From an optimization exercise on the open Yosys and OpenROAD flow, aimed at small area; shortcuts taken in it are not production practice.
The RTL was checked by simulation tests, not by an equivalence proof against the original design.
The series may have gaps, and a smaller design here may also do less where the tests do not look. The clock port is modelled as an ideal driver; clocking choices that lean on that would not hold on a real chip.

### Routing congestion map, run 1

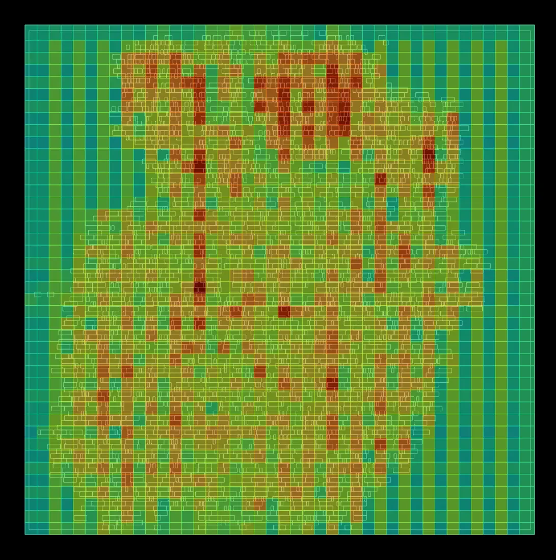
### Cell placement, run 1

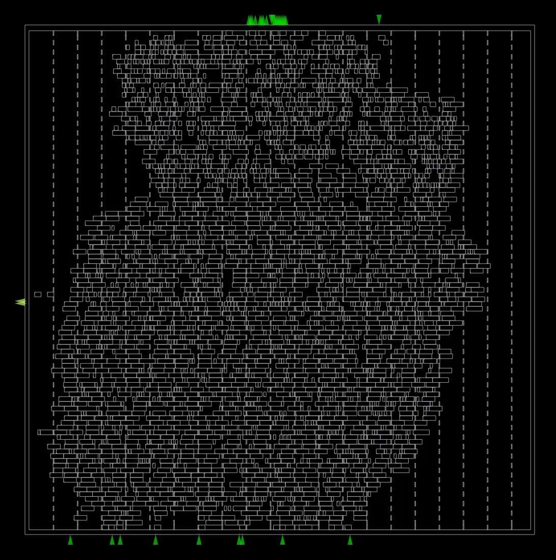
### Layout detail, run 1

Window x 209 to 229, y 209 to 229 µm. Cells in gray, sequential cells in the stronger gray; small squares are vias.
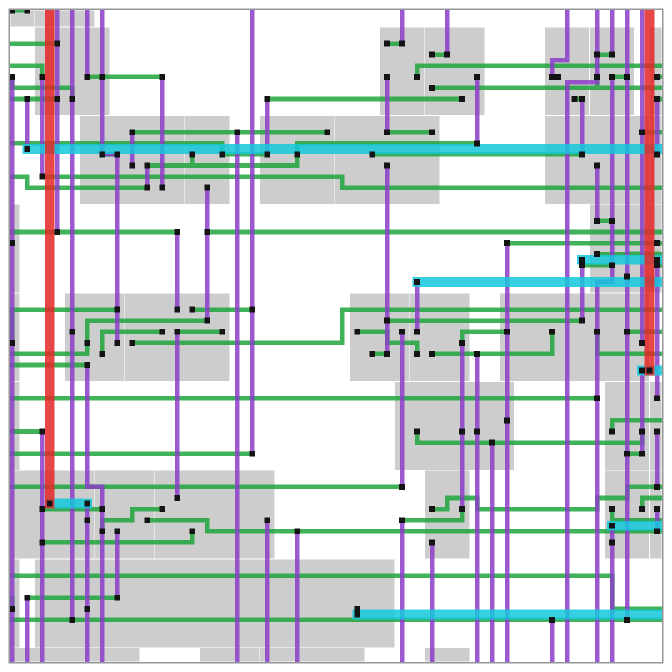
--- flow/design.v ---
module sin_cos (
  input Clk,
  input rst,
  output reg signed [7:0] data_sin,
  output reg signed [7:0] data_cos);
    reg [7:0] sine [0:359];
    integer i_sin;
    integer i_cos;
    initial begin
        $readmemh("sine.hex", sine);
    end
    always@ (posedge(Clk))
    begin
        if (rst) begin
            data_sin <= 0;
            i_sin <= 0;
        end else begin
            data_sin <= sine[i_sin];
            if(i_sin + 26 >= 359)
                i_sin <= 0;
            else
                i_sin <= i_sin + 26;
        end
    end
    always@ (posedge(Clk))
    begin
        if (rst) begin
            data_cos <= 0;
            i_cos <= 90;
        end else begin
            data_cos <= sine[i_cos];
            if(i_cos + 37 >= 359)
                i_cos <= 0;
            else
                i_cos <= i_cos + 37;
        end
    end
endmodule
module pam_mixer(
  input clk,
  input [1:0] data_in,
  input signed [7:0] sin_in,
  output signed [7:0] signal_out
);
  wire signed [2:0] signed_data_in;
  wire signed [10:0] temp_storage;
  assign signed_data_in = data_in;
  assign temp_storage = sin_in*signed_data_in;
  assign signal_out = temp_storage>>>1;
endmodule
module moving_avg_filt(
  input clk,
  input signed [7:0] signal_in,
  output reg signed [7:0] signal_out
  );
  parameter N = 64;  
  reg signed [7:0] input_signal_queue [0:N-1];
  reg signed [13:0] signal_in_sum;
  integer iter;
  always @ (posedge clk) begin
    input_signal_queue[0] <= signal_in;
    for (iter = 0; iter < N - 1; iter = iter + 1)
    begin
      input_signal_queue[iter + 1] <= input_signal_queue[iter];
    end  
  end
  always@(*) begin
    signal_in_sum = 0;
    for (iter = 0; iter < N; iter = iter + 1) begin
      signal_in_sum = signal_in_sum + input_signal_queue[iter];
    end
  end
  always@(posedge clk) begin
    signal_out <= signal_in_sum >>> 6;
  end  
endmodule
module qam_demodulator(
  input clk,
  input signed [7:0] input_signal,
  output reg [1:0] data_demod
  );
  reg signed [7:0] mod_value;
  wire signed [7:0] avg_filt_out;
  moving_avg_filt mov_avg(
    clk,
    mod_value,
    avg_filt_out
    );
  always @ ( posedge clk ) begin
    if (input_signal < 0)
      mod_value <= 255 - input_signal;
    else
      mod_value <= input_signal;
  end
  always @ ( * ) begin
    if (avg_filt_out <= 9) data_demod = 0;
    else if (avg_filt_out <= 28) data_demod = 1;
    else if (avg_filt_out <= 47) data_demod = 2;
    else data_demod = 3;
  end
endmodule
module pam_modem (
  input clk,
  input rst,
  input [1:0] data_in,
  input signed [7:0] rx_in,
  output signed [7:0] tx_out,
  output signed [7:0] cos_out,
  output [1:0] rx_data
);
  wire signed [7:0] sin_w;
  sin_cos u_carrier (
    .Clk(clk),
    .rst(rst),
    .data_sin(sin_w),
    .data_cos(cos_out)
  );
  pam_mixer u_mixer (
    .clk(clk),
    .data_in(data_in),
    .sin_in(sin_w),
    .signal_out(tx_out)
  );
  qam_demodulator u_demod (
    .clk(clk),
    .input_signal(rx_in),
    .data_demod(rx_data)
  );
endmodule
--- flow/constraint.sdc ---
create_clock -name core_clock -period 10.0 [get_ports {clk}]
set_input_delay 2.0000 -clock core_clock [delete_from_list [all_inputs] [get_ports {clk}]]
set_output_delay 2.0000 -clock core_clock [all_outputs]
set_load 0.01 [all_outputs]
--- flow/config.mk ---
export PLATFORM = sky130hd
export DESIGN_NAME = pam_modem
export DESIGN_NICKNAME = pam_modem
export VERILOG_FILES = /design/flow/design.v
export SDC_FILE = /design/flow/constraint.sdc
export NUM_CORES = 4
export LEC_CHECK = 0
export CAP_MARGIN = 20
export CORE_MARGIN = 2
export CORE_UTILIZATION = 40
export SLEW_MARGIN = 20
--- flow/run.sh ---
#!/bin/bash
# synth_recipe.tcl (not shown) runs the flow's synth.tcl, then flattens the netlist and writes it again
# the make line also repeats each setting of config.mk as NAME=value (left out here)
make -C /OpenROAD-flow-scripts/flow DESIGN_CONFIG=/design/flow/config.mk WORK_HOME=/design/flow/orfs CLKGATE_MAP_FILE= SYNTH_SCRIPT=/design/flow/synth_recipe.tcl finish
--- flow/sine.hex ---
00
01
02
03
04
05
06
07
08
0a
0b
0c
0d
0e
0f
10
11
12
13
14
15
16
17
19
1a
1b
1c
1d
1e
1f
1f
20
21
22
23
24
25
26
27
28
29
29
2a
2b
2c
2d
2e
2e
2f
30
31
31
32
33
33
34
35
35
36
36
37
37
38
39
39
3a
3a
3a
3b
3b
3c
3c
3c
3d
3d
3d
3e
3e
3e
3e
3f
3f
3f
3f
3f
3f
3f
3f
3f
3f
3f
3f
3f
3f
3f
3f
3f
3f
3f
3f
3f
3e
3e
3e
3e
3d
3d
3d
3c
3c
3c
3b
3b
3a
3a
3a
39
39
38
37
37
36
36
35
35
34
33
33
32
31
31
30
2f
2e
2e
2d
2c
2b
2a
29
29
28
27
26
25
24
23
22
21
20
20
1f
1e
1d
1c
1b
1a
19
17
16
15
14
13
12
11
10
0f
0e
0d
0c
0b
0a
08
07
06
05
04
03
02
01
00
ff
fe
fd
fc
fb
fa
f9
f8
f6
f5
f4
f3
f2
f1
f0
ef
ee
ed
ec
eb
ea
e9
e7
e6
e5
e4
e3
e2
e1
e1
e0
df
de
dd
dc
db
da
d9
d8
d7
d7
d6
d5
d4
d3
d2
d2
d1
d0
cf
cf
ce
cd
cd
cc
cb
cb
ca
ca
c9
c9
c8
c7
c7
c6
c6
c6
c5
c5
c4
c4
c4
c3
c3
c3
c2
c2
c2
c2
c1
c1
c1
c1
c1
c1
c1
c1
c1
c1
c1
c1
c1
c1
c1
c1
c1
c1
c1
c1
c1
c2
c2
c2
c2
c3
c3
c3
c4
c4
c4
c5
c5
c6
c6
c6
c7
c7
c8
c9
c9
ca
ca
cb
cb
cc
cd
cd
ce
cf
cf
d0
d1
d2
d2
d3
d4
d5
d6
d7
d7
d8
d9
da
db
dc
dd
de
df
e0
e0
e1
e2
e3
e4
e5
e6
e7
e9
ea
eb
ec
ed
ee
ef
f0
f1
f2
f3
f4
f5
f6
f8
f9
fa
fb
fc
fd
fe
ff
==> flow_summary_export.csv, run 1 <==
group,metric,value,unit
placement,dp.cells,4028,
final_layout,ff_latch_area,0.0121,mm²
final_layout,antennaDiodeCount,0,
yosys,yosysWarningCount,4,
setup_path,start_kind,"register",
setup_path,r2r-start,"u_demod.mov_avg.input_signal_queue[3][4]",
yosys,synth_top_family_by_area,"adder cells",
timing,tns,0,ps
setup_path,crit_buf_inv,4,
yosys,ys_top_cells_by_count,"inv_1 (796), dfxtp_1 (605), fa_1 (542), nor2_1 (126), ha_1 (100)",
timing,hold_viol,0,
timing,setup_slack,2010,ps
job,cap_violations,0,
run_status,status,"timing/DRC/antenna clean",
final_layout,fin_cells,4144,
yosys,synth_compound_area_share,6.42,%
yosys,synth_top_area_share,36.6,%
global_route,grt_pass1_vias,20276,
routing,drc,0,
yosys,async_reset_ff_share,0,%
placement,dpl_cell_area,0.0344,mm²
min_path,min_path_cells,0,
timing,period_minus_slack,7990,ps
clock_network,cts_resized,0,
clock_network,cts_sinks,605,
timing,finClkSkew,32.0,ps
setup_path,cp_cell_sequence,"inv_1 -> fa_1 -> inv_1 -> fa_1 -> fa_1 -> fa_1 -> fa_1 -> fa_1 -> fa_1 -> fa_1 -> fa_1 -> inv_1 -> fa_1 -> inv_1 -> ha_1 -> o21ai_0 -> a221oi_1 -> o41ai_1 -> o21ai_0 -> nor4_1 -> nor3_1 -> xnor2_1",
floorplanning,initial_core_util,40.4,%
placement,port_buffers,29,
clock_network,cts_tree,"done",
routing,drtAntennaViolNets,0,
global_route,grt_pass1_wl,99.0,mm
routing,avgViaCountPerCell,4.51,
min_path,hp-start,"u_demod.mov_avg.input_signal_queue[53][3]",
final_layout,multi_input_area,0.0176,mm²
clock_network,h-tree-depth,3,
floorplanning,ioPinCount,30,
setup_path,cpPeakStageDelay,610,ps
final_layout,final_nets,3681,
clock_network,cts_buffer_depth,3,
floorplanning,dieArea,0.0850,mm²
timing,setup_violations,0,
setup_path,cp-end-kind,"register",
clock_network,cts_hold_buf,0,
setup_path,cp_common_cell,"fa_1",
setup_path,cp_max_fo,4,
routing,drt_iter0_drc,865,
setup_path,crit_family,"adder cells",
yosys,ys_top_cells_by_area,"dfxtp_1 (37%), fa_1 (33%), inv_1 (9.0%)",
setup_path,reg2reg_slack,2010,ps
setup_path,rr_endpoint,"u_demod.mov_avg.signal_out[7]",
global_route,grt_overflow,0,
floorplanning,fp.dieH,292,µm
setup_path,cp_slowest_cell,"a221oi_1",
yosys,ys_seq_area_share,36.6,%
timing,holdWs,326,ps
yosys,synth_fa_ha_area_share,36.6,%
clock_network,root_buffer,"clkbuf_16",
setup_path,critPathArrivalTime,8530,ps
min_path,holdPathEnd,"u_demod.mov_avg.input_signal_queue[54][3]",
min_path,holdCritPathClass,"register to register",
clock_network,clock_latency,620,ps
yosys,synth-seq-cells,605,
global_route,grt_max_degree,71,
yosys,netlist_area,0.0331,mm²
global_route,antenna_found_initial,0,
placement,dp_hpwl,41.2,mm
routing,drt_wl_total,54.4,mm
setup_path,path_class,"register to register",
floorplanning,die_width,292,µm
timing,slew_viol_final,0,
clock_network,post_cts.repair.setup_buffers,0,
yosys,synthCells,3010,
setup_path,rr_worst_depth,22,
final_layout,syn_to_final_growth,10.8,%
placement,place_congestion,0.824,
yosys,syn_area_per_cell,11.0,µm²
yosys,synth-simple-area-share,6.76,%
timing,fin_crit_sh,79.9,%
yosys,synth_cell_types,80,
yosys,ys.flop_type,"dfxtp_1",
final_layout,stdcell_area,0.0367,mm²
final_layout,drive_above_1_share,5.20,%
timing,rsz0062_at_grt,"false",
clock_network,cts.reportedPaths.clkPinSlew,60,ps
routing,num_vias,18694,
placement,pre_cts_ws,2020,ps
timing,relSlewSlack,37.5,%
yosys,synth_mux_area_share,1.16,%
setup_path,cp.required,10540,ps
routing,first_pass_iters,5,
yosys,yosys.area.top_type,"dfxtp_1",
yosys,synth_xor_area_share,2.25,%
yosys,synth.most_common_cell,"inv_1",
clock_network,numCtsBuffers,67,
final_layout,fillers,7745,
yosys,synth_edf_count,0,
timing,tightest_slew,937,ps
yosys,syn-num-nets,3664,
timing,fmax,125,MHz
Notes on 'Routing congestion map' above:
utilization after layout: 44.7%
Top Usage Layer GRT: met2
Overall Global Routing Usage: 14.0%
met2 usage: 22.7%
Routed wire per std cell: 13.1 µm

Notes on 'Cell placement' above:
sequential cell count: 605
Core Area: 0.0820 mm²
Cell Rows: 105
Seq/total area: 33.0%

Notes on 'Layout detail' above:
- met3: cyan
- met4: red
- met2: purple
- met1: green
- most frequent: nor2_1 (5), xnor2_1 (3)
- sequential cells in the window: 0
- cells with their middle in the window: 23

## run 1: metal layers
layer  global-route usage (%)  up-vias  wire length, µm
li1                         -     9190                -
met1                     19.5     9134            25500
met3                     2.02       82             2050
met4                     4.53        0             1140
met5                        0        -                0
met2                     22.7      288            25700
## run 1: worst register-to-register path: cells and delay by family, from the launching register on
| kind | cells | cell delay [ps] |
|---|---|---|
| adders and majority gates | 11 | 5580 |
| AOI/OAI and AO/OA | 4 | 1360 |
| DFF | 1 | 320 |
| and+or+nand+nor | 2 | 320 |
| buffers and inverters | 4 | 200 |
| xor gates and xnor gates | 1 | 150 |
## run 1: placed cells by master (no fill, tap or decap), types with 41 or more instances in the layout
| master | count |
|---|---|
| nor2_1 | 126 |
| o21ai_0 | 66 |
| clkbuf_16 | 67 |
| a21oi_1 | 88 |
| nand2_1 | 83 |
| xnor2_1 | 54 |
| nand3_1 | 41 |
| ha_1 | 100 |
| inv_1 | 796 |
| dfxtp_1 | 603 |
| fa_1 | 542 |
## run 1: sequential cells by signal (all words and copies together), names as in the netlist
| signal | count |
|---|---|
| u_carrier.i_sin | 31 |
| u_carrier.data_cos | 7 |
| u_demod.mov_avg.input_signal_queue | 512 |
| u_carrier.data_sin | 7 |
| u_demod.mod_value | 8 |
| u_carrier.i_cos | 32 |
| u_demod.mov_avg.signal_out | 8 |
## run 1: final cells by class
| type | instances | area share, % |
|---|---|---|
| well taps | 1070 | 3.65 |
| multi-input cells | 1512 | 48.0 |
| inverters | 799 | 8.18 |
| clock buffers | 91 | 5.15 |
| clock inverters | 25 | 0.918 |
| repair buffers | 42 | 1.06 |
| flip-flops and latches | 605 | 33.0 |
## run 1: cell families (layout without fill, tap and decap cells)
logic type / count (synthesis) / after routing
XOR/XNOR: 85 / 85
AND/OR/NAND/NOR: 437 / 437
buffers and inverters: 893 / 957
AO/OA/AOI/OAI: 318 / 318
flip-flops: 605 / 605
other: 1 / 1
adder cells (fa/ha/maj): 642 / 642
multiplexers: 29 / 29
## run 1: worst max-delay path by stage
stage | endpoint | start | slack (ps) | cells after the start
detailed placement | u_demod.mov_avg.signal_out[7] | u_demod.mov_avg.input_signal_queue[3][3] | 2020 | 22
global route | u_demod.mov_avg.signal_out[7] | u_demod.mov_avg.input_signal_queue[45][3] | 1530 | 26
floorplan | u_demod.mov_avg.signal_out[7] | u_demod.mov_avg.input_signal_queue[42][2] | 2630 | 26
finish | u_demod.mov_avg.signal_out[7] | u_demod.mov_avg.input_signal_queue[3][4] | 2010 | 22
CTS | u_demod.mov_avg.signal_out[7] | u_demod.mov_avg.input_signal_queue[3][3] | 1980 | 22
global placement | u_demod.mov_avg.signal_out[7] | u_demod.mov_avg.input_signal_queue[3][3] | 2030 | 22
### Sizing map, run 1

The bar under the picture is 100 µm long.
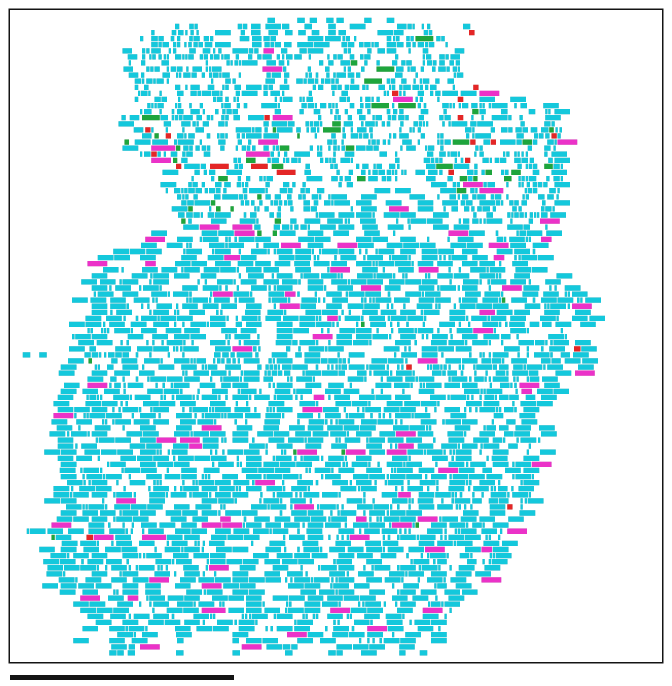

==> run 2: a larger rewrite; changed files in full <==
removed: flow/sine.hex
==> flow/design.v <==
module sin_cos (
  input Clk,
  input rst,
  output reg [3:0] sin_phase,
  output reg signed [7:0] data_cos,
  output fill_done);
    reg [4:0] cos_phase;
    always @(posedge Clk) begin
        if (rst) sin_phase <= 4'd0;
        else case (sin_phase)
            4'd0: sin_phase <= 4'd1;
            4'd1: sin_phase <= 4'd2;
            4'd2: sin_phase <= 4'd3;
            4'd3: sin_phase <= 4'd4;
            4'd4: sin_phase <= 4'd5;
            4'd5: sin_phase <= 4'd6;
            4'd6: sin_phase <= 4'd7;
            4'd7: sin_phase <= 4'd8;
            4'd8: sin_phase <= 4'd9;
            4'd9: sin_phase <= 4'd10;
            4'd10: sin_phase <= 4'd11;
            4'd11: sin_phase <= 4'd12;
            4'd12: sin_phase <= 4'd13;
            4'd13: sin_phase <= 4'd14;
            4'd14: sin_phase <= 4'd1;
            default: sin_phase <= 4'd0;
        endcase
    end
    always @(posedge Clk) begin
        if (rst) cos_phase <= 5'd0;
        else case (cos_phase)
            5'd0: cos_phase <= 5'd1;
            5'd1: cos_phase <= 5'd2;
            5'd2: cos_phase <= 5'd3;
            5'd3: cos_phase <= 5'd4;
            5'd4: cos_phase <= 5'd5;
            5'd5: cos_phase <= 5'd6;
            5'd6: cos_phase <= 5'd7;
            5'd7: cos_phase <= 5'd8;
            5'd8: cos_phase <= 5'd9;
            5'd9: cos_phase <= 5'd10;
            5'd10: cos_phase <= 5'd11;
            5'd11: cos_phase <= 5'd12;
            5'd12: cos_phase <= 5'd13;
            5'd13: cos_phase <= 5'd14;
            5'd14: cos_phase <= 5'd15;
            5'd15: cos_phase <= 5'd16;
            5'd16: cos_phase <= 5'd17;
            5'd17: cos_phase <= 5'd18;
            5'd18: cos_phase <= 5'd9;
            default: cos_phase <= 5'd0;
        endcase
    end
    assign fill_done = (sin_phase == 4'd7) && (cos_phase == 5'd13);
    always @(*) begin
        case (cos_phase)
            5'd0: data_cos = 8'sd0;
            5'd1: data_cos = 8'sd63;
            5'd2: data_cos = 8'sd51;
            5'd3: data_cos = 8'sd17;
            5'd4: data_cos = -8'sd22;
            5'd5: data_cos = -8'sd54;
            5'd6: data_cos = -8'sd63;
            5'd7: data_cos = -8'sd47;
            5'd8: data_cos = -8'sd12;
            5'd9: data_cos = 8'sd0;
            5'd10: data_cos = 8'sd38;
            5'd11: data_cos = 8'sd61;
            5'd12: data_cos = 8'sd59;
            5'd13: data_cos = 8'sd33;
            5'd14: data_cos = -8'sd5;
            5'd15: data_cos = -8'sd42;
            5'd16: data_cos = -8'sd62;
            5'd17: data_cos = -8'sd57;
            5'd18: data_cos = -8'sd29;
            default: data_cos = 8'sd0;
        endcase
    end
endmodule
module pam_mixer(
  input [1:0] data_in,
  input [3:0] sin_phase,
  output reg signed [7:0] signal_out
);
  always @(*) begin
    case ({sin_phase, data_in})
      6'd0: signal_out = 8'sd0;
      6'd1: signal_out = 8'sd0;
      6'd2: signal_out = 8'sd0;
      6'd3: signal_out = 8'sd0;
      6'd4: signal_out = 8'sd0;
      6'd5: signal_out = 8'sd0;
      6'd6: signal_out = 8'sd0;
      6'd7: signal_out = 8'sd0;
      6'd8: signal_out = 8'sd0;
      6'd9: signal_out = 8'sd14;
      6'd10: signal_out = 8'sd28;
      6'd11: signal_out = 8'sd42;
      6'd12: signal_out = 8'sd0;
      6'd13: signal_out = 8'sd25;
      6'd14: signal_out = 8'sd50;
      6'd15: signal_out = 8'sd75;
      6'd16: signal_out = 8'sd0;
      6'd17: signal_out = 8'sd31;
      6'd18: signal_out = 8'sd62;
      6'd19: signal_out = 8'sd93;
      6'd20: signal_out = 8'sd0;
      6'd21: signal_out = 8'sd31;
      6'd22: signal_out = 8'sd62;
      6'd23: signal_out = 8'sd93;
      6'd24: signal_out = 8'sd0;
      6'd25: signal_out = 8'sd24;
      6'd26: signal_out = 8'sd49;
      6'd27: signal_out = 8'sd73;
      6'd28: signal_out = 8'sd0;
      6'd29: signal_out = 8'sd13;
      6'd30: signal_out = 8'sd26;
      6'd31: signal_out = 8'sd39;
      6'd32: signal_out = 8'sd0;
      6'd33: signal_out = -8'sd1;
      6'd34: signal_out = -8'sd2;
      6'd35: signal_out = -8'sd3;
      6'd36: signal_out = 8'sd0;
      6'd37: signal_out = -8'sd15;
      6'd38: signal_out = -8'sd30;
      6'd39: signal_out = -8'sd45;
      6'd40: signal_out = 8'sd0;
      6'd41: signal_out = -8'sd26;
      6'd42: signal_out = -8'sd51;
      6'd43: signal_out = -8'sd77;
      6'd44: signal_out = 8'sd0;
      6'd45: signal_out = -8'sd32;
      6'd46: signal_out = -8'sd63;
      6'd47: signal_out = -8'sd95;
      6'd48: signal_out = 8'sd0;
      6'd49: signal_out = -8'sd31;
      6'd50: signal_out = -8'sd61;
      6'd51: signal_out = -8'sd92;
      6'd52: signal_out = 8'sd0;
      6'd53: signal_out = -8'sd24;
      6'd54: signal_out = -8'sd47;
      6'd55: signal_out = -8'sd71;
      6'd56: signal_out = 8'sd0;
      6'd57: signal_out = -8'sd12;
      6'd58: signal_out = -8'sd23;
      6'd59: signal_out = -8'sd35;
      default: signal_out = 8'sd0;
    endcase
  end
endmodule
module moving_avg_filt(
  input clk,
  input rst,
  input fill_done,
  input [6:0] signal_in,
  output reg [12:0] signal_sum
  );
  parameter N = 64;
  reg [7*N-1:0] queue;
  reg fill_en;
  wire [6:0] oldest = queue[7*N-1 -: 7];
  always @(posedge clk) begin
    queue <= {queue[7*N-8:0], ~signal_in};
  end
  always @(posedge clk) begin
    if (rst)
      fill_en <= 1'b0;
    else if (fill_done)
      fill_en <= 1'b1;
  end
  wire [6:0] a = signal_sum[6:0];
  wire [6:0] b = signal_in;
  wire [6:0] c = oldest | {7{~fill_en}};
  wire [6:0] ps = a ^ b ^ c;
  wire [7:1] pc = (a & b) | (c & (a ^ b));
  wire [7:0] k;
  wire [6:0] lo;
  assign k[0] = 1'b1;
  assign lo[0] = ps[0] ^ k[0];
  assign k[1] = ps[0] & k[0];
  genvar i;
  generate
    for (i = 1; i < 7; i = i + 1) begin : rip
      assign lo[i] = ps[i] ^ pc[i] ^ k[i];
      assign k[i+1] = (ps[i] & pc[i]) | (k[i] & (ps[i] ^ pc[i]));
    end
  endgenerate
  wire up = pc[7] & k[7];
  wire dn = ~(pc[7] | k[7]);
  wire [5:0] hi = signal_sum[12:7];
  wire [6:0] ones, zeros;
  assign ones[0] = 1'b1;
  assign zeros[0] = 1'b1;
  generate
    for (i = 0; i < 6; i = i + 1) begin : incdec
      assign ones[i+1] = ones[i] & hi[i];
      assign zeros[i+1] = zeros[i] & ~hi[i];
    end
  endgenerate
  wire [5:0] hi_next = hi ^ (({6{up}} & ones[5:0]) | ({6{dn}} & zeros[5:0]));
  always @(posedge clk) begin
    if (rst)
      signal_sum <= 13'd0;
    else
      signal_sum <= {hi_next, lo};
  end
endmodule
module qam_demodulator(
  input clk,
  input rst,
  input fill_done,
  input signed [7:0] input_signal,
  output reg [1:0] data_demod
  );
  wire [6:0] mod_value = input_signal[6:0] ^ {7{input_signal[7]}};
  wire [12:0] sum;
  reg [1:0] level;
  moving_avg_filt mov_avg(
    .clk(clk),
    .rst(rst),
    .fill_done(fill_done),
    .signal_in(mod_value),
    .signal_sum(sum)
    );
  wire [6:0] avg = sum[12:6];
  always @ ( posedge clk ) begin
    if (avg <= 9) level <= 2'd0;
    else if (avg <= 28) level <= 2'd1;
    else if (avg <= 47) level <= 2'd2;
    else level <= 2'd3;
    data_demod <= level;
  end
endmodule
module pam_modem (
  input clk,
  input rst,
  input [1:0] data_in,
  input signed [7:0] rx_in,
  output signed [7:0] tx_out,
  output signed [7:0] cos_out,
  output [1:0] rx_data
);
  wire [3:0] sin_phase;
  wire fill_done;
  sin_cos u_carrier (
    .Clk(clk),
    .rst(rst),
    .sin_phase(sin_phase),
    .data_cos(cos_out),
    .fill_done(fill_done)
  );
  pam_mixer u_mixer (
    .data_in(data_in),
    .sin_phase(sin_phase),
    .signal_out(tx_out)
  );
  qam_demodulator u_demod (
    .clk(clk),
    .rst(rst),
    .fill_done(fill_done),
    .input_signal(rx_in),
    .data_demod(rx_data)
  );
endmodule
==> flow/config.mk <==
export PLATFORM = sky130hd
export DESIGN_NAME = pam_modem
export DESIGN_NICKNAME = pam_modem
export VERILOG_FILES = /design/flow/design.v
export SDC_FILE = /design/flow/constraint.sdc
export NUM_CORES = 4
export LEC_CHECK = 0
export CAP_MARGIN = 20
export CORE_MARGIN = 2
export CORE_UTILIZATION = 40
export CTS_BUF_LIST = sky130_fd_sc_hd__clkbuf_2 sky130_fd_sc_hd__clkbuf_4 sky130_fd_sc_hd__clkbuf_8
export SLEW_MARGIN = 20
### Sizing map, run 2

The bar under the picture is 50 µm long.
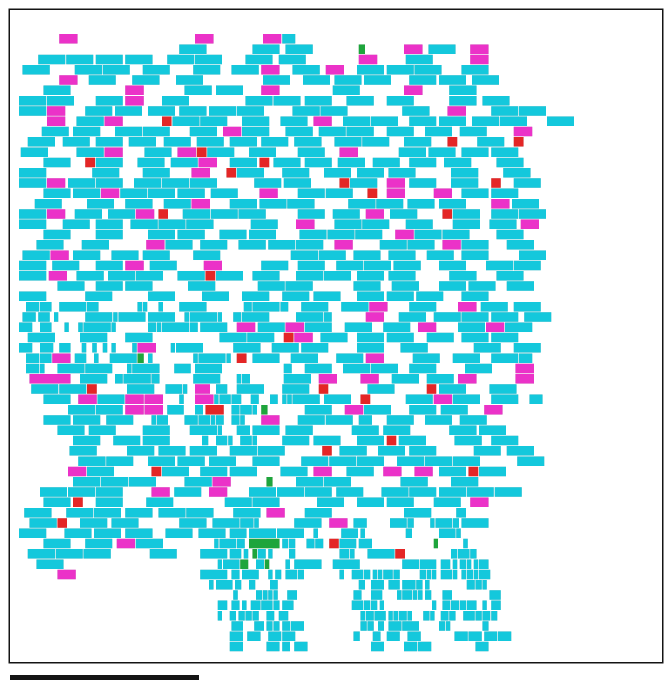
- drive 2: green (cells 9; share 1.0%)
- drive 3 to 4: red (cells 28; share 3.2%)
- drive 6 and up: magenta (cells 87; share 10%)
- drive 1 or less: cyan (cells 745; share 86%)
setup slack after layout: 3620 ps
Non-clk bufs: 30
Layout area overhead: 18.5%

### Routed metal per tile, run 2

34 x 34 tiles, from dark purple (low) to yellow (high), scaled to the fullest tile. Values are wire area over tile area, all layers added.
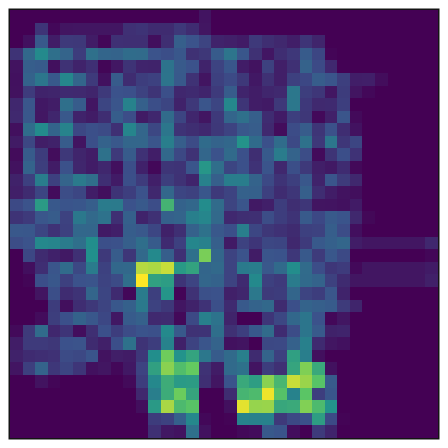
- emptiest ninth of the die: upper right
- densest ninth of the die: bottom center
- mean over tiles: 0.073
- tiles over half the peak: 4.8%
- fullest tile: 0.43
Overall Global Routing Usage: 10.1%
Routed wire per std cell: 11.0 µm
vias post-DR: 5025
WL final: 13.8 mm

### Cell placement, run 2

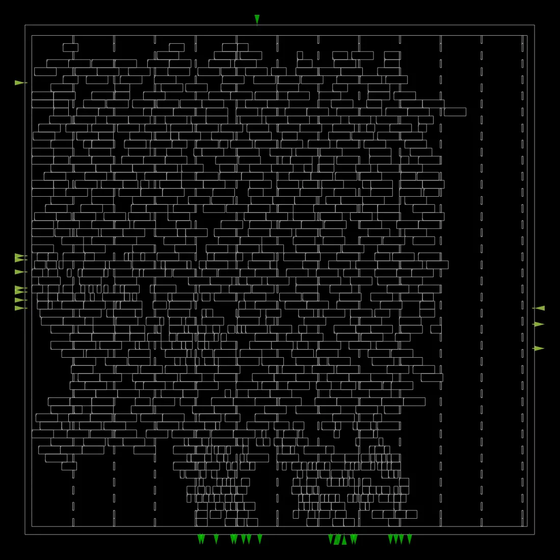
utilization after layout: 48.3%
Core Area: 0.0278 mm²

### Routing congestion map, run 2

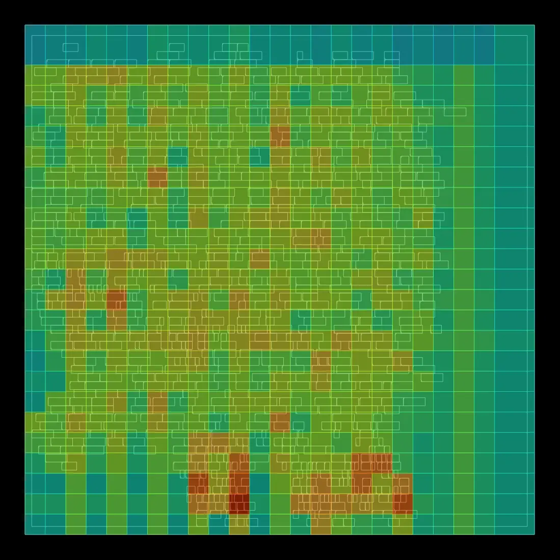
met2 usage: 12.8%
met3 GRT Util: 3.80%
met1 usage: 14.8%

==> flow_summary_export.csv, run 2 <==
group,metric,value,unit
placement,place_congestion,0.788,
clock_network,cts_tree,"done",
yosys,synthCells,744,
placement,dp_hpwl,7.13,mm
clock_network,cts_buffer_depth,3,
floorplanning,num_rows,61,
routing,drtAntennaViolNets,0,
routing,drt_iter0_drc,250,
timing,tightest_slew,1000,ps
routing,avgViaCountPerCell,4.03,
setup_path,cp-end-kind,"output port",
yosys,ys_seq_area_share,84.0,%
global_route,grt_pass1_wl,23.9,mm
clock_network,root_buffer,"clkbuf_8",
setup_path,cpPeakStageDelay,610,ps
yosys,synth_cell_types,47,
run_status,status,"timing/DRC/antenna clean",
yosys,async_reset_ff_share,0,%
timing,setup_violations,0,
global_route,antenna_found_initial,0,
floorplanning,initial_core_util,40.7,%
yosys,yosysWarningCount,4,
yosys,yosys.area.top_type,"dfxtp_1",
clock_network,post_cts.repair.setup_buffers,0,
final_layout,antennaDiodeCount,0,
yosys,syn_area_per_cell,15.2,µm²
yosys,synth_edf_count,0,
floorplanning,fp.dieH,172,µm
job,cap_violations,0,
setup_path,reg2reg_slack,5720,ps
min_path,hp-start,"u_demod.mov_avg.queue[103]",
setup_path,critPathArrivalTime,4380,ps
timing,relSlewSlack,32.9,%
final_layout,drive_above_1_share,14.3,%
global_route,grt_max_degree,36,
clock_network,numCtsBuffers,69,
timing,finClkSkew,12.3,ps
setup_path,crit_family,"buffers and inverters",
clock_network,clock_latency,550,ps
global_route,grt_overflow,0,
final_layout,largest_reg_flops,448,
timing,hold_viol,0,
setup_path,cp_max_fo,8,
setup_path,cp_cell_sequence,"clkdlybuf4s50_1 -> inv_1 -> ha_1 -> nor2_1 -> a21oi_1 -> or3_1 -> a32oi_1 -> clkdlybuf4s50_1",
yosys,syn-num-nets,785,
setup_path,cp.depth,8,
final_layout,layout_commonest_cell,"dfxtp_1",
final_layout,reg.largest.list,"u_demod.mov_avg.queue: 448 flops, u_demod.mov_avg.signal_sum: 13 flops, u_carrier.cos_phase: 5 flops",
setup_path,cp_common_cell,"clkdlybuf4s50_1",
min_path,holdCritPathClass,"register to register",
clock_network,cts_hold_buf,0,
timing,tns,0,ps
clock_network,cts_sinks,475,
timing,rsz0062_at_grt,"false",
setup_path,path_class,"input pin to output port",
final_layout,regMostFlops,"u_demod.mov_avg.queue",
global_route,grt_pass1_vias,5053,
final_layout,final_nets,864,
timing,period_minus_slack,6380,ps
setup_path,rr_endpoint,"u_demod.mov_avg.signal_sum[12]",
yosys,ys.flop_type,"dfxtp_1",
setup_path,rr_worst_depth,16,
routing,first_pass_iters,4,
setup_path,cp.required,8000,ps
## run 2: cell count changes after synthesis, moves of 25 or more
cell	previous run	this run
inv_1	796	29
fa_1	542	13
dfxtp_1	605	475
nor2_1	126	32
ha_1	100	16
a21oi_1	88	17
nand2_1	83	20
o21ai_0	66	10
clkbuf_1	61	13
xnor2_1	54	10
nand3_1	41	5
nor3_1	35	6
xor2_1	31	6
## run 2: kinds of logic (layout without fill, tap and decap cells)
kind of cell	Yosys count	after routing	share of synthesized area [%]
mux	7	7	0.730
simple gates	95	95	4.11
flops	475	475	84.0
compound gates	68	68	3.86
fa+ha+maj	29	29	4.07
xor+xnor	16	16	1.24
buf+inv	54	179	1.95
## run 2: routing by layer
| metal | vias to the layer above | part of all wire [%] | routed length [µm] | track usage (%) |
|---|---|---|---|---|
| met5 | - | 0 | 0 | 0 |
| met3 | 26 | 4.1 | 571 | 3.80 |
| met1 | 2354 | 54 | 7480 | 14.8 |
| met2 | 87 | 39 | 5430 | 12.8 |
| li1 | 2558 | - | - | - |
| met4 | 0 | 2.1 | 296 | 5.22 |
## run 2: metrics by stage
stage / instance area (µm²) / utilization, % / hold WS, ps / worst slack [ps] / std cells
after global routing: 13400 / 48.3 / 318 / 3470 / 1247
after floorplan: 11300 / - / 310 / 4110 / 744
final: 13400 / 48.3 / 315 / 3620 / 1247
after CTS: 13400 / 48.3 / 316 / 3620 / 1247
after detailed placement: 12000 / 43.1 / 312 / 3410 / 1130
after global placement: 12000 / 43.1 / 310 / 3530 / 1130
## run 2: worst min-delay path by stage
| stage | end | cells past startpoint |
|---|---|---|
| finish | u_demod.mov_avg.queue[110] | 0 |
| global route | u_demod.mov_avg.queue[225] | 0 |
| global placement | u_demod.mov_avg.queue[336] | 0 |
| detailed placement | u_demod.mov_avg.queue[119] | 0 |
| CTS | u_demod.mov_avg.queue[397] | 0 |
| floorplan | u_demod.data_demod[0] | 0 |
## run 2: area by class of cell
type,instances,area [µm²],area share (%)
clock buffers,108,1340,10.0
repair buffers,30,298,2.22
multi-input cells,215,1590,11.8
flip-flops and latches,475,9510,70.9
well taps,378,473,3.53
clock inverters,9,83.8,0.625
inverters,32,120,0.896
### Layout detail, run 2

Window x 119 to 139, y 119 to 139 µm. Cells in gray, sequential cells in the stronger gray; small squares are vias.
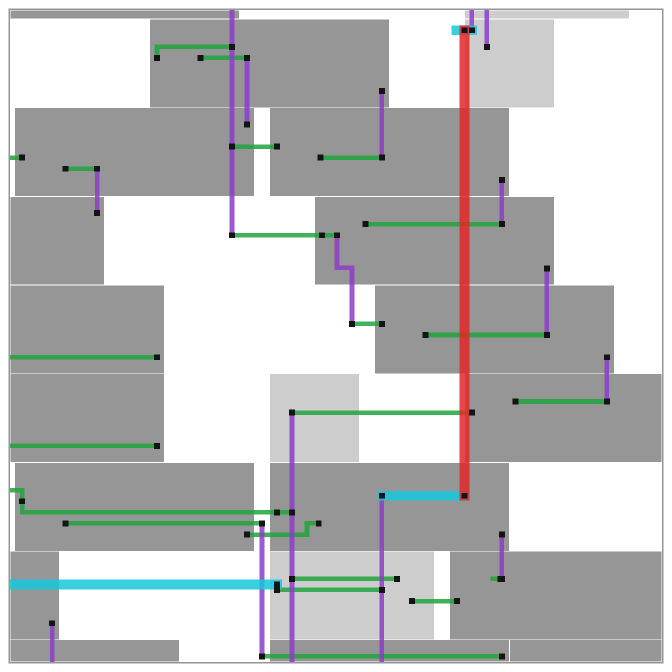

==> inputs of run 3 (changes only) <==
--- a/flow/config.mk
+++ b/flow/config.mk
@@ -8,5 +8,7 @@
 export CAP_MARGIN = 20
 export CORE_MARGIN = 2
 export CORE_UTILIZATION = 40
-export CTS_BUF_LIST = sky130_fd_sc_hd__clkbuf_2 sky130_fd_sc_hd__clkbuf_4 sky130_fd_sc_hd__clkbuf_8
+export CTS_BUF_LIST = sky130_fd_sc_hd__clkbuf_8
+export CTS_CLUSTER_DIAMETER = 60
+export CTS_CLUSTER_SIZE = 20
 export SLEW_MARGIN = 20
### Layout detail, run 3

Window x 119 to 139, y 119 to 139 µm. Cells in gray, sequential cells in the stronger gray; small squares are vias.
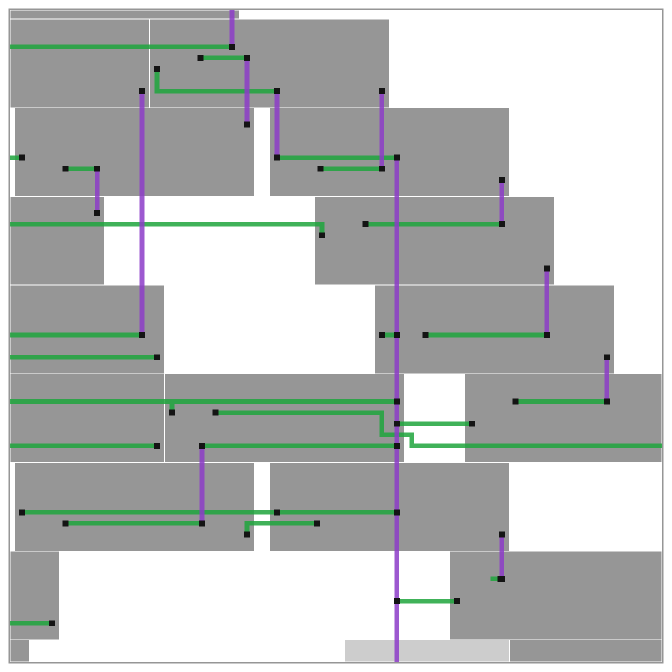
- met1: green
- met2: purple
- netlist names of flops here include: u_demod.mov_avg.queue (13)
- sequential cells in the window: 13
- cells with their middle in the window: 13
- most frequent: dfxtp_1 (13)

### Metal 2, run 3

The bar under the picture is 50 µm long.
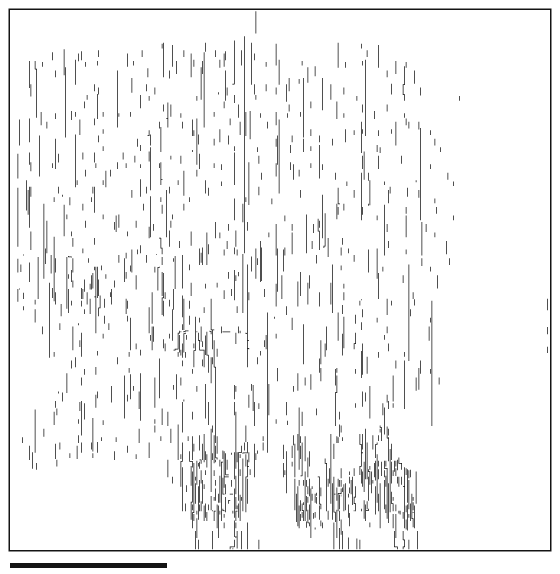
- nets with wire on the layer: 674
- longest straight run: 69.0 µm
- share of all routed wire: 37%
- wire length on this layer: 4700 µm
- main direction: vertical
WL final: 12.9 mm
vias post-DR: 4735
met2 usage: 11.7%

### Cell placement, run 3

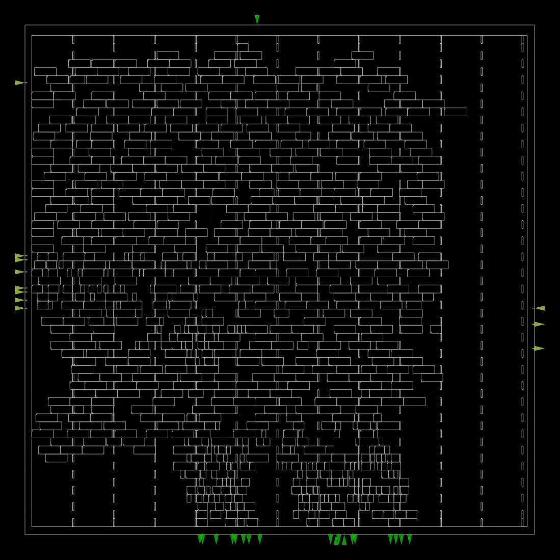
fillcell total: 2510
Seq/total area: 76.6%

### Routing congestion map, run 3

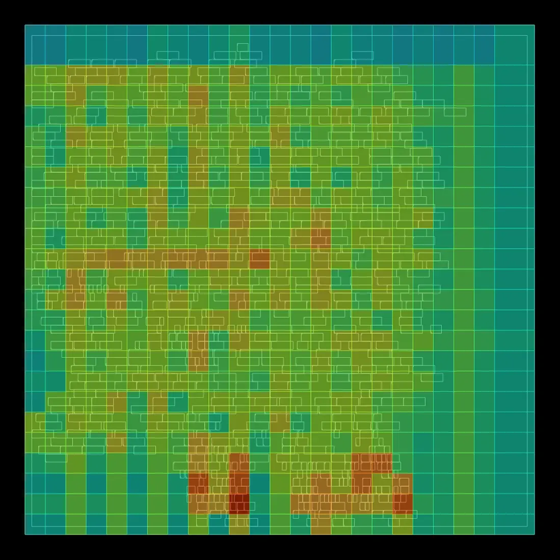
Routed wire per std cell: 11.1 µm
Top Usage Layer GRT: met1

==> flow_summary_export.csv, run 3 <==
group,metric,value,unit
floorplanning,fp.dieH,172,µm
clock_network,numCtsBuffers,28,
setup_path,cp_max_fo,8,
yosys,ys.flop_type,"dfxtp_1",
timing,fmax,157,MHz
clock_network,clock_latency,570,ps
final_layout,largest_reg_flops,448,
final_layout,final_nets,823,
yosys,syn_area_per_cell,15.2,µm²
yosys,async_reset_ff_share,0,%
setup_path,cp-startpoint,"data_in[0]",
placement,place_congestion,0.788,
setup_path,critPathArrivalTime,4380,ps
global_route,grt_overflow,0,
yosys,synth.most_common_cell,"dfxtp_1",
timing,hold_viol,0,
clock_network,cts_buffer_depth,3,
routing,avgViaCountPerCell,4.07,
yosys,synth-seq-cells,475,
yosys,yosys.area.top_type,"dfxtp_1",
setup_path,start_kind,"input pin",
final_layout,reg.largest.list,"u_demod.mov_avg.queue: 448 flops, u_demod.mov_avg.signal_sum: 13 flops, u_carrier.cos_phase: 5 flops",
clock_network,cts_sinks,475,
job,cap_violations,0,
yosys,synth_edf_count,0,
placement,dp_hpwl,7.13,mm
clock_network,post_cts.repair.setup_buffers,0,
setup_path,cp_common_cell,"clkdlybuf4s50_1",
yosys,synth_top_area_share,84.0,%
timing,fin_crit_sh,63.8,%
routing,drc,0,
placement,pre_cts_ws,3410,ps
timing,relSlewSlack,33.5,%
clock_network,cts.reportedPaths.clkPinSlew,110,ps
setup_path,cpPeakStageDelay,610,ps
global_route,grt_max_degree,36,
final_layout,most-common-layout-cells,"dfxtp_1 (475), nor2_1 (32), inv_1 (29), clkbuf_8 (29), clkdlybuf4s50_1 (29)",
run_status,status,"timing/DRC/antenna clean",
final_layout,regMostFlops,"u_demod.mov_avg.queue",
floorplanning,die_width,172,µm
final_layout,drive_above_1_share,5.10,%
floorplanning,ioPinCount,30,
placement,port_buffers,29,
global_route,grtUsageTotal,9.10,%
timing,tns,0,ps
final_layout,antennaDiodeCount,0,
-- run 3: changes by cell type in the layout (fill, tap and decap cells not counted) --
cell	change
clkinvlp_4	-1
clkbuf_8	-56
clkinv_2	-4
clkbuf_4	-23
bufinv_16	-1
clkinv_4	+1
-- run 3: layout make-up --
type,instances,area (µm²)
Multi-Input combinational cell,215,1590
Clock buffer,29,399
Sequential cell,475,9510
Clock inverter,4,35.0
Inverter,32,120
Fill cell,2510,15400
Tap cell,378,473
Timing Repair Buffer,30,298
-- run 3: metrics by stage --
| step | std cells | instance area, µm² | hold slack (ps) | util, % |
|---|---|---|---|---|
| 6_report | 1163 | 12400 | 327 | 44.7 |
| 5_1_grt | 1163 | 12400 | 330 | 44.7 |
| 4_1_cts | 1163 | 12400 | 325 | 44.7 |
| 3_5_place_dp | 1130 | 12000 | 312 | 43.1 |
| 3_3_place_gp | 1130 | 12000 | 310 | 43.1 |
| 2_1_floorplan | 744 | 11300 | 310 | - |
-- run 3: cell families after synthesis --
group                    synth area share [%]
AO/OA/AOI/OAI                            3.86
XOR/XNOR                                 1.24
adder cells (fa/ha/maj)                  4.07
buffers and inverters                    1.95
flip-flops                               84.0
multiplexers                            0.730
AND/OR/NAND/NOR                          4.11
-- run 3: final timing paths --
check | to | slack, ps | depth (start not counted)
worst max register to register | u_demod.mov_avg.signal_sum[11] | 5730 | 16
worst min register to register | u_demod.mov_avg.queue[419] | 330 | 0
worst max-delay path | tx_out[3] | 3620 | 8
worst min-delay path | u_demod.mov_avg.queue[419] | 330 | 0
-- run 3: layer usage --
layer	vias up	track usage, %	part of all wire [%]	routed length (µm)
met5	-	0	0	0
met4	0	3.18	2.5	318
met3	31	2.04	3.9	507
met2	68	11.7	37	4700
met1	2209	14.6	57	7340
li1	2427	-	-	-
-- run 3: critical path, delay by kind of cell --
kind | cells | cell delay [ps]
buffers and inverters | 3 | 1280
and+or+nand+nor | 2 | 560
AOI/OAI and AO/OA | 2 | 250
adders and majority gates | 1 | 300
### Sizing map, run 3

The bar under the picture is 50 µm long.
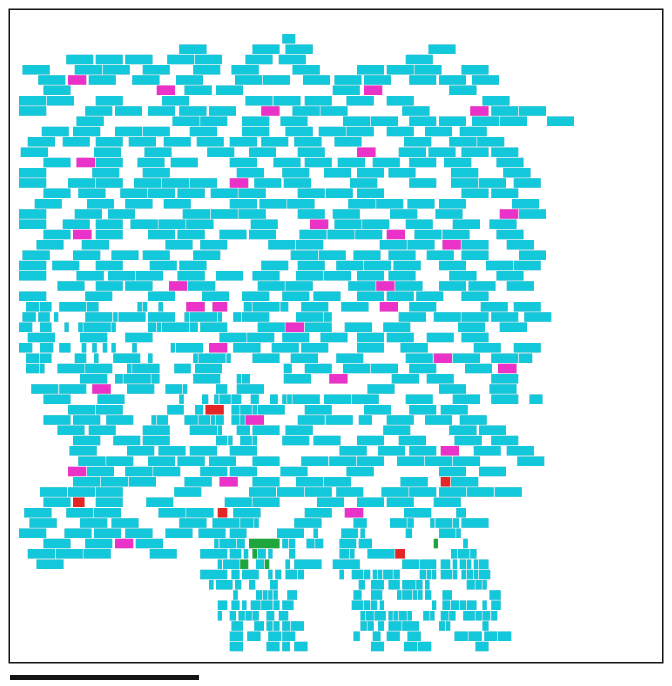

==> inputs of run 4 (changes only) <==
--- a/flow/config.mk
+++ b/flow/config.mk
@@ -8,7 +8,7 @@
 export CAP_MARGIN = 20
 export CORE_MARGIN = 2
 export CORE_UTILIZATION = 40
-export CTS_BUF_LIST = sky130_fd_sc_hd__clkbuf_8
-export CTS_CLUSTER_DIAMETER = 60
-export CTS_CLUSTER_SIZE = 20
+export CTS_BUF_LIST = sky130_fd_sc_hd__clkbuf_4
+export CTS_CLUSTER_DIAMETER = 40
+export CTS_CLUSTER_SIZE = 12
 export SLEW_MARGIN = 20
### Sizing map, run 4

The bar under the picture is 50 µm long.
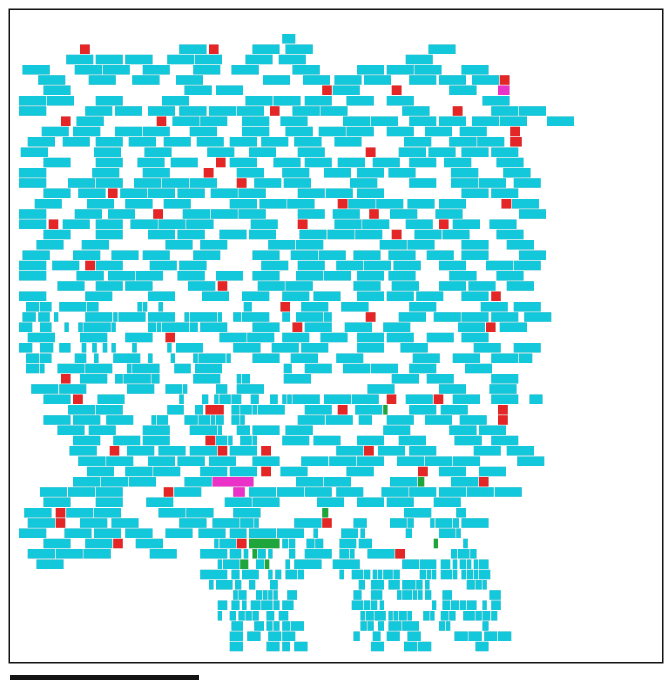
- drive 1 or less: cyan (cells 746; share 92%)
- drive 2: green (cells 8; share 0.99%)
- drive 6 and up: magenta (cells 3; share 0.37%)
- drive 3 to 4: red (cells 55; share 6.8%)
Design Area, Final: 0.0125 mm²
Layout area overhead: 10.1%

### Cell placement, run 4

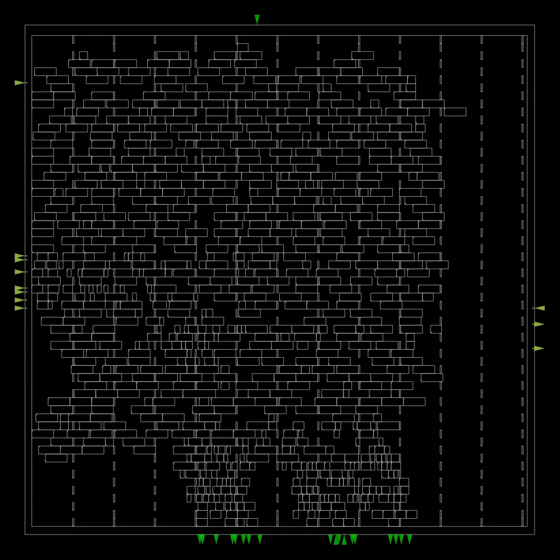
Tap Cells: 378
fillcell total: 2540

==> flow_summary_export.csv, run 4 <==
group,metric,value,unit
placement,port_buffers,29,
timing,rsz0062_at_grt,"false",
min_path,holdCritPathClass,"register to register",
yosys,yosys.area.top_type,"dfxtp_1",
timing,tightest_slew,1010,ps
global_route,met3_usage,2.79,%
run_status,status,"timing/DRC/antenna clean",
floorplanning,fp.dieH,172,µm
timing,fin_crit_sh,64.0,%
yosys,ys_top_cells_by_area,"dfxtp_1 (84%), fa_1 (2.3%), ha_1 (1.8%)",
yosys,synth_xor_area_share,1.24,%
clock_network,root_buffer,"clkbuf_4",
job,cap_violations,0,
timing,tns,0,ps
global_route,met1_usage,14.9,%
final_layout,final_nets,843,
global_route,grtUsageTotal,9.54,%
yosys,synth_mux_area_share,0.730,%
yosys,synth.most_common_cell,"dfxtp_1",
yosys,synth-seq-cells,475,
final_layout,regMostFlops,"u_demod.mov_avg.queue",
global_route,grt_overflow,0,
clock_network,cts_tree,"done",
yosys,synthCells,744,
setup_path,start_kind,"input pin",
yosys,netlist_area,0.0113,mm²
final_layout,largest_reg_flops,448,
setup_path,cp_common_cell,"clkdlybuf4s50_1",
clock_network,cts_hold_buf,0,
clock_network,cts_buffer_depth,3,
routing,detail_route.wl_per_cell,11.1,µm
clock_network,h-tree-depth,2,
routing,drc,0,
timing,slew_viol_final,0,
floorplanning,num_rows,61,
routing,drt_iter0_drc,206,
setup_path,crit_buf_inv,3,
timing,relSlewSlack,32.4,%
timing,setup_slack,3600,ps
yosys,synth_compound_area_share,3.86,%
yosys,syn_area_per_cell,15.2,µm²
yosys,async_reset_ff_share,0,%
timing,holdWs,326,ps
timing,period_minus_slack,6400,ps
global_route,grt_max_degree,36,
setup_path,crit_family,"buffers and inverters",
yosys,synth-simple-area-share,4.11,%
setup_path,cpPeakStageDelay,610,ps
placement,pre_cts_ws,3410,ps
setup_path,cp-end-kind,"output port",
floorplanning,dieArea,0.0296,mm²
yosys,ys_seq_area_share,84.0,%
clock_network,numCtsBuffers,48,
yosys,yosysWarningCount,4,
yosys,synth_cell_types,47,
final_layout,fin_cells,1192,
timing,hold_viol,0,
### Metal 2, run 4

The bar under the picture is 50 µm long.
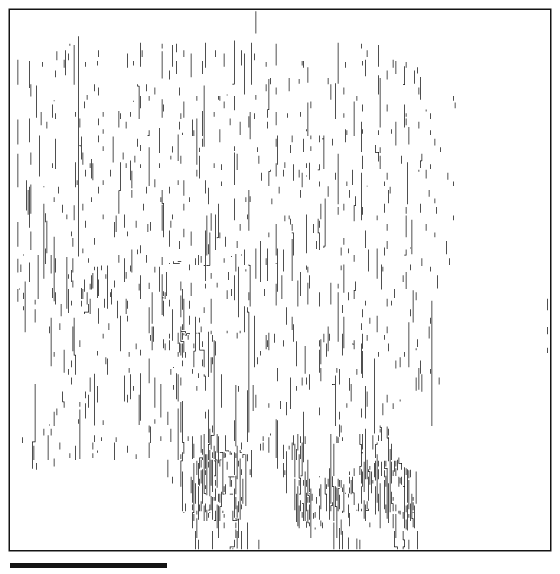
- wire length on this layer: 4830 µm
- main direction: vertical
- longest straight run: 70.0 µm
vias post-DR: 4890
WL final: 13.2 mm
met2 usage: 11.9%

### Layout detail, run 4

Window x 119 to 139, y 119 to 139 µm. Cells in gray, sequential cells in the stronger gray; small squares are vias.
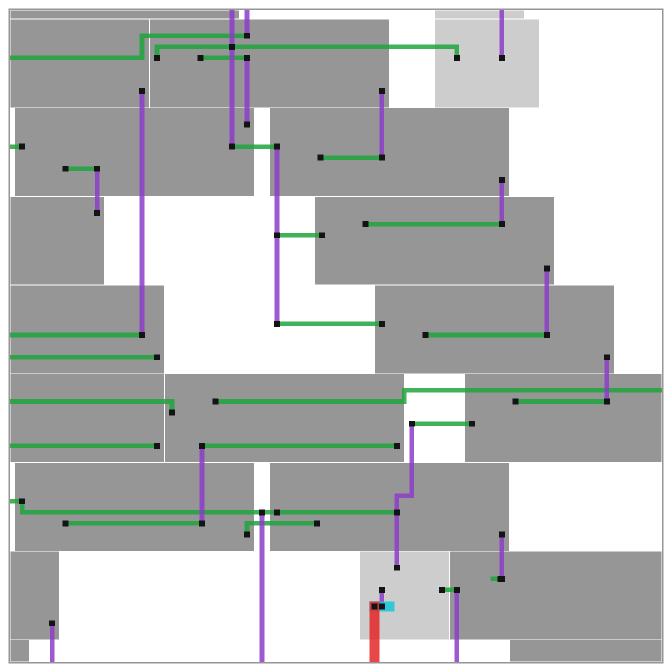
- met2: purple
- met4: red
- met1: green
- met3: cyan
- netlist names of flops here include: u_demod.mov_avg.queue (13)
- sequential cells in the window: 13
- most frequent: dfxtp_1 (13), clkbuf_4 (1), clkinv_4 (1)
- cells with their middle in the window: 15

## run 4: changes by cell type in the layout (fill, tap and decap cells not counted), moves of 2 or more
cell      previous run  this run
clkbuf_4             0        50
clkbuf_8            29         0
clkinv_2             0         2
diode_2              0         2
inv_6                0         2
## run 4: area by class of cell
class,instances,area (µm²)
Tap cell,378,473
Sequential cell,475,9510
Inverter,32,120
Timing Repair Buffer,30,298
Clock buffer,50,375
Clock inverter,10,88.8
Fill cell,2540,15300
Multi-Input combinational cell,215,1590
Antenna cell,2,5.00
## run 4: layer usage
layer | wire, µm | part of all wire (%)
met1 | 7310 | 55
met2 | 4830 | 37
met3 | 617 | 4.7
met4 | 424 | 3.2
met5 | 0 | 0
## run 4: kinds of logic after synthesis
family	after synthesis
flip-flops	475
AND/OR/NAND/NOR	95
AO/OA/AOI/OAI	68
buffers and inverters	54
adder cells (fa/ha/maj)	29
XOR/XNOR	16
multiplexers	7
## run 4: worst paths after layout
path	start	endpoint	slack, ps
worst min-delay path	u_demod.mov_avg.queue[377]	u_demod.mov_avg.queue[384]	330
worst max-delay path	data_in[0]	tx_out[3]	3600
worst max register to register	u_demod.mov_avg.fill_en	u_demod.mov_avg.signal_sum[11]	5730
worst min register to register	u_demod.mov_avg.queue[377]	u_demod.mov_avg.queue[384]	330
### Routed metal per tile, run 4

34 x 34 tiles, from dark purple (low) to yellow (high), scaled to the fullest tile. Values are wire area over tile area, all layers added.
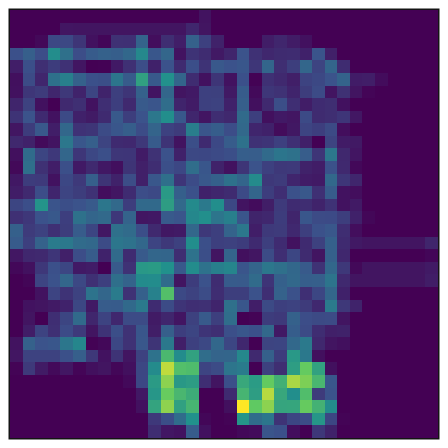

==> inputs of run 5 (changes only) <==
==> flow/flow/run.sh (new file) <==
#!/bin/bash
# Layout flow: the standard flow (standard.sh), with two changes:
#  - the port buffers are the smallest buffer (buf_1) instead of the
#    resizer's default choice (clkdlybuf4s50_1);
#  - clock tree synthesis uses clkbuf_8 sink clusters of up to 20 flip-flops
#    and inserts no dummy loads.
# Every tool's output goes to a log file in this folder (and ORFS keeps its
# per-step logs under orfs/logs/).
set -euo pipefail
cat >> config.mk <<'EOC'
export BUFFER_PORTS_ARGS = -buffer_cell sky130_fd_sc_hd__buf_1
export CTS_ARGS = -sink_clustering_enable -repair_clock_nets -buf_list sky130_fd_sc_hd__clkbuf_8 -sink_clustering_size 20 -sink_clustering_max_diameter 60 -dont_use_dummy_load
EOC
bash standard.sh > flow_make.log 2>&1
==> flow/standard.sh (new file) <==
#!/bin/bash
# synth_recipe.tcl (not shown) runs the flow's synth.tcl, then flattens the netlist and writes it again
# the make line also repeats each setting of config.mk as NAME=value (left out here)
make -C /OpenROAD-flow-scripts/flow DESIGN_CONFIG=/design/flow/config.mk WORK_HOME=/design/flow/orfs CLKGATE_MAP_FILE= SYNTH_SCRIPT=/design/flow/synth_recipe.tcl "${@:-finish}"
--- a/flow/config.mk
+++ b/flow/config.mk
@@ -8,7 +8,6 @@
 export CAP_MARGIN = 20
 export CORE_MARGIN = 2
 export CORE_UTILIZATION = 40
-export CTS_BUF_LIST = sky130_fd_sc_hd__clkbuf_4
-export CTS_CLUSTER_DIAMETER = 40
-export CTS_CLUSTER_SIZE = 12
 export SLEW_MARGIN = 20
+export BUFFER_PORTS_ARGS = -buffer_cell sky130_fd_sc_hd__buf_1
+export CTS_ARGS = -sink_clustering_enable -repair_clock_nets -buf_list sky130_fd_sc_hd__clkbuf_8 -sink_clustering_size 20 -sink_clustering_max_diameter 60 -dont_use_dummy_load
removed: flow/run.sh
### Routed metal per tile, run 5

34 x 34 tiles, from dark purple (low) to yellow (high), scaled to the fullest tile. Values are wire area over tile area, all layers added.
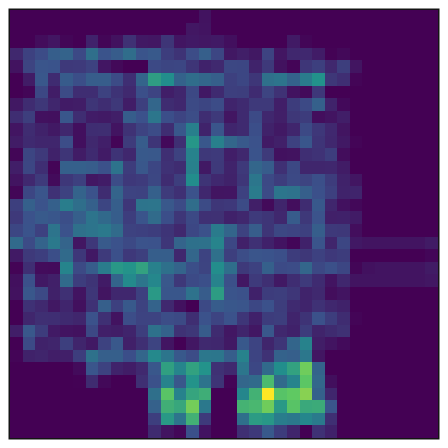
- densest ninth of the die: bottom center
- fullest tile: 0.47
- nearly empty tiles: 32%
- tiles over half the peak: 3.3%
- mean over tiles: 0.067
vias post-DR: 4605
Overall Global Routing Usage: 9.01%
Routed wire per std cell: 11.0 µm
WL final: 12.7 mm

### Layout detail, run 5

Window x 119 to 139, y 119 to 139 µm. Cells in gray, sequential cells in the stronger gray; small squares are vias.
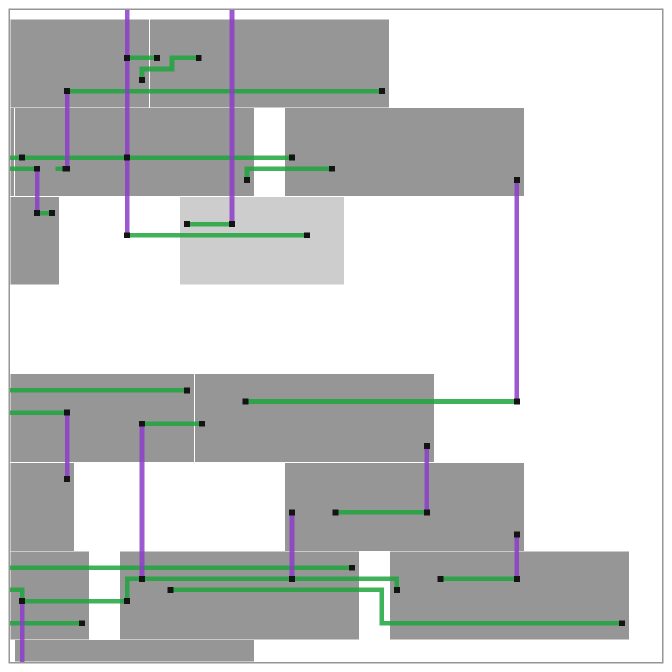
- met2: purple
- met1: green
- cells with their middle in the window: 10
- netlist names of flops here include: u_demod.mov_avg.queue (9)
- most frequent: dfxtp_1 (9), clkbuf_8 (1)
- sequential cells in the window: 9

==> flow_summary_export.csv, run 5 <==
group,metric,value,unit
clock_network,post_cts.repair.setup_buffers,0,
routing,avgViaCountPerCell,3.98,
yosys,async_reset_ff_share,0,%
timing,period_minus_slack,5710,ps
setup_path,cp-end-kind,"output port",
timing,relSlewSlack,32.1,%
routing,first_pass_iters,4,
clock_network,cts.reportedPaths.clkPinSlew,110,ps
timing,tns,0,ps
yosys,synth_top_area_share,84.0,%
floorplanning,ioPinCount,30,
timing,setup_violations,0,
yosys,netlist_area,0.0113,mm²
yosys,ys.flop_type,"dfxtp_1",
setup_path,cp-startpoint,"data_in[0]",
yosys,yosysWarningCount,4,
final_layout,reg.largest.list,"u_demod.mov_avg.queue: 448 flops, u_demod.mov_avg.signal_sum: 13 flops, u_carrier.cos_phase: 5 flops",
clock_network,cts_sinks,475,
clock_network,clock_latency,580,ps
routing,drt_iter0_drc,177,
clock_network,cts_hold_buf,0,
timing,rsz0062_at_grt,"false",
timing,finClkSkew,43.1,ps
routing,wl_met3,521,µm
setup_path,cp.required,8000,ps
final_layout,fillers,2520,
final_layout,layout_commonest_cell,"dfxtp_1",
setup_path,cp_max_fo,8,
timing,fin_crit_sh,57.1,%
final_layout,regMostFlops,"u_demod.mov_avg.queue",
timing,holdWs,303,ps
job,cap_violations,0,
yosys,syn-num-nets,785,
clock_network,cts_buffer_depth,3,
final_layout,ff_latch_area,0.00951,mm²
global_route,grt_pass1_wl,21.7,mm
floorplanning,dieArea,0.0296,mm²
routing,top_layer,"met4",
yosys,synth.most_common_cell,"dfxtp_1",
routing,drc,0,
run_status,status,"timing/DRC/antenna clean",
final_layout,largest_reg_flops,448,
yosys,syn_area_per_cell,15.2,µm²
global_route,grt_overflow,0,
final_layout,antennaDiodeCount,0,
floorplanning,initial_core_util,40.7,%
setup_path,critPathArrivalTime,3710,ps
yosys,ys_seq_area_share,84.0,%
global_route,grt_pass1_vias,4347,
clock_network,cts_tree,"done",
placement,port_buffers,29,
routing,wl_met2,4.53,mm
global_route,grt_max_degree,36,
setup_path,path_class,"input pin to output port",
floorplanning,num_rows,61,
yosys,ys_top_cells_by_count,"dfxtp_1 (475), nor2_1 (32), inv_1 (29), nand2_1 (20), a21oi_1 (17)",
placement,dp_hpwl,6.98,mm
timing,hold_viol,0,
min_path,holdCritPathClass,"register to register",
routing,wl_met1,7.44,mm
### Routing congestion map, run 5

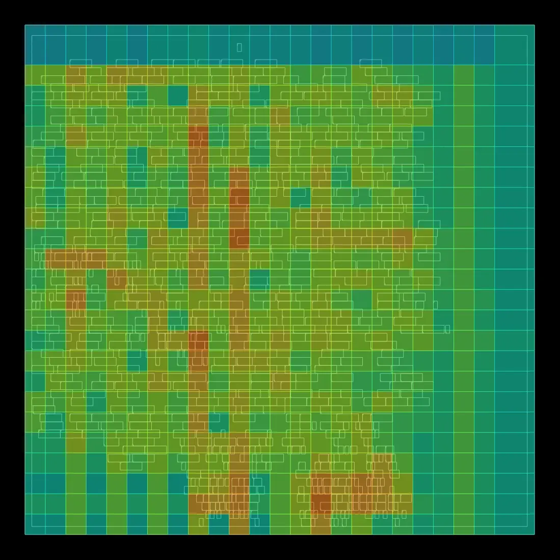
met1 usage: 15.0%
met3 GRT Util: 1.95%
met2 usage: 11.0%

### Sizing map, run 5

The bar under the picture is 50 µm long.
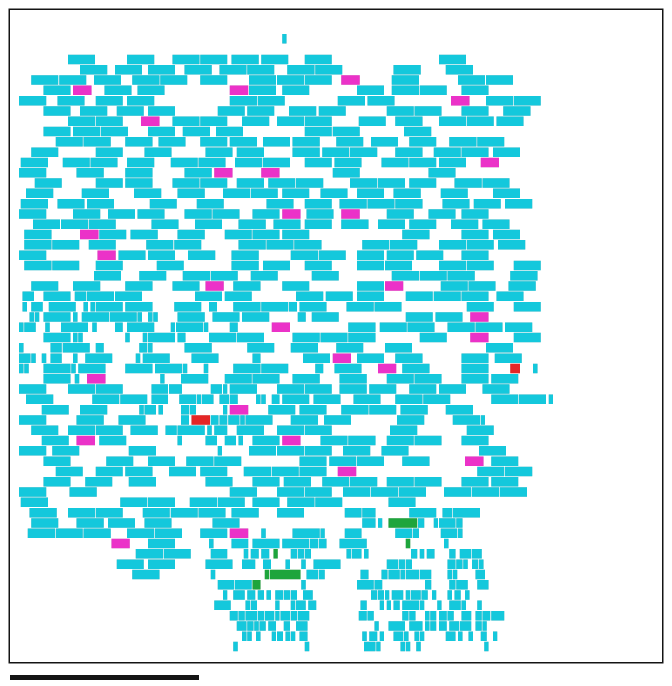
- drive 6 and up: magenta (cells 27; share 3.5%)
- drive 2: green (cells 6; share 0.77%)
- drive 3 to 4: red (cells 2; share 0.26%)
- drive 1 or less: cyan (cells 744; share 96%)
Layout area overhead: 7.62%
Design Area, Final: 0.0122 mm²
setup slack after layout: 4290 ps

[run 5: cell count changes in the layout (fill, tap and decap cells not counted), sizes merged]
cell           change
clkbuf            -23
clkinvlp           -2
bufinv             -1
clkdlybuf4s50     -29
diode              -2
inv                -3
clkinv             -4
buf               +29
[run 5: worst paths after layout]
| kind | to | slack (ps) | cells after the start |
|---|---|---|---|
| worst min register to register | u_demod.mov_avg.queue[34] | 300 | 0 |
| worst max register to register | u_demod.mov_avg.signal_sum[11] | 5760 | 16 |
| worst max-delay path | tx_out[3] | 4290 | 8 |
| worst min-delay path | u_demod.mov_avg.queue[34] | 300 | 0 |
[run 5: area by class of cell]
class	count	area share (%)
clock buffers	27	3.05
well taps	378	3.88
multi-input cells	215	13.0
repair buffers	30	0.956
inverters	32	0.986
flip-flops and latches	475	78.1
[run 5: layer usage]
metal  vias to the layer above  global-route usage [%]
met5                         -                       0
met4                         0                    3.40
met3                        16                    1.95
met2                        53                    11.0
met1                      2113                    15.0
li1                       2423                       -
[run 5: cell families (layout without fill, tap and decap cells)]
group | after synthesis | after routing | share of synthesized area [%]
fa+ha+maj | 29 | 29 | 4.07
mux | 7 | 7 | 0.730
buf+inv | 54 | 89 | 1.95
flops | 475 | 475 | 84.0
compound gates | 68 | 68 | 3.86
simple gates | 95 | 95 | 4.11
xor+xnor | 16 | 16 | 1.24
[run 5: per-stage QoR]
stage	utilization, %	instances
after detailed placement	42.5	1130
after global routing	43.8	1157
after global placement	42.5	1130
after CTS	43.8	1157
final	43.8	1157
after floorplan	-	744
[run 5: worst max-delay path, stage by stage]
cell and delay, ps:
buf_1 270, inv_1 140, ha_1 310, nor2_1 220, a21oi_1 60, or3_1 340, a32oi_1 190, buf_1 170
### Metal 2, run 5

The bar under the picture is 50 µm long.
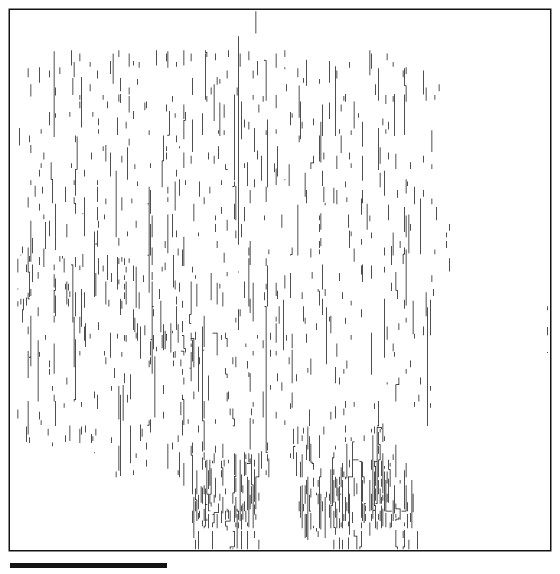

==> inputs of run 6 (changes only) <==
--- a/flow/flow/run.sh
+++ b/flow/flow/run.sh
@@ -9,6 +9,6 @@
 set -euo pipefail
 cat >> config.mk <<'EOC'
 export BUFFER_PORTS_ARGS = -buffer_cell sky130_fd_sc_hd__buf_1
-export CTS_ARGS = -sink_clustering_enable -repair_clock_nets -buf_list sky130_fd_sc_hd__clkbuf_8 -sink_clustering_size 20 -sink_clustering_max_diameter 60 -dont_use_dummy_load
+export CTS_ARGS = -sink_clustering_enable -repair_clock_nets -buf_list sky130_fd_sc_hd__clkbuf_16 -sink_clustering_size 36 -sink_clustering_max_diameter 80 -dont_use_dummy_load
 EOC
 bash standard.sh > flow_make.log 2>&1
--- a/flow/config.mk
+++ b/flow/config.mk
@@ -10,4 +10,4 @@
 export CORE_UTILIZATION = 40
 export SLEW_MARGIN = 20
 export BUFFER_PORTS_ARGS = -buffer_cell sky130_fd_sc_hd__buf_1
-export CTS_ARGS = -sink_clustering_enable -repair_clock_nets -buf_list sky130_fd_sc_hd__clkbuf_8 -sink_clustering_size 20 -sink_clustering_max_diameter 60 -dont_use_dummy_load
+export CTS_ARGS = -sink_clustering_enable -repair_clock_nets -buf_list sky130_fd_sc_hd__clkbuf_16 -sink_clustering_size 36 -sink_clustering_max_diameter 80 -dont_use_dummy_load
### Metal 2, run 6

The bar under the picture is 50 µm long.
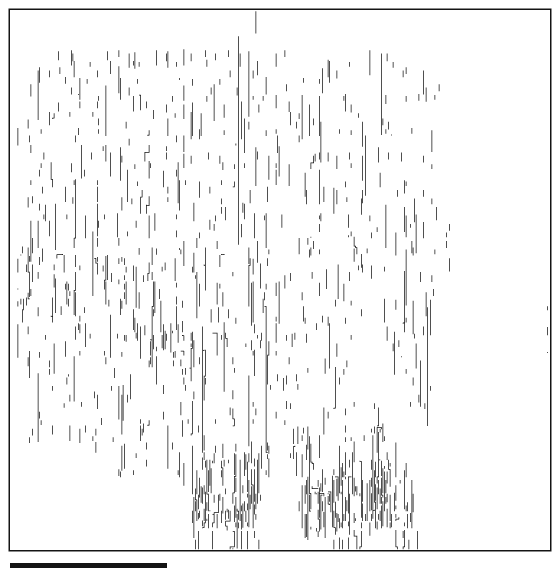
- longest straight run: 66.3 µm
- main direction: vertical
met2 usage: 10.7%
WL final: 12.5 mm
vias post-DR: 4542

### Cell placement, run 6

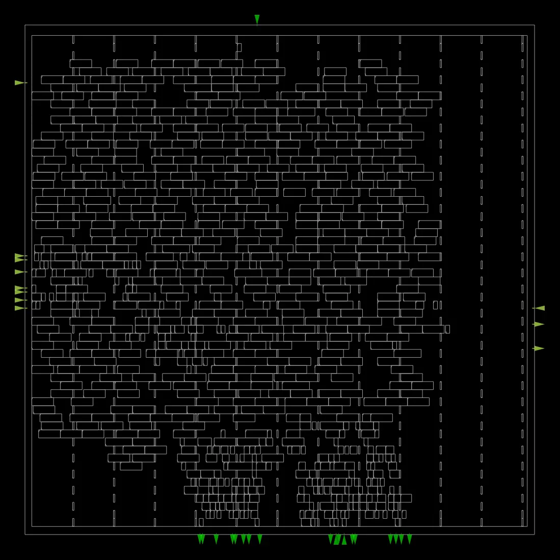
Seq/total area: 77.8%
fillcell total: 2508
utilization after layout: 44.0%
Finished Layout Cells: 1147

### Sizing map, run 6

The bar under the picture is 50 µm long.
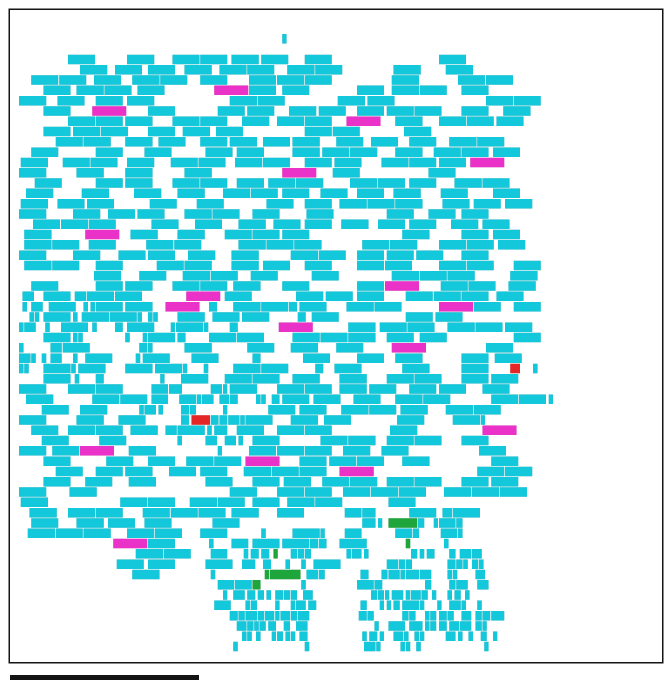
- drive 6 and up: magenta (cells 17; share 2.2%)
- drive 2: green (cells 6; share 0.78%)
- drive 1 or less: cyan (cells 744; share 97%)
- drive 3 to 4: red (cells 2; share 0.26%)
setup slack after layout: 4300 ps
Design Area, Final: 0.0122 mm²
Layout area overhead: 8.09%

### Layout detail, run 6

Window x 119 to 139, y 119 to 139 µm. Cells in gray, sequential cells in the stronger gray; small squares are vias.
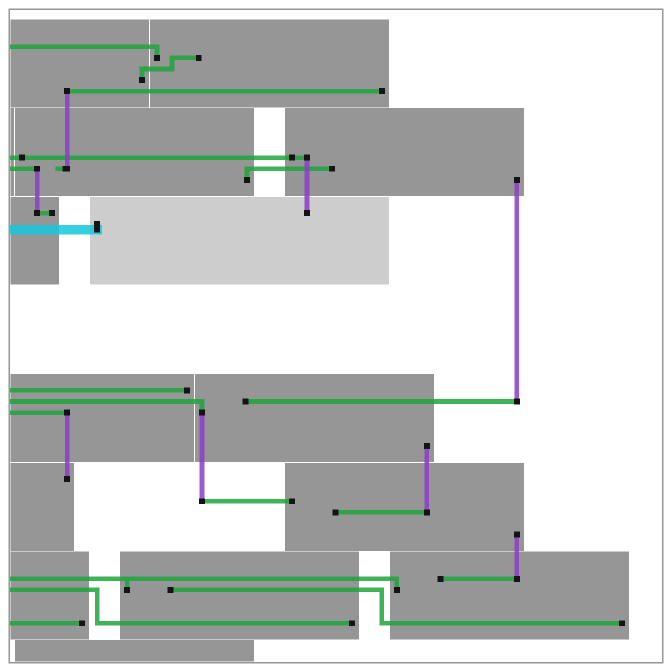
- met2: purple
- met3: cyan
- met1: green
- most frequent: dfxtp_1 (9), clkbuf_16 (1)
- cells with their middle in the window: 10
- netlist names of flops here include: u_demod.mov_avg.queue (9)
- sequential cells in the window: 9

==> flow_summary_export.csv, run 6 <==
group,metric,value,unit
run_status,status,"timing/DRC/antenna clean",
timing,fmax,176,MHz
yosys,async_reset_ff_share,0,%
routing,detail_route.wl_per_cell,10.9,µm
routing,drc,0,
routing,avgViaCountPerCell,3.96,
final_layout,final_nets,812,
clock_network,cts_tree,"done",
yosys,ys_top_cells_by_count,"dfxtp_1 (475), nor2_1 (32), inv_1 (29), nand2_1 (20), a21oi_1 (17)",
global_route,antenna_found_initial,0,
clock_network,cts_buffer_depth,3,
placement,place_congestion,0.799,
timing,slew_viol_final,0,
floorplanning,fp.dieH,172,µm
final_layout,layout_commonest_cell,"dfxtp_1",
clock_network,cts.reportedPaths.clkPinSlew,120,ps
final_layout,largest_reg_flops,448,
setup_path,cp.required,8000,ps
yosys,synth.most_common_cell,"dfxtp_1",
global_route,grtUsageTotal,8.77,%
routing,drt_iter0_drc,157,
floorplanning,initial_core_util,40.7,%
timing,holdWs,271,ps
floorplanning,num_rows,61,
placement,dp_hpwl,6.98,mm
floorplanning,die_width,172,µm
timing,setup_violations,0,
setup_path,cp-end-kind,"output port",
global_route,grt_overflow,0,
min_path,holdCritPathClass,"register to register",
yosys,syn_area_per_cell,15.2,µm²
yosys,yosysWarningCount,4,
timing,period_minus_slack,5700,ps
yosys,ys_seq_area_share,84.0,%
yosys,yosys.area.top_type,"dfxtp_1",
floorplanning,core,0.0278,mm²
clock_network,clock_latency,530,ps
clock_network,numCtsBuffers,17,
clock_network,root_buffer,"clkbuf_16",
yosys,synthCells,744,
clock_network,h-tree-depth,1,
yosys,synth_cell_types,47,
yosys,synth_top_area_share,84.0,%
placement,port_buffers,29,
global_route,grt_pass1_wl,21.1,mm
final_layout,reg.largest.list,"u_demod.mov_avg.queue: 448 flops, u_demod.mov_avg.signal_sum: 13 flops, u_carrier.cos_phase: 5 flops",
timing,rsz0062_at_grt,"false",
clock_network,cts_resized,0,
setup_path,start_kind,"input pin",
routing,drtAntennaViolNets,0,
yosys,syn-num-nets,785,
timing,tns,0,ps
setup_path,path_class,"input pin to output port",
yosys,synth_edf_count,0,
timing,tightest_slew,1020,ps
final_layout,antennaDiodeCount,0,
[run 6: path summary, 6_finish.rpt]
| kind | start | to | depth (start not counted) | slack, ps |
|---|---|---|---|---|
| setup / recovery | data_in[0] | tx_out[3] | 8 | 4300 |
| hold / removal | u_demod.mov_avg.queue[350] | u_demod.mov_avg.queue[357] | 0 | 270 |
| setup reg to reg | u_demod.mov_avg.fill_en | u_demod.mov_avg.signal_sum[11] | 16 | 5790 |
| hold reg to reg | u_demod.mov_avg.queue[350] | u_demod.mov_avg.queue[357] | 0 | 270 |
[run 6: per-stage QoR]
step                worst slack [ps]  cells  util, %
global route                    4140   1147     44.0
finish                          4300   1147     44.0
CTS                             4320   1147     44.0
global placement                3900   1130     42.5
floorplan                       4110    744        -
detailed placement              3810   1130     42.5
[run 6: kinds of logic (layout without fill, tap and decap cells)]
kind of cell             after synthesis  after routing  synth area share [%]
AO/OA/AOI/OAI                         68             68                  3.86
XOR/XNOR                              16             16                  1.24
adder cells (fa/ha/maj)               29             29                  4.07
buffers and inverters                 54             79                  1.95
flip-flops                           475            475                  84.0
multiplexers                           7              7                 0.730
AND/OR/NAND/NOR                       95             95                  4.11
[run 6: critical path, stage by stage]
cell     delay (ps)
buf_1           260
inv_1           140
ha_1            310
nor2_1          230
a21oi_1          60
or3_1           340
a32oi_1         190
buf_1           170
[run 6: layout make-up]
cell class,count,area (µm²)
fill,2508,15600
sequential,475,9510
multi-input combinational,215,1590
tap,378,473
clock buffer,17,425
inverter,32,120
timing repair buffer,30,116
[run 6: per-layer routing]
metal	track usage, %	vias to the layer above	share of wire (%)
li1	-	2398	-
met1	14.8	2071	60
met2	10.7	50	34
met3	1.83	23	3.2
met4	2.92	0	2.7
met5	0	-	0
### Routed metal per tile, run 6

34 x 34 tiles, from dark purple (low) to yellow (high), scaled to the fullest tile. Values are wire area over tile area, all layers added.
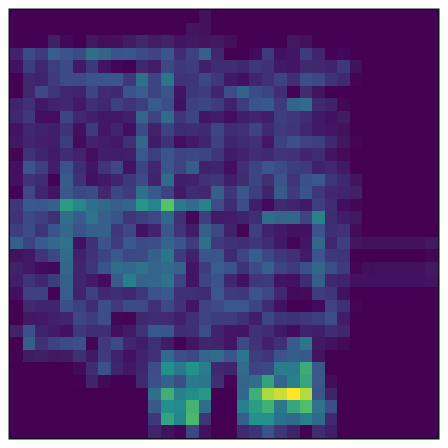

==> inputs of run 7 (changes only) <==
==> flow/flow/run.sh (replaced) <==
#!/bin/bash
# Layout flow: the standard flow (standard.sh) with these changes:
#  - synthesis: the standard synthesis script (synth_recipe.tcl), except that
#    ABC maps the logic with an area-oriented script (flow/area.abc: deep
#    AIG optimisation, then area-recovering mapping, no buffering or
#    upsizing), and Yosys's extract_fa is skipped (ABC maps the adders too);
#  - the port buffers are the smallest buffer (buf_1) instead of the
#    resizer's default choice (clkdlybuf4s50_1);
#  - clock tree synthesis uses clkbuf_8 sink clusters of up to 20 flip-flops
#    and inserts no dummy loads.
# Each tool's output goes to a log file in this folder (ORFS also keeps its
# per-step logs under orfs/logs/).
set -euo pipefail
work=$PWD
cat > my_synth.tcl <<EOT
proc abc {args} {
  set i [lsearch \$args -script]
  lset args [expr {\$i + 1}] $work/flow/area.abc
  yosys abc {*}\$args
}
proc extract_fa {args} {}
source $work/synth_recipe.tcl
EOT
sed "s#SYNTH_SCRIPT=[^ ]*#SYNTH_SCRIPT=$work/my_synth.tcl#" standard.sh > my_standard.sh
grep -q "SYNTH_SCRIPT=$work/my_synth.tcl" my_standard.sh
cat >> config.mk <<'EOC'
export BUFFER_PORTS_ARGS = -buffer_cell sky130_fd_sc_hd__buf_1
export CTS_ARGS = -sink_clustering_enable -repair_clock_nets -dont_use_dummy_load -buf_list sky130_fd_sc_hd__clkbuf_8 -sink_clustering_size 22 -sink_clustering_max_diameter 50
EOC
bash my_standard.sh > flow_make.log 2>&1
==> flow/flow/area.abc (new file) <==
&get -n
&st
&deepsyn -T 10
&dch -f
&nf -R 1000
&put
topo
--- a/flow/config.mk
+++ b/flow/config.mk
@@ -10,4 +10,4 @@
 export CORE_UTILIZATION = 40
 export SLEW_MARGIN = 20
 export BUFFER_PORTS_ARGS = -buffer_cell sky130_fd_sc_hd__buf_1
-export CTS_ARGS = -sink_clustering_enable -repair_clock_nets -buf_list sky130_fd_sc_hd__clkbuf_16 -sink_clustering_size 36 -sink_clustering_max_diameter 80 -dont_use_dummy_load
+export CTS_ARGS = -sink_clustering_enable -repair_clock_nets -dont_use_dummy_load -buf_list sky130_fd_sc_hd__clkbuf_8 -sink_clustering_size 22 -sink_clustering_max_diameter 50
### Routed metal per tile, run 7

34 x 34 tiles, from dark purple (low) to yellow (high), scaled to the fullest tile. Values are wire area over tile area, all layers added.
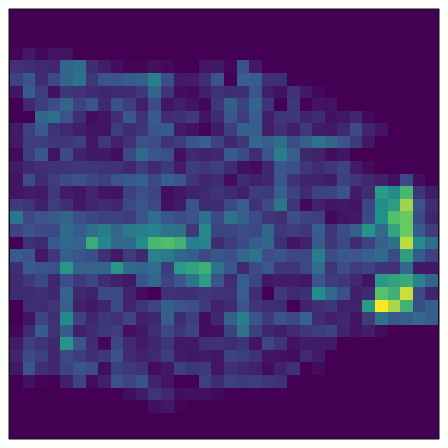
- tiles over half the peak: 2.8%
- nearly empty tiles: 34%
- fullest tile: 0.49
- emptiest ninth of the die: upper right
- mean over tiles: 0.065
WL final: 11.6 mm
vias post-DR: 4482
Routed wire per std cell: 10.6 µm
Overall Global Routing Usage: 8.55%

### Cell placement, run 7

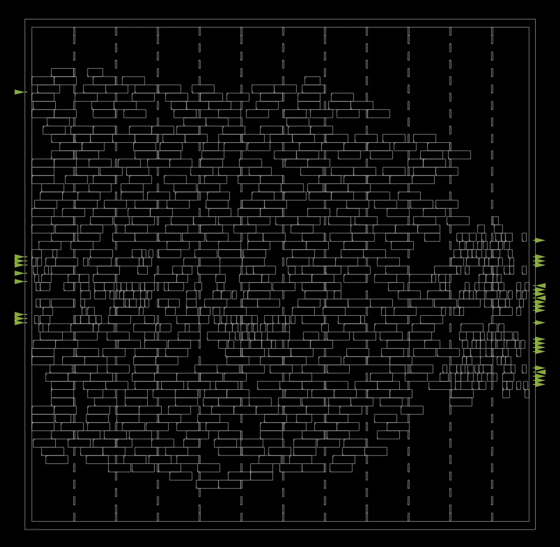
Core Area: 0.0268 mm²
sequential cell count: 475
Finished Layout Cells: 1099

### Layout detail, run 7

Window x 116 to 136, y 116 to 136 µm. Cells in gray, sequential cells in the stronger gray; small squares are vias.
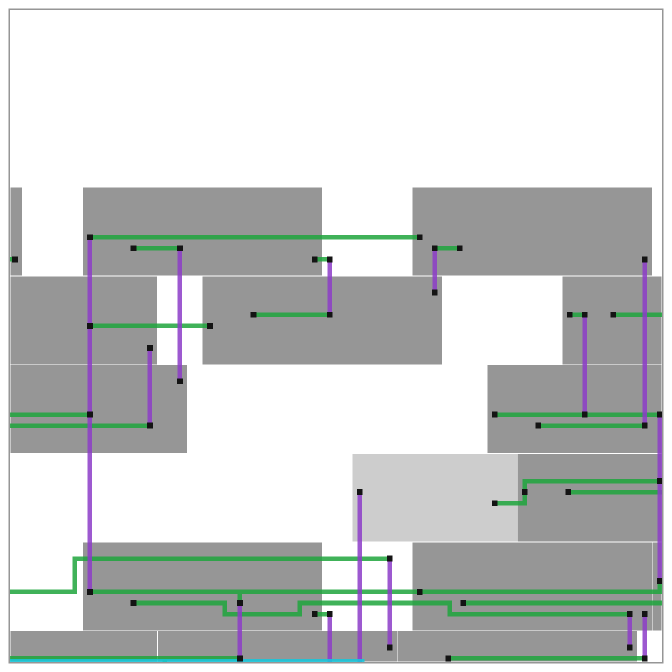
- met3: cyan
- met2: purple
- met1: green
- sequential cells in the window: 9
- cells with their middle in the window: 10
- most frequent: dfxtp_1 (9), clkbuf_8 (1)
- netlist names of flops here include: u_demod.mov_avg.queue (9)

### Routing congestion map, run 7

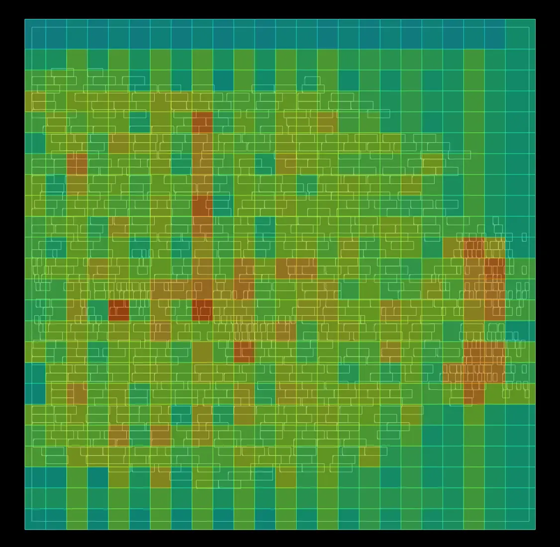
utilization after layout: 43.9%
met1 usage: 13.6%
met3 GRT Util: 2.10%
met2 usage: 10.9%

==> flow_summary_export.csv, run 7 <==
group,metric,value,unit
run_status,status,"timing/DRC/antenna clean",
yosys,synth_cell_types,35,
min_path,holdCritPathClass,"register to register",
timing,setup_slack,4150,ps
timing,holdWs,284,ps
clock_network,post_cts.repair.setup_buffers,0,
setup_path,rr_worst_depth,20,
global_route,grt_max_degree,23,
setup_path,cp_max_fo,7,
timing,period_minus_slack,5850,ps
floorplanning,initial_core_util,40.4,%
yosys,synth_top_area_share,87.7,%
final_layout,drive_above_1_share,3.96,%
routing,drtAntennaViolNets,0,
timing,slew_viol_final,0,
timing,finClkSkew,45.8,ps
yosys,ys_seq_area_share,87.7,%
final_layout,stdcell_area,0.0118,mm²
floorplanning,num_rows,60,
yosys,ys_top_cells_by_count,"dfxtp_1 (475), nor2_1 (43), xnor2_1 (24), nand2_1 (19)",
placement,dpl_cell_area,0.0114,mm²
yosys,netlist_area,0.0108,mm²
clock_network,numCtsBuffers,29,
final_layout,regMostFlops,"u_demod.mov_avg.queue",
yosys,synthCells,700,
clock_network,cts_tree,"done",
setup_path,critPathArrivalTime,6360,ps
global_route,antenna_found_initial,0,
clock_network,cts_resized,0,
global_route,grt.busiest_layer,"met1",
routing,drc,0,
final_layout,syn_to_final_growth,8.62,%
placement,dp.cells,1070,
global_route,grt_overflow,0,
final_layout,antennaDiodeCount,0,
placement,place_congestion,0.801,
yosys,syn-num-nets,712,
setup_path,start_kind,"input pin",
timing,hold_viol,0,
yosys,syn_area_per_cell,15.5,µm²
yosys,synth.most_common_cell,"dfxtp_1",
floorplanning,fp.dieH,169,µm
yosys,synth_edf_count,0,
yosys,yosys.area.top_type,"dfxtp_1",
routing,first_pass_iters,4,
clock_network,root_buffer,"clkbuf_8",
min_path,min_path_cells,0,
routing,avgViaCountPerCell,4.08,
yosys,ys_top_cells_by_area,"dfxtp_1 (88%), xnor2_1 (1.9%), nor2_1 (1.5%)",
timing,fmax,171,MHz
timing,tightest_slew,530,ps
timing,tns,0,ps
placement,port_buffers,29,
job,cap_violations,0,
yosys,yosysWarningCount,4,
global_route,grt_pass1_vias,4241,
clock_network,cts_hold_buf,0,
final_layout,final_nets,772,
clock_network,cts.reportedPaths.clkPinSlew,120,ps
setup_path,cp-end-kind,"register",
timing,setup_violations,0,
final_layout,layout_commonest_cell,"dfxtp_1",
routing,drt_iter0_drc,230,
clock_network,clock_latency,560,ps
yosys,ys.flop_type,"dfxtp_1",
global_route,grt_pass1_wl,20.2,mm
clock_network,cts_sinks,475,
timing,fin_crit_sh,58.5,%
timing,rsz0062_at_grt,"false",
floorplanning,dieArea,0.0284,mm²
yosys,synth-seq-cells,475,
clock_network,cts_buffer_depth,3,
yosys,async_reset_ff_share,0,%
floorplanning,die_width,169,µm
final_layout,most-common-layout-cells,"dfxtp_1 (475), nor2_1 (43), clkbuf_8 (29), buf_1 (29), xnor2_1 (24)",
placement,dp_hpwl,6.57,mm
clock_network,h-tree-depth,1,
placement,pre_cts_ws,3550,ps
setup_path,cp.required,10510,ps
timing,relSlewSlack,64.4,%
final_layout,reg.largest.list,"u_demod.mov_avg.queue: 448 flops, u_demod.mov_avg.signal_sum: 13 flops, u_carrier.cos_phase: 5 flops",
final_layout,fillers,2405,
final_layout,largest_reg_flops,448,
floorplanning,ioPinCount,30,
setup_path,path_class,"input pin to register",
## run 7: path summary, 6_finish.rpt
kind / start / end / slack, ps
worst min register to register: u_demod.mov_avg.queue[342] / u_demod.mov_avg.queue[349] / 280
worst max-delay path: rx_in[7] / u_demod.mov_avg.signal_sum[12] / 4150
worst min-delay path: u_demod.mov_avg.queue[342] / u_demod.mov_avg.queue[349] / 280
worst max register to register: u_demod.mov_avg.fill_en / u_demod.mov_avg.signal_sum[12] / 5510
## run 7: cell families after synthesis
group / synth area share, %
AO/OA/AOI/OAI: 2.81
XOR/XNOR: 2.51
adder cells (fa/ha/maj): 0.554
buffers and inverters: 0.416
flip-flops: 87.7
multiplexers: 0.496
AND/OR/NAND/NOR: 5.47
## run 7: metal layers
layer | wire [µm] | vias to the layer above
met5 | 0 | -
met4 | 312 | 0
met3 | 496 | 30
met2 | 3970 | 78
met1 | 6860 | 2037
li1 | - | 2337
## run 7: final cells by class
| class | instances | area [µm²] | area share, % |
|---|---|---|---|
| Timing Repair Buffer | 30 | 116 | 0.989 |
| Tap cell | 341 | 427 | 3.62 |
| Sequential cell | 475 | 9510 | 80.8 |
| Inverter | 10 | 37.5 | 0.319 |
| Clock buffer | 29 | 399 | 3.39 |
| Multi-Input combinational cell | 214 | 1280 | 10.9 |
## run 7: worst max-delay path: stages
cell and delay [ps]:
buf_1 330, xor2_1 320, xor2_1 210, xnor2_1 110, a21boi_0 300, xnor2_1 180
nand2_1 90, o21ai_0 120, xor2_1 200, nand2_1 110, a21oi_1 190, nor2_1 90
maj3_1 390, maj3_1 410, or3_1 390, nand2b_1 170, nor2_1 160, mux2i_1 130
nor3_1 270, o21bai_1 80, a21oi_1 100
### Sizing map, run 7

The bar under the picture is 50 µm long.
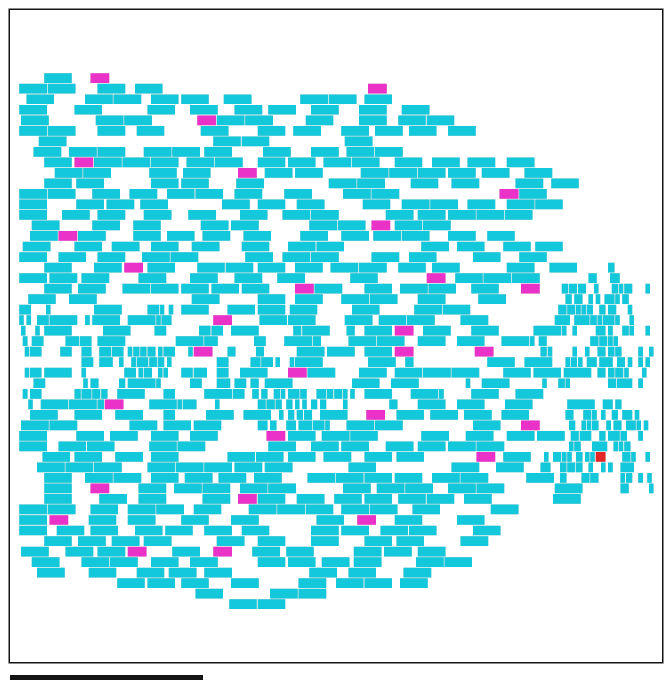

==> inputs of run 8 (changes only) <==
--- a/flow/flow/run.sh
+++ b/flow/flow/run.sh
@@ -25,6 +25,6 @@
 grep -q "SYNTH_SCRIPT=$work/my_synth.tcl" my_standard.sh
 cat >> config.mk <<'EOC'
 export BUFFER_PORTS_ARGS = -buffer_cell sky130_fd_sc_hd__buf_1
-export CTS_ARGS = -sink_clustering_enable -repair_clock_nets -dont_use_dummy_load -buf_list sky130_fd_sc_hd__clkbuf_8 -sink_clustering_size 22 -sink_clustering_max_diameter 50
+export CTS_ARGS = -sink_clustering_enable -repair_clock_nets -dont_use_dummy_load -buf_list sky130_fd_sc_hd__clkbuf_16 -sink_clustering_size 36 -sink_clustering_max_diameter 80 -root_buf sky130_fd_sc_hd__clkbuf_4 -tree_buf sky130_fd_sc_hd__clkbuf_4
 EOC
 bash my_standard.sh > flow_make.log 2>&1
--- a/flow/config.mk
+++ b/flow/config.mk
@@ -10,4 +10,4 @@
 export CORE_UTILIZATION = 40
 export SLEW_MARGIN = 20
 export BUFFER_PORTS_ARGS = -buffer_cell sky130_fd_sc_hd__buf_1
-export CTS_ARGS = -sink_clustering_enable -repair_clock_nets -dont_use_dummy_load -buf_list sky130_fd_sc_hd__clkbuf_8 -sink_clustering_size 22 -sink_clustering_max_diameter 50
+export CTS_ARGS = -sink_clustering_enable -repair_clock_nets -dont_use_dummy_load -buf_list sky130_fd_sc_hd__clkbuf_16 -sink_clustering_size 36 -sink_clustering_max_diameter 80 -root_buf sky130_fd_sc_hd__clkbuf_4 -tree_buf sky130_fd_sc_hd__clkbuf_4
### Sizing map, run 8

The bar under the picture is 50 µm long.
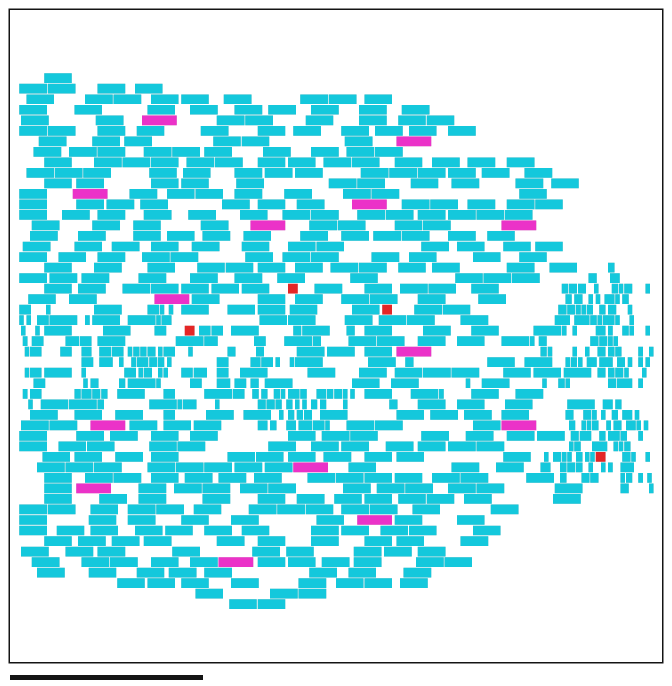
- drive 6 and up: magenta (cells 14; share 1.9%)
- drive 3 to 4: red (cells 4; share 0.54%)
- drive 1 or less: cyan (cells 728; share 98%)
Layout area overhead: 8.38%
setup slack after layout: 4270 ps
Design Area, Final: 0.0117 mm²

### Metal 2, run 8

The bar under the picture is 50 µm long.
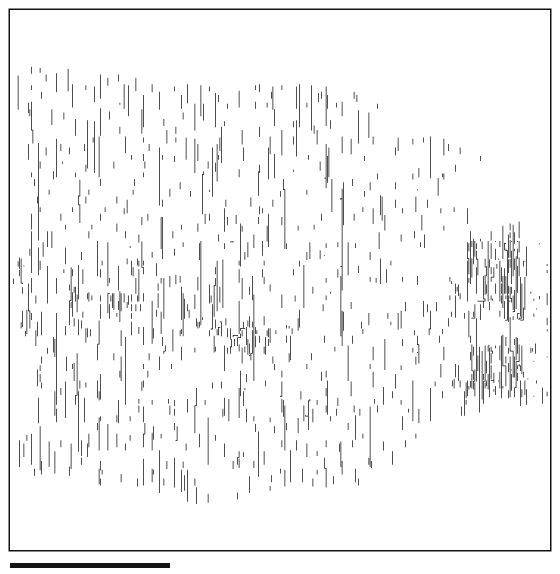
- share of all routed wire: 34%
- wire length on this layer: 3900 µm
- nets with wire on the layer: 647
met2 usage: 11.0%
vias post-DR: 4420

==> flow_summary_export.csv, run 8 <==
group,metric,value,unit
global_route,grt_pass1_wl,19.9,mm
clock_network,clock_latency,680,ps
setup_path,crit_buf_inv,1,
yosys,syn-num-nets,712,
placement,dp.cells,1070,
routing,drtAntennaViolNets,0,
timing,setup_violations,0,
yosys,yosysWarningCount,4,
setup_path,cp_max_fo,7,
placement,dpl_cell_area,0.0114,mm²
yosys,ys_top_cells_by_area,"dfxtp_1 (88%), xnor2_1 (1.9%), nor2_1 (1.5%)",
clock_network,cts_sinks,475,
placement,dp_hpwl,6.57,mm
setup_path,cp_slowest_cell,"maj3_1",
setup_path,cpPeakStageDelay,410,ps
yosys,synth_cell_types,35,
floorplanning,die_width,169,µm
yosys,netlist_area,0.0108,mm²
placement,pre_cts_ws,3550,ps
routing,detail_route.wl_per_cell,10.6,µm
routing,drc,0,
timing,fin_crit_sh,57.3,%
yosys,synth_top_area_share,87.7,%
setup_path,cp.required,10610,ps
yosys,yosys.area.top_type,"dfxtp_1",
floorplanning,ioPinCount,30,
setup_path,path_class,"input pin to register",
final_layout,drive_above_1_share,2.41,%
run_status,status,"timing/DRC/antenna clean",
timing,rsz0062_at_grt,"false",
global_route,antenna_found_initial,0,
final_layout,final_core_util,43.8,%
setup_path,start_kind,"input pin",
clock_network,post_cts.repair.setup_buffers,0,
setup_path,crit_family,"simple AND/OR/NAND/NOR gates",
final_layout,antennaDiodeCount,0,
timing,slew_viol_final,0,
yosys,synth_edf_count,0,
timing,hold_viol,0,
final_layout,fin_cells,1087,
yosys,synth.most_common_cell,"dfxtp_1",
timing,tightest_slew,432,ps
global_route,grt_pass1_vias,4134,
timing,finClkSkew,48.4,ps
yosys,ys_seq_area_share,87.7,%
global_route,grt_overflow,0,
timing,fmax,174,MHz
floorplanning,num_rows,60,
final_layout,layout_commonest_cell,"dfxtp_1",
setup_path,cp_cell_sequence,"buf_1 -> xor2_1 -> xor2_1 -> xnor2_1 -> a21boi_0 -> xnor2_1 -> nand2_1 -> o21ai_0 -> xor2_1 -> nand2_1 -> a21oi_1 -> nor2_1 -> maj3_1 -> maj3_1 -> or3_1 -> nand2b_1 -> nor2_1 -> mux2i_1 -> nor3_1 -> o21bai_1 -> a21oi_1",
floorplanning,initial_core_util,40.4,%
final_layout,final_nets,760,
yosys,async_reset_ff_share,0,%
clock_network,cts.reportedPaths.clkPinSlew,120,ps
placement,place_congestion,0.801,
final_layout,regMostFlops,"u_demod.mov_avg.queue",
yosys,ys.flop_type,"dfxtp_1",
timing,relSlewSlack,71.0,%
floorplanning,dieArea,0.0284,mm²
routing,drt_iter0_drc,271,
yosys,synthCells,700,
clock_network,h-tree-depth,1,
yosys,synth-seq-cells,475,
setup_path,critPathArrivalTime,6350,ps
setup_path,cp_common_cell,"xor2_1",
min_path,holdCritPathClass,"register to register",
timing,tns,0,ps
timing,period_minus_slack,5730,ps
final_layout,largest_reg_flops,448,
floorplanning,core,0.0268,mm²
final_layout,fillers,2400,
global_route,grt_max_degree,37,
placement,port_buffers,29,
routing,avgViaCountPerCell,4.07,
clock_network,cts_hold_buf,0,
setup_path,cp-end-kind,"register",
final_layout,reg.largest.list,"u_demod.mov_avg.queue: 448 flops, u_demod.mov_avg.signal_sum: 13 flops, u_carrier.cos_phase: 5 flops",
clock_network,numCtsBuffers,17,
clock_network,root_buffer,"clkbuf_4",
clock_network,cts_tree,"done",
clock_network,cts_resized,0,
job,cap_violations,0,
yosys,syn_area_per_cell,15.5,µm²
clock_network,cts_buffer_depth,3,
yosys,ys_top_cells_by_count,"dfxtp_1 (475), nor2_1 (43), xnor2_1 (24), nand2_1 (19)",
final_layout,most-common-layout-cells,"dfxtp_1 (475), nor2_1 (43), buf_1 (29)",
floorplanning,fp.dieH,169,µm
routing,first_pass_iters,4,
### Routed metal per tile, run 8

34 x 34 tiles, from dark purple (low) to yellow (high), scaled to the fullest tile. Values are wire area over tile area, all layers added.
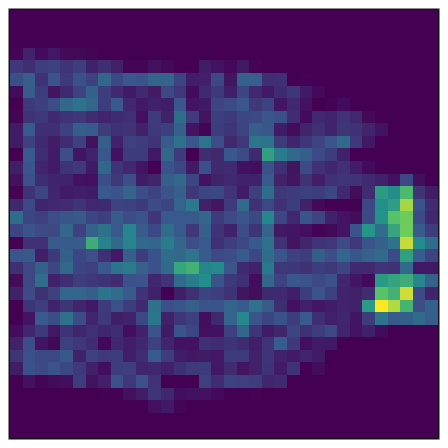
- fullest tile: 0.48
- tiles over half the peak: 2.2%
- emptiest ninth of the die: upper right
- nearly empty tiles: 34%
- mean over tiles: 0.063
Overall Global Routing Usage: 8.38%
WL final: 11.5 mm

### Layout detail, run 8

Window x 116 to 136, y 116 to 136 µm. Cells in gray, sequential cells in the stronger gray; small squares are vias.
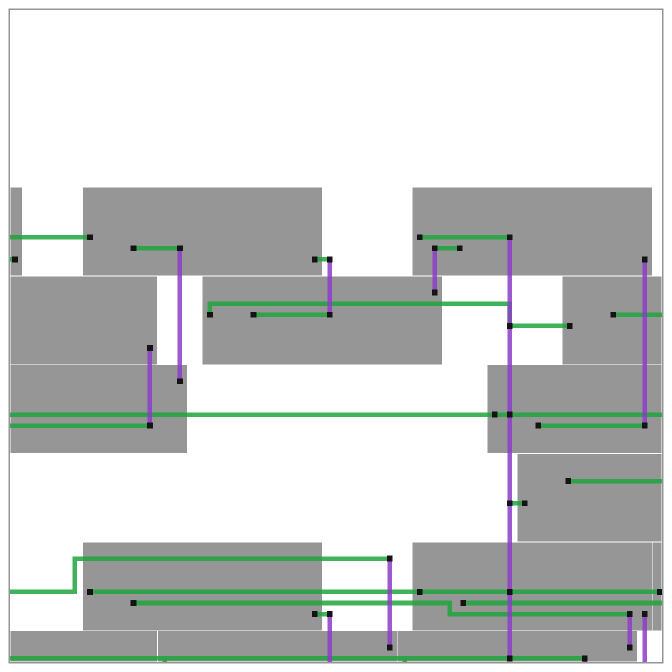
- met2: purple
- met1: green
- sequential cells in the window: 9
- cells with their middle in the window: 9
- most frequent: dfxtp_1 (9)
- netlist names of flops here include: u_demod.mov_avg.queue (9)

-- run 8: worst reg2reg max path, delay by kind of cell, from the launching register on --
family,cells,cell delay (ps)
buffers and inverters,1,230
xor gates and xnor gates,2,420
muxes,1,130
DFF,1,530
adders and majority gates,2,800
AOI/OAI and AO/OA,5,670
and+or+nand+nor,9,1650
-- run 8: through the flow --
| step | hold slack, ps |
|---|---|
| after detailed placement | 312 |
| after CTS | 290 |
| after global placement | 310 |
| final | 290 |
| after floorplan | 310 |
| after global routing | 301 |
-- run 8: layer usage --
layer / global-route usage, % / routed length [µm]
met1: 13.6 / 6890
met4: 2.25 / 252
met2: 11.0 / 3900
met5: 0 / 0
met3: 1.87 / 429
-- run 8: final cells by class --
type                            count  area [µm²]  share of cell area [%]
Sequential cell                   475        9510                    81.0
Clock buffer                       17         373                    3.17
Tap cell                          341         427                    3.63
Timing Repair Buffer               30         116                   0.991
Multi-Input combinational cell    214        1280                    10.9
Inverter                           10        37.5                   0.320
-- run 8: final timing paths --
check	from	end	slack [ps]	cells after the start
max reg2reg	u_demod.mov_avg.fill_en	u_demod.mov_avg.signal_sum[12]	5500	20
max	rx_in[7]	u_demod.mov_avg.signal_sum[12]	4270	21
min	u_demod.mov_avg.queue[229]	u_demod.mov_avg.queue[236]	290	0
min reg2reg	u_demod.mov_avg.queue[229]	u_demod.mov_avg.queue[236]	290	0
-- run 8: cells by family (layout without fill, tap and decap cells) --
kind of cell / Yosys count / after routing / synth area share (%)
buffers and inverters: 11 / 57 / 0.416
adders and majority gates: 6 / 6 / 0.554
xor gates and xnor gates: 31 / 31 / 2.51
DFF: 475 / 475 / 87.7
AOI/OAI and AO/OA: 50 / 50 / 2.81
muxes: 5 / 5 / 0.496
and+or+nand+nor: 122 / 122 / 5.47
### Routing congestion map, run 8

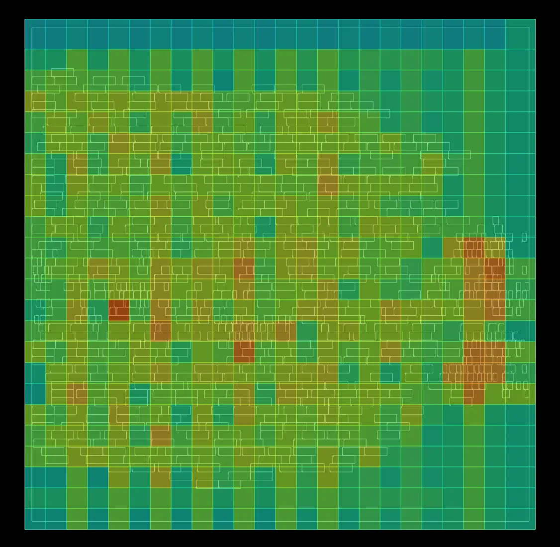

==> inputs of run 9 (changes only) <==
--- a/flow/flow/run.sh
+++ b/flow/flow/run.sh
@@ -25,6 +25,6 @@
 grep -q "SYNTH_SCRIPT=$work/my_synth.tcl" my_standard.sh
 cat >> config.mk <<'EOC'
 export BUFFER_PORTS_ARGS = -buffer_cell sky130_fd_sc_hd__buf_1
-export CTS_ARGS = -sink_clustering_enable -repair_clock_nets -dont_use_dummy_load -buf_list sky130_fd_sc_hd__clkbuf_16 -sink_clustering_size 36 -sink_clustering_max_diameter 80 -root_buf sky130_fd_sc_hd__clkbuf_4 -tree_buf sky130_fd_sc_hd__clkbuf_4
+export CTS_ARGS = -sink_clustering_enable -repair_clock_nets -dont_use_dummy_load -buf_list sky130_fd_sc_hd__clkbuf_8 -sink_clustering_size 20 -sink_clustering_max_diameter 40 -root_buf sky130_fd_sc_hd__clkbuf_2 -tree_buf sky130_fd_sc_hd__clkbuf_2
 EOC
 bash my_standard.sh > flow_make.log 2>&1
==> flow/config.mk (replaced) <==
export PLATFORM = sky130hd
export DESIGN_NAME = pam_modem
export DESIGN_NICKNAME = pam_modem
export VERILOG_FILES = /design/flow/design.v
export SDC_FILE = /design/flow/constraint.sdc
export NUM_CORES = 4
export LEC_CHECK = 0
export CAP_MARGIN = 20
export CORE_MARGIN = 2
export CORE_UTILIZATION = 40
export SLEW_MARGIN = 20
export BUFFER_PORTS_ARGS = -buffer_cell sky130_fd_sc_hd__buf_1
export CTS_ARGS = -sink_clustering_enable -repair_clock_nets -dont_use_dummy_load -buf_list sky130_fd_sc_hd__clkbuf_8 -sink_clustering_size 20 -sink_clustering_max_diameter 40 -root_buf sky130_fd_sc_hd__clkbuf_2 -tree_buf sky130_fd_sc_hd__clkbuf_2
### Routing congestion map, run 9

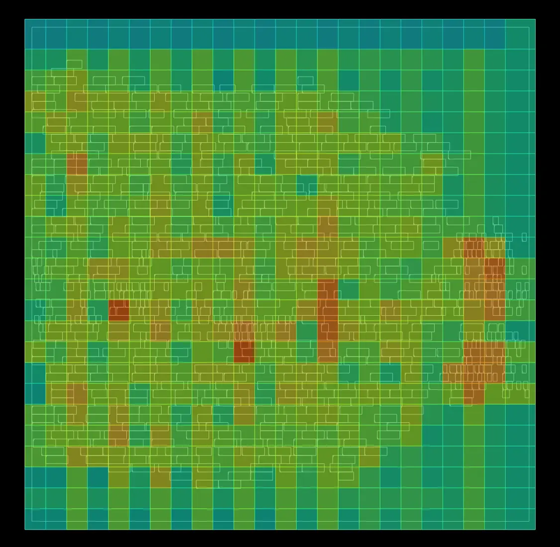
met3 GRT Util: 2.38%
utilization after layout: 44.1%
met2 usage: 10.9%
Routed wire per std cell: 10.7 µm
met1 usage: 13.7%

### Sizing map, run 9

The bar under the picture is 50 µm long.
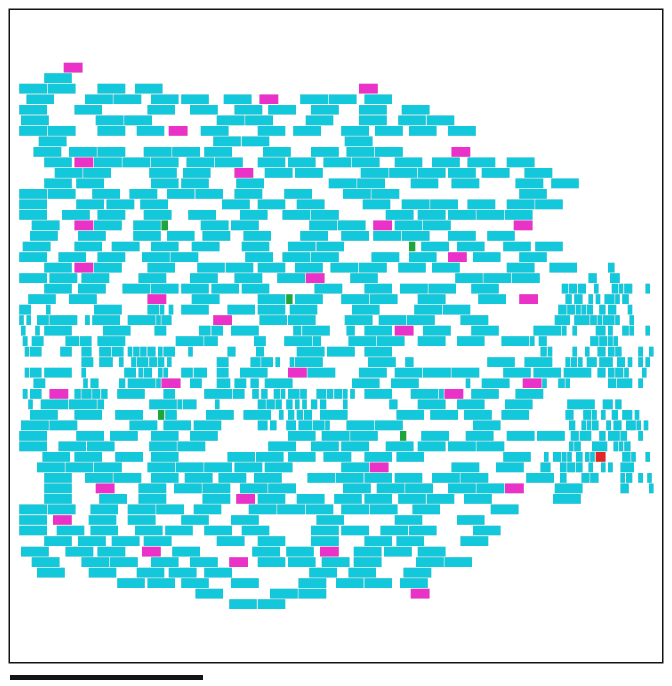
- drive 1 or less: cyan (cells 728; share 95%)
- drive 2: green (cells 5; share 0.65%)
- drive 3 to 4: red (cells 1; share 0.13%)
- drive 6 and up: magenta (cells 31; share 4.1%)
setup slack after layout: 4370 ps
Design Area, Final: 0.0118 mm²
Layout area overhead: 9.11%

==> flow_summary_export.csv, run 9 <==
group,metric,value,unit
yosys,synth_cell_types,35,
final_layout,fillers,2392,
floorplanning,num_rows,60,
setup_path,reg2reg_slack,5470,ps
final_layout,reg.largest.list,"u_demod.mov_avg.queue: 448 flops, u_demod.mov_avg.signal_sum: 13 flops, u_carrier.cos_phase: 5 flops",
timing,tns,0,ps
routing,drtAntennaViolNets,0,
global_route,grt_overflow,0,
clock_network,h-tree-depth,2,
clock_network,root_buffer,"clkbuf_2",
yosys,ys_top_cells_by_area,"dfxtp_1 (88%), xnor2_1 (1.9%), nor2_1 (1.5%)",
yosys,ys_seq_area_share,87.7,%
global_route,grt_pass1_vias,4307,
yosys,async_reset_ff_share,0,%
floorplanning,core,0.0268,mm²
floorplanning,die_width,169,µm
timing,relSlewSlack,66.9,%
setup_path,cp.required,10720,ps
min_path,holdPathEnd,"u_demod.mov_avg.queue[363]",
timing,finClkSkew,104,ps
yosys,synth_top_area_share,87.7,%
clock_network,cts.reportedPaths.clkPinSlew,110,ps
clock_network,cts_hold_buf,0,
yosys,syn_area_per_cell,15.5,µm²
clock_network,cts_resized,0,
routing,drt_iter0_drc,226,
final_layout,regMostFlops,"u_demod.mov_avg.queue",
floorplanning,initial_core_util,40.4,%
final_layout,layout_commonest_cell,"dfxtp_1",
yosys,ys.flop_type,"dfxtp_1",
final_layout,final_nets,779,
clock_network,cts_buffer_depth,3,
global_route,grt_pass1_wl,20.5,mm
run_status,status,"timing/DRC/antenna clean",
final_layout,antennaDiodeCount,0,
timing,rsz0062_at_grt,"false",
clock_network,numCtsBuffers,36,
global_route,grtUsageTotal,8.82,%
yosys,syn-num-nets,712,
global_route,antenna_found_initial,0,
yosys,yosysWarningCount,4,
### Layout detail, run 9

Window x 116 to 136, y 116 to 136 µm. Cells in gray, sequential cells in the stronger gray; small squares are vias.
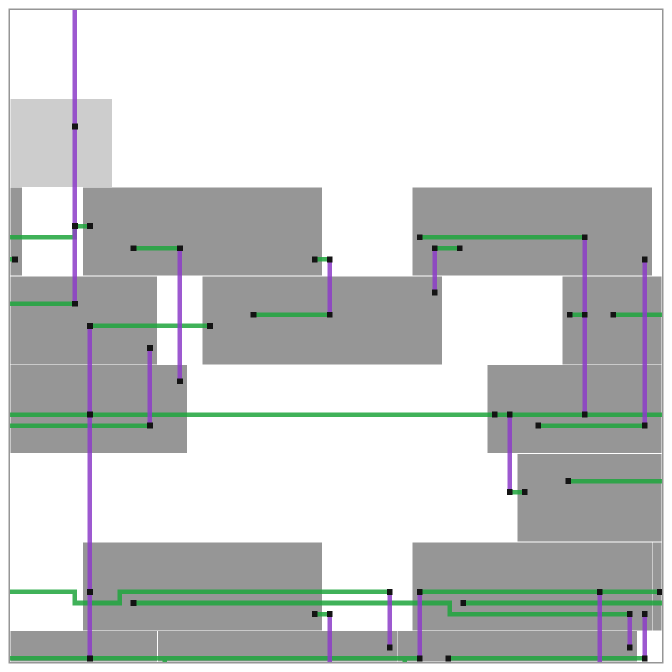
- met2: purple
- met1: green
- netlist names of flops here include: u_demod.mov_avg.queue (9)
- sequential cells in the window: 9
- most frequent: dfxtp_1 (9), clkbuf_8 (1)
- cells with their middle in the window: 10

### Metal 2, run 9

The bar under the picture is 50 µm long.
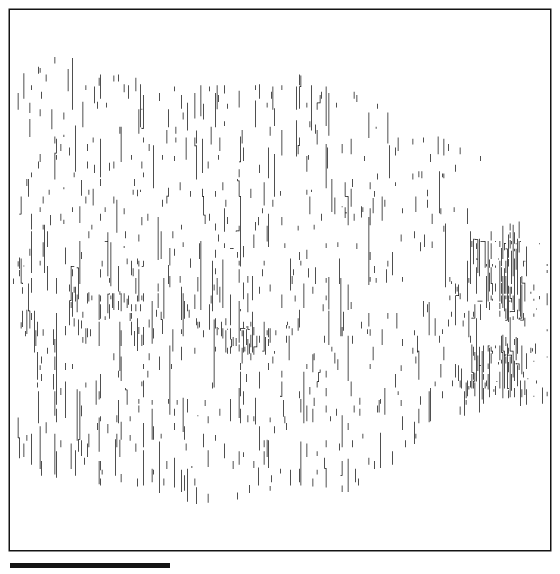
- share of all routed wire: 34%
- wire length on this layer: 4000 µm
- nets with wire on the layer: 667
- main direction: vertical
vias post-DR: 4535
WL final: 11.8 mm

==> run 9: kinds of logic (layout without fill, tap and decap cells) <==
| group | after synthesis | after routing | synth area share, % |
|---|---|---|---|
| compound gates | 50 | 50 | 2.81 |
| xor+xnor | 31 | 31 | 2.51 |
| fa+ha+maj | 6 | 6 | 0.554 |
| buf+inv | 11 | 76 | 0.416 |
| flops | 475 | 475 | 87.7 |
| mux | 5 | 5 | 0.496 |
| simple gates | 122 | 122 | 5.47 |
==> run 9: cell type report <==
cell class / instances / area, µm² / area share [%]
tap: 341 / 427 / 3.61
timing repair buffer: 30 / 116 / 0.984
clock buffer: 36 / 452 / 3.82
multi-input combinational: 214 / 1280 / 10.8
sequential: 475 / 9510 / 80.4
inverter: 10 / 37.5 / 0.317
==> run 9: metrics by stage <==
step	instances	utilization (%)	setup WS [ps]	hold WS (ps)
2_1_floorplan	700	-	4270	310
3_3_place_gp	1070	42.4	3630	310
3_5_place_dp	1070	42.4	3550	312
4_1_cts	1106	44.1	4430	234
5_1_grt	1106	44.1	4010	231
6_report	1106	44.1	4370	243
==> run 9: worst max-delay path by stage <==
stage | start | end | slack [ps] | cells after the start
final | rx_in[7] | u_demod.mov_avg.signal_sum[12] | 4370 | 21
after global routing | rx_in[7] | u_demod.mov_avg.signal_sum[12] | 4010 | 21
after CTS | data_in[0] | tx_out[0] | 4430 | 7
after detailed placement | rx_in[7] | u_demod.mov_avg.signal_sum[12] | 3550 | 21
after global placement | rx_in[7] | u_demod.mov_avg.signal_sum[12] | 3630 | 21
after floorplan | rx_in[7] | u_demod.mov_avg.signal_sum[12] | 4270 | 20
==> run 9: critical path, stage by stage <==
cell and delay (ps):
buf_1 330, xor2_1 320, xor2_1 210, xnor2_1 110
a21boi_0 300, xnor2_1 180, nand2_1 90, o21ai_0 120
xor2_1 200, nand2_1 100, a21oi_1 190, nor2_1 90
maj3_1 390, maj3_1 410, or3_1 390, nand2b_1 170
nor2_1 160, mux2i_1 130, nor3_1 270, o21bai_1 90
a21oi_1 100
==> run 9: per-layer routing <==
| metal | routed length (µm) | up-vias |
|---|---|---|
| met3 | 614 | 40 |
| met2 | 4000 | 95 |
| met4 | 420 | 0 |
| li1 | - | 2354 |
| met5 | 0 | - |
| met1 | 6790 | 2046 |

## Gallery

Metal 2.
panel A
The bar under the picture is 50 µm long.
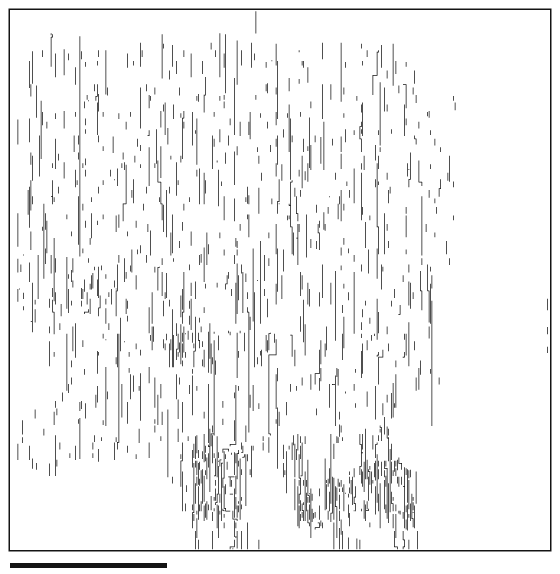
panel B
The bar under the picture is 100 µm long.
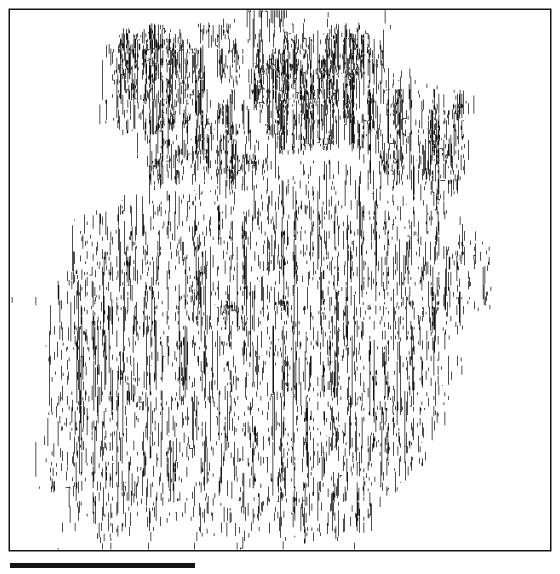
panel C
The bar under the picture is 50 µm long.
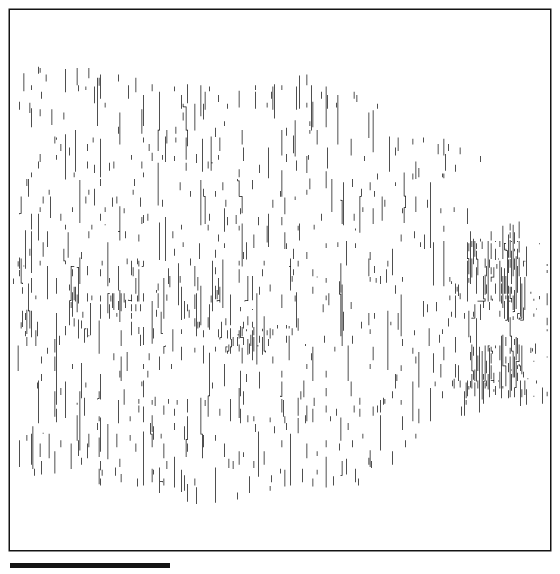
- run 2 = panel A
- run 1 = panel B
- run 7 = panel C
The one with the largest die is panel B.

Key to panel A:
- longest straight run: 70.0 µm
- wire length on this layer: 5430 µm

==> port drivers added, routing unchanged <==
In the flow no input, the clock included, has a driving cell. The finished layouts below were timed again as built, in two steps. Step 1 sets driving cells, clkbuf_16 on the clock port and buf_2 on the other inputs (assumed; they add their load-dependent delay and slew). Step 2 times the ports against the registers' clock, not the clock port: input delays grow and output delays shrink by t, the midpoint of the rising clock arrivals with the driver on. a / b / c = ideal / step 1 / step 2; a / b = the first two.
| run | t, ns | setup slack, ns | worst hold slack (ns) | slew at the worst register clock pin (ns) | worst slew at a driven data input, ns |
|---|---|---|---|---|---|
| run 1 | 0.657 | 2.010 / 2.010 / 2.010 | 0.326 / 0.326 / 0.326 | 0.06 / 0.06 | 0.04 |
| run 2 | 0.581 | 3.615 / 3.591 / 3.413 | 0.315 / 0.315 / 0.315 | 0.07 / 0.07 | 0.04 |
| run 3 | 0.602 | 3.616 / 3.592 / 3.449 | 0.327 / 0.327 / 0.327 | 0.11 / 0.11 | 0.04 |
| run 4 | 0.690 | 3.603 / 3.579 / 3.436 | 0.326 / 0.326 / 0.326 | 0.12 / 0.12 | 0.04 |
| run 5 | 0.593 | 4.291 / 4.269 / 3.803 | 0.303 / 0.303 / 0.303 | 0.11 / 0.11 | 0.04 |
| run 6 | 0.546 | 4.302 / 4.281 / 3.850 | 0.271 / 0.271 / 0.271 | 0.12 / 0.12 | 0.04 |
| run 7 | 0.591 | 4.149 / 4.166 / 3.575 | 0.284 / 0.284 / 0.284 | 0.12 / 0.12 | 0.03 |
| run 8 | 0.689 | 4.266 / 4.277 / 3.588 | 0.290 / 0.290 / 0.290 | 0.12 / 0.12 | 0.03 |
| run 9 | 0.789 | 4.370 / 4.369 / 3.591 | 0.243 / 0.243 / 0.243 | 0.11 / 0.11 | 0.03 |
After both steps setup and hold are still met in every run listed. For run 9, which loses most, drivers alone change the setup slack by -0.001 ns; drivers and shift together by -0.779 ns.
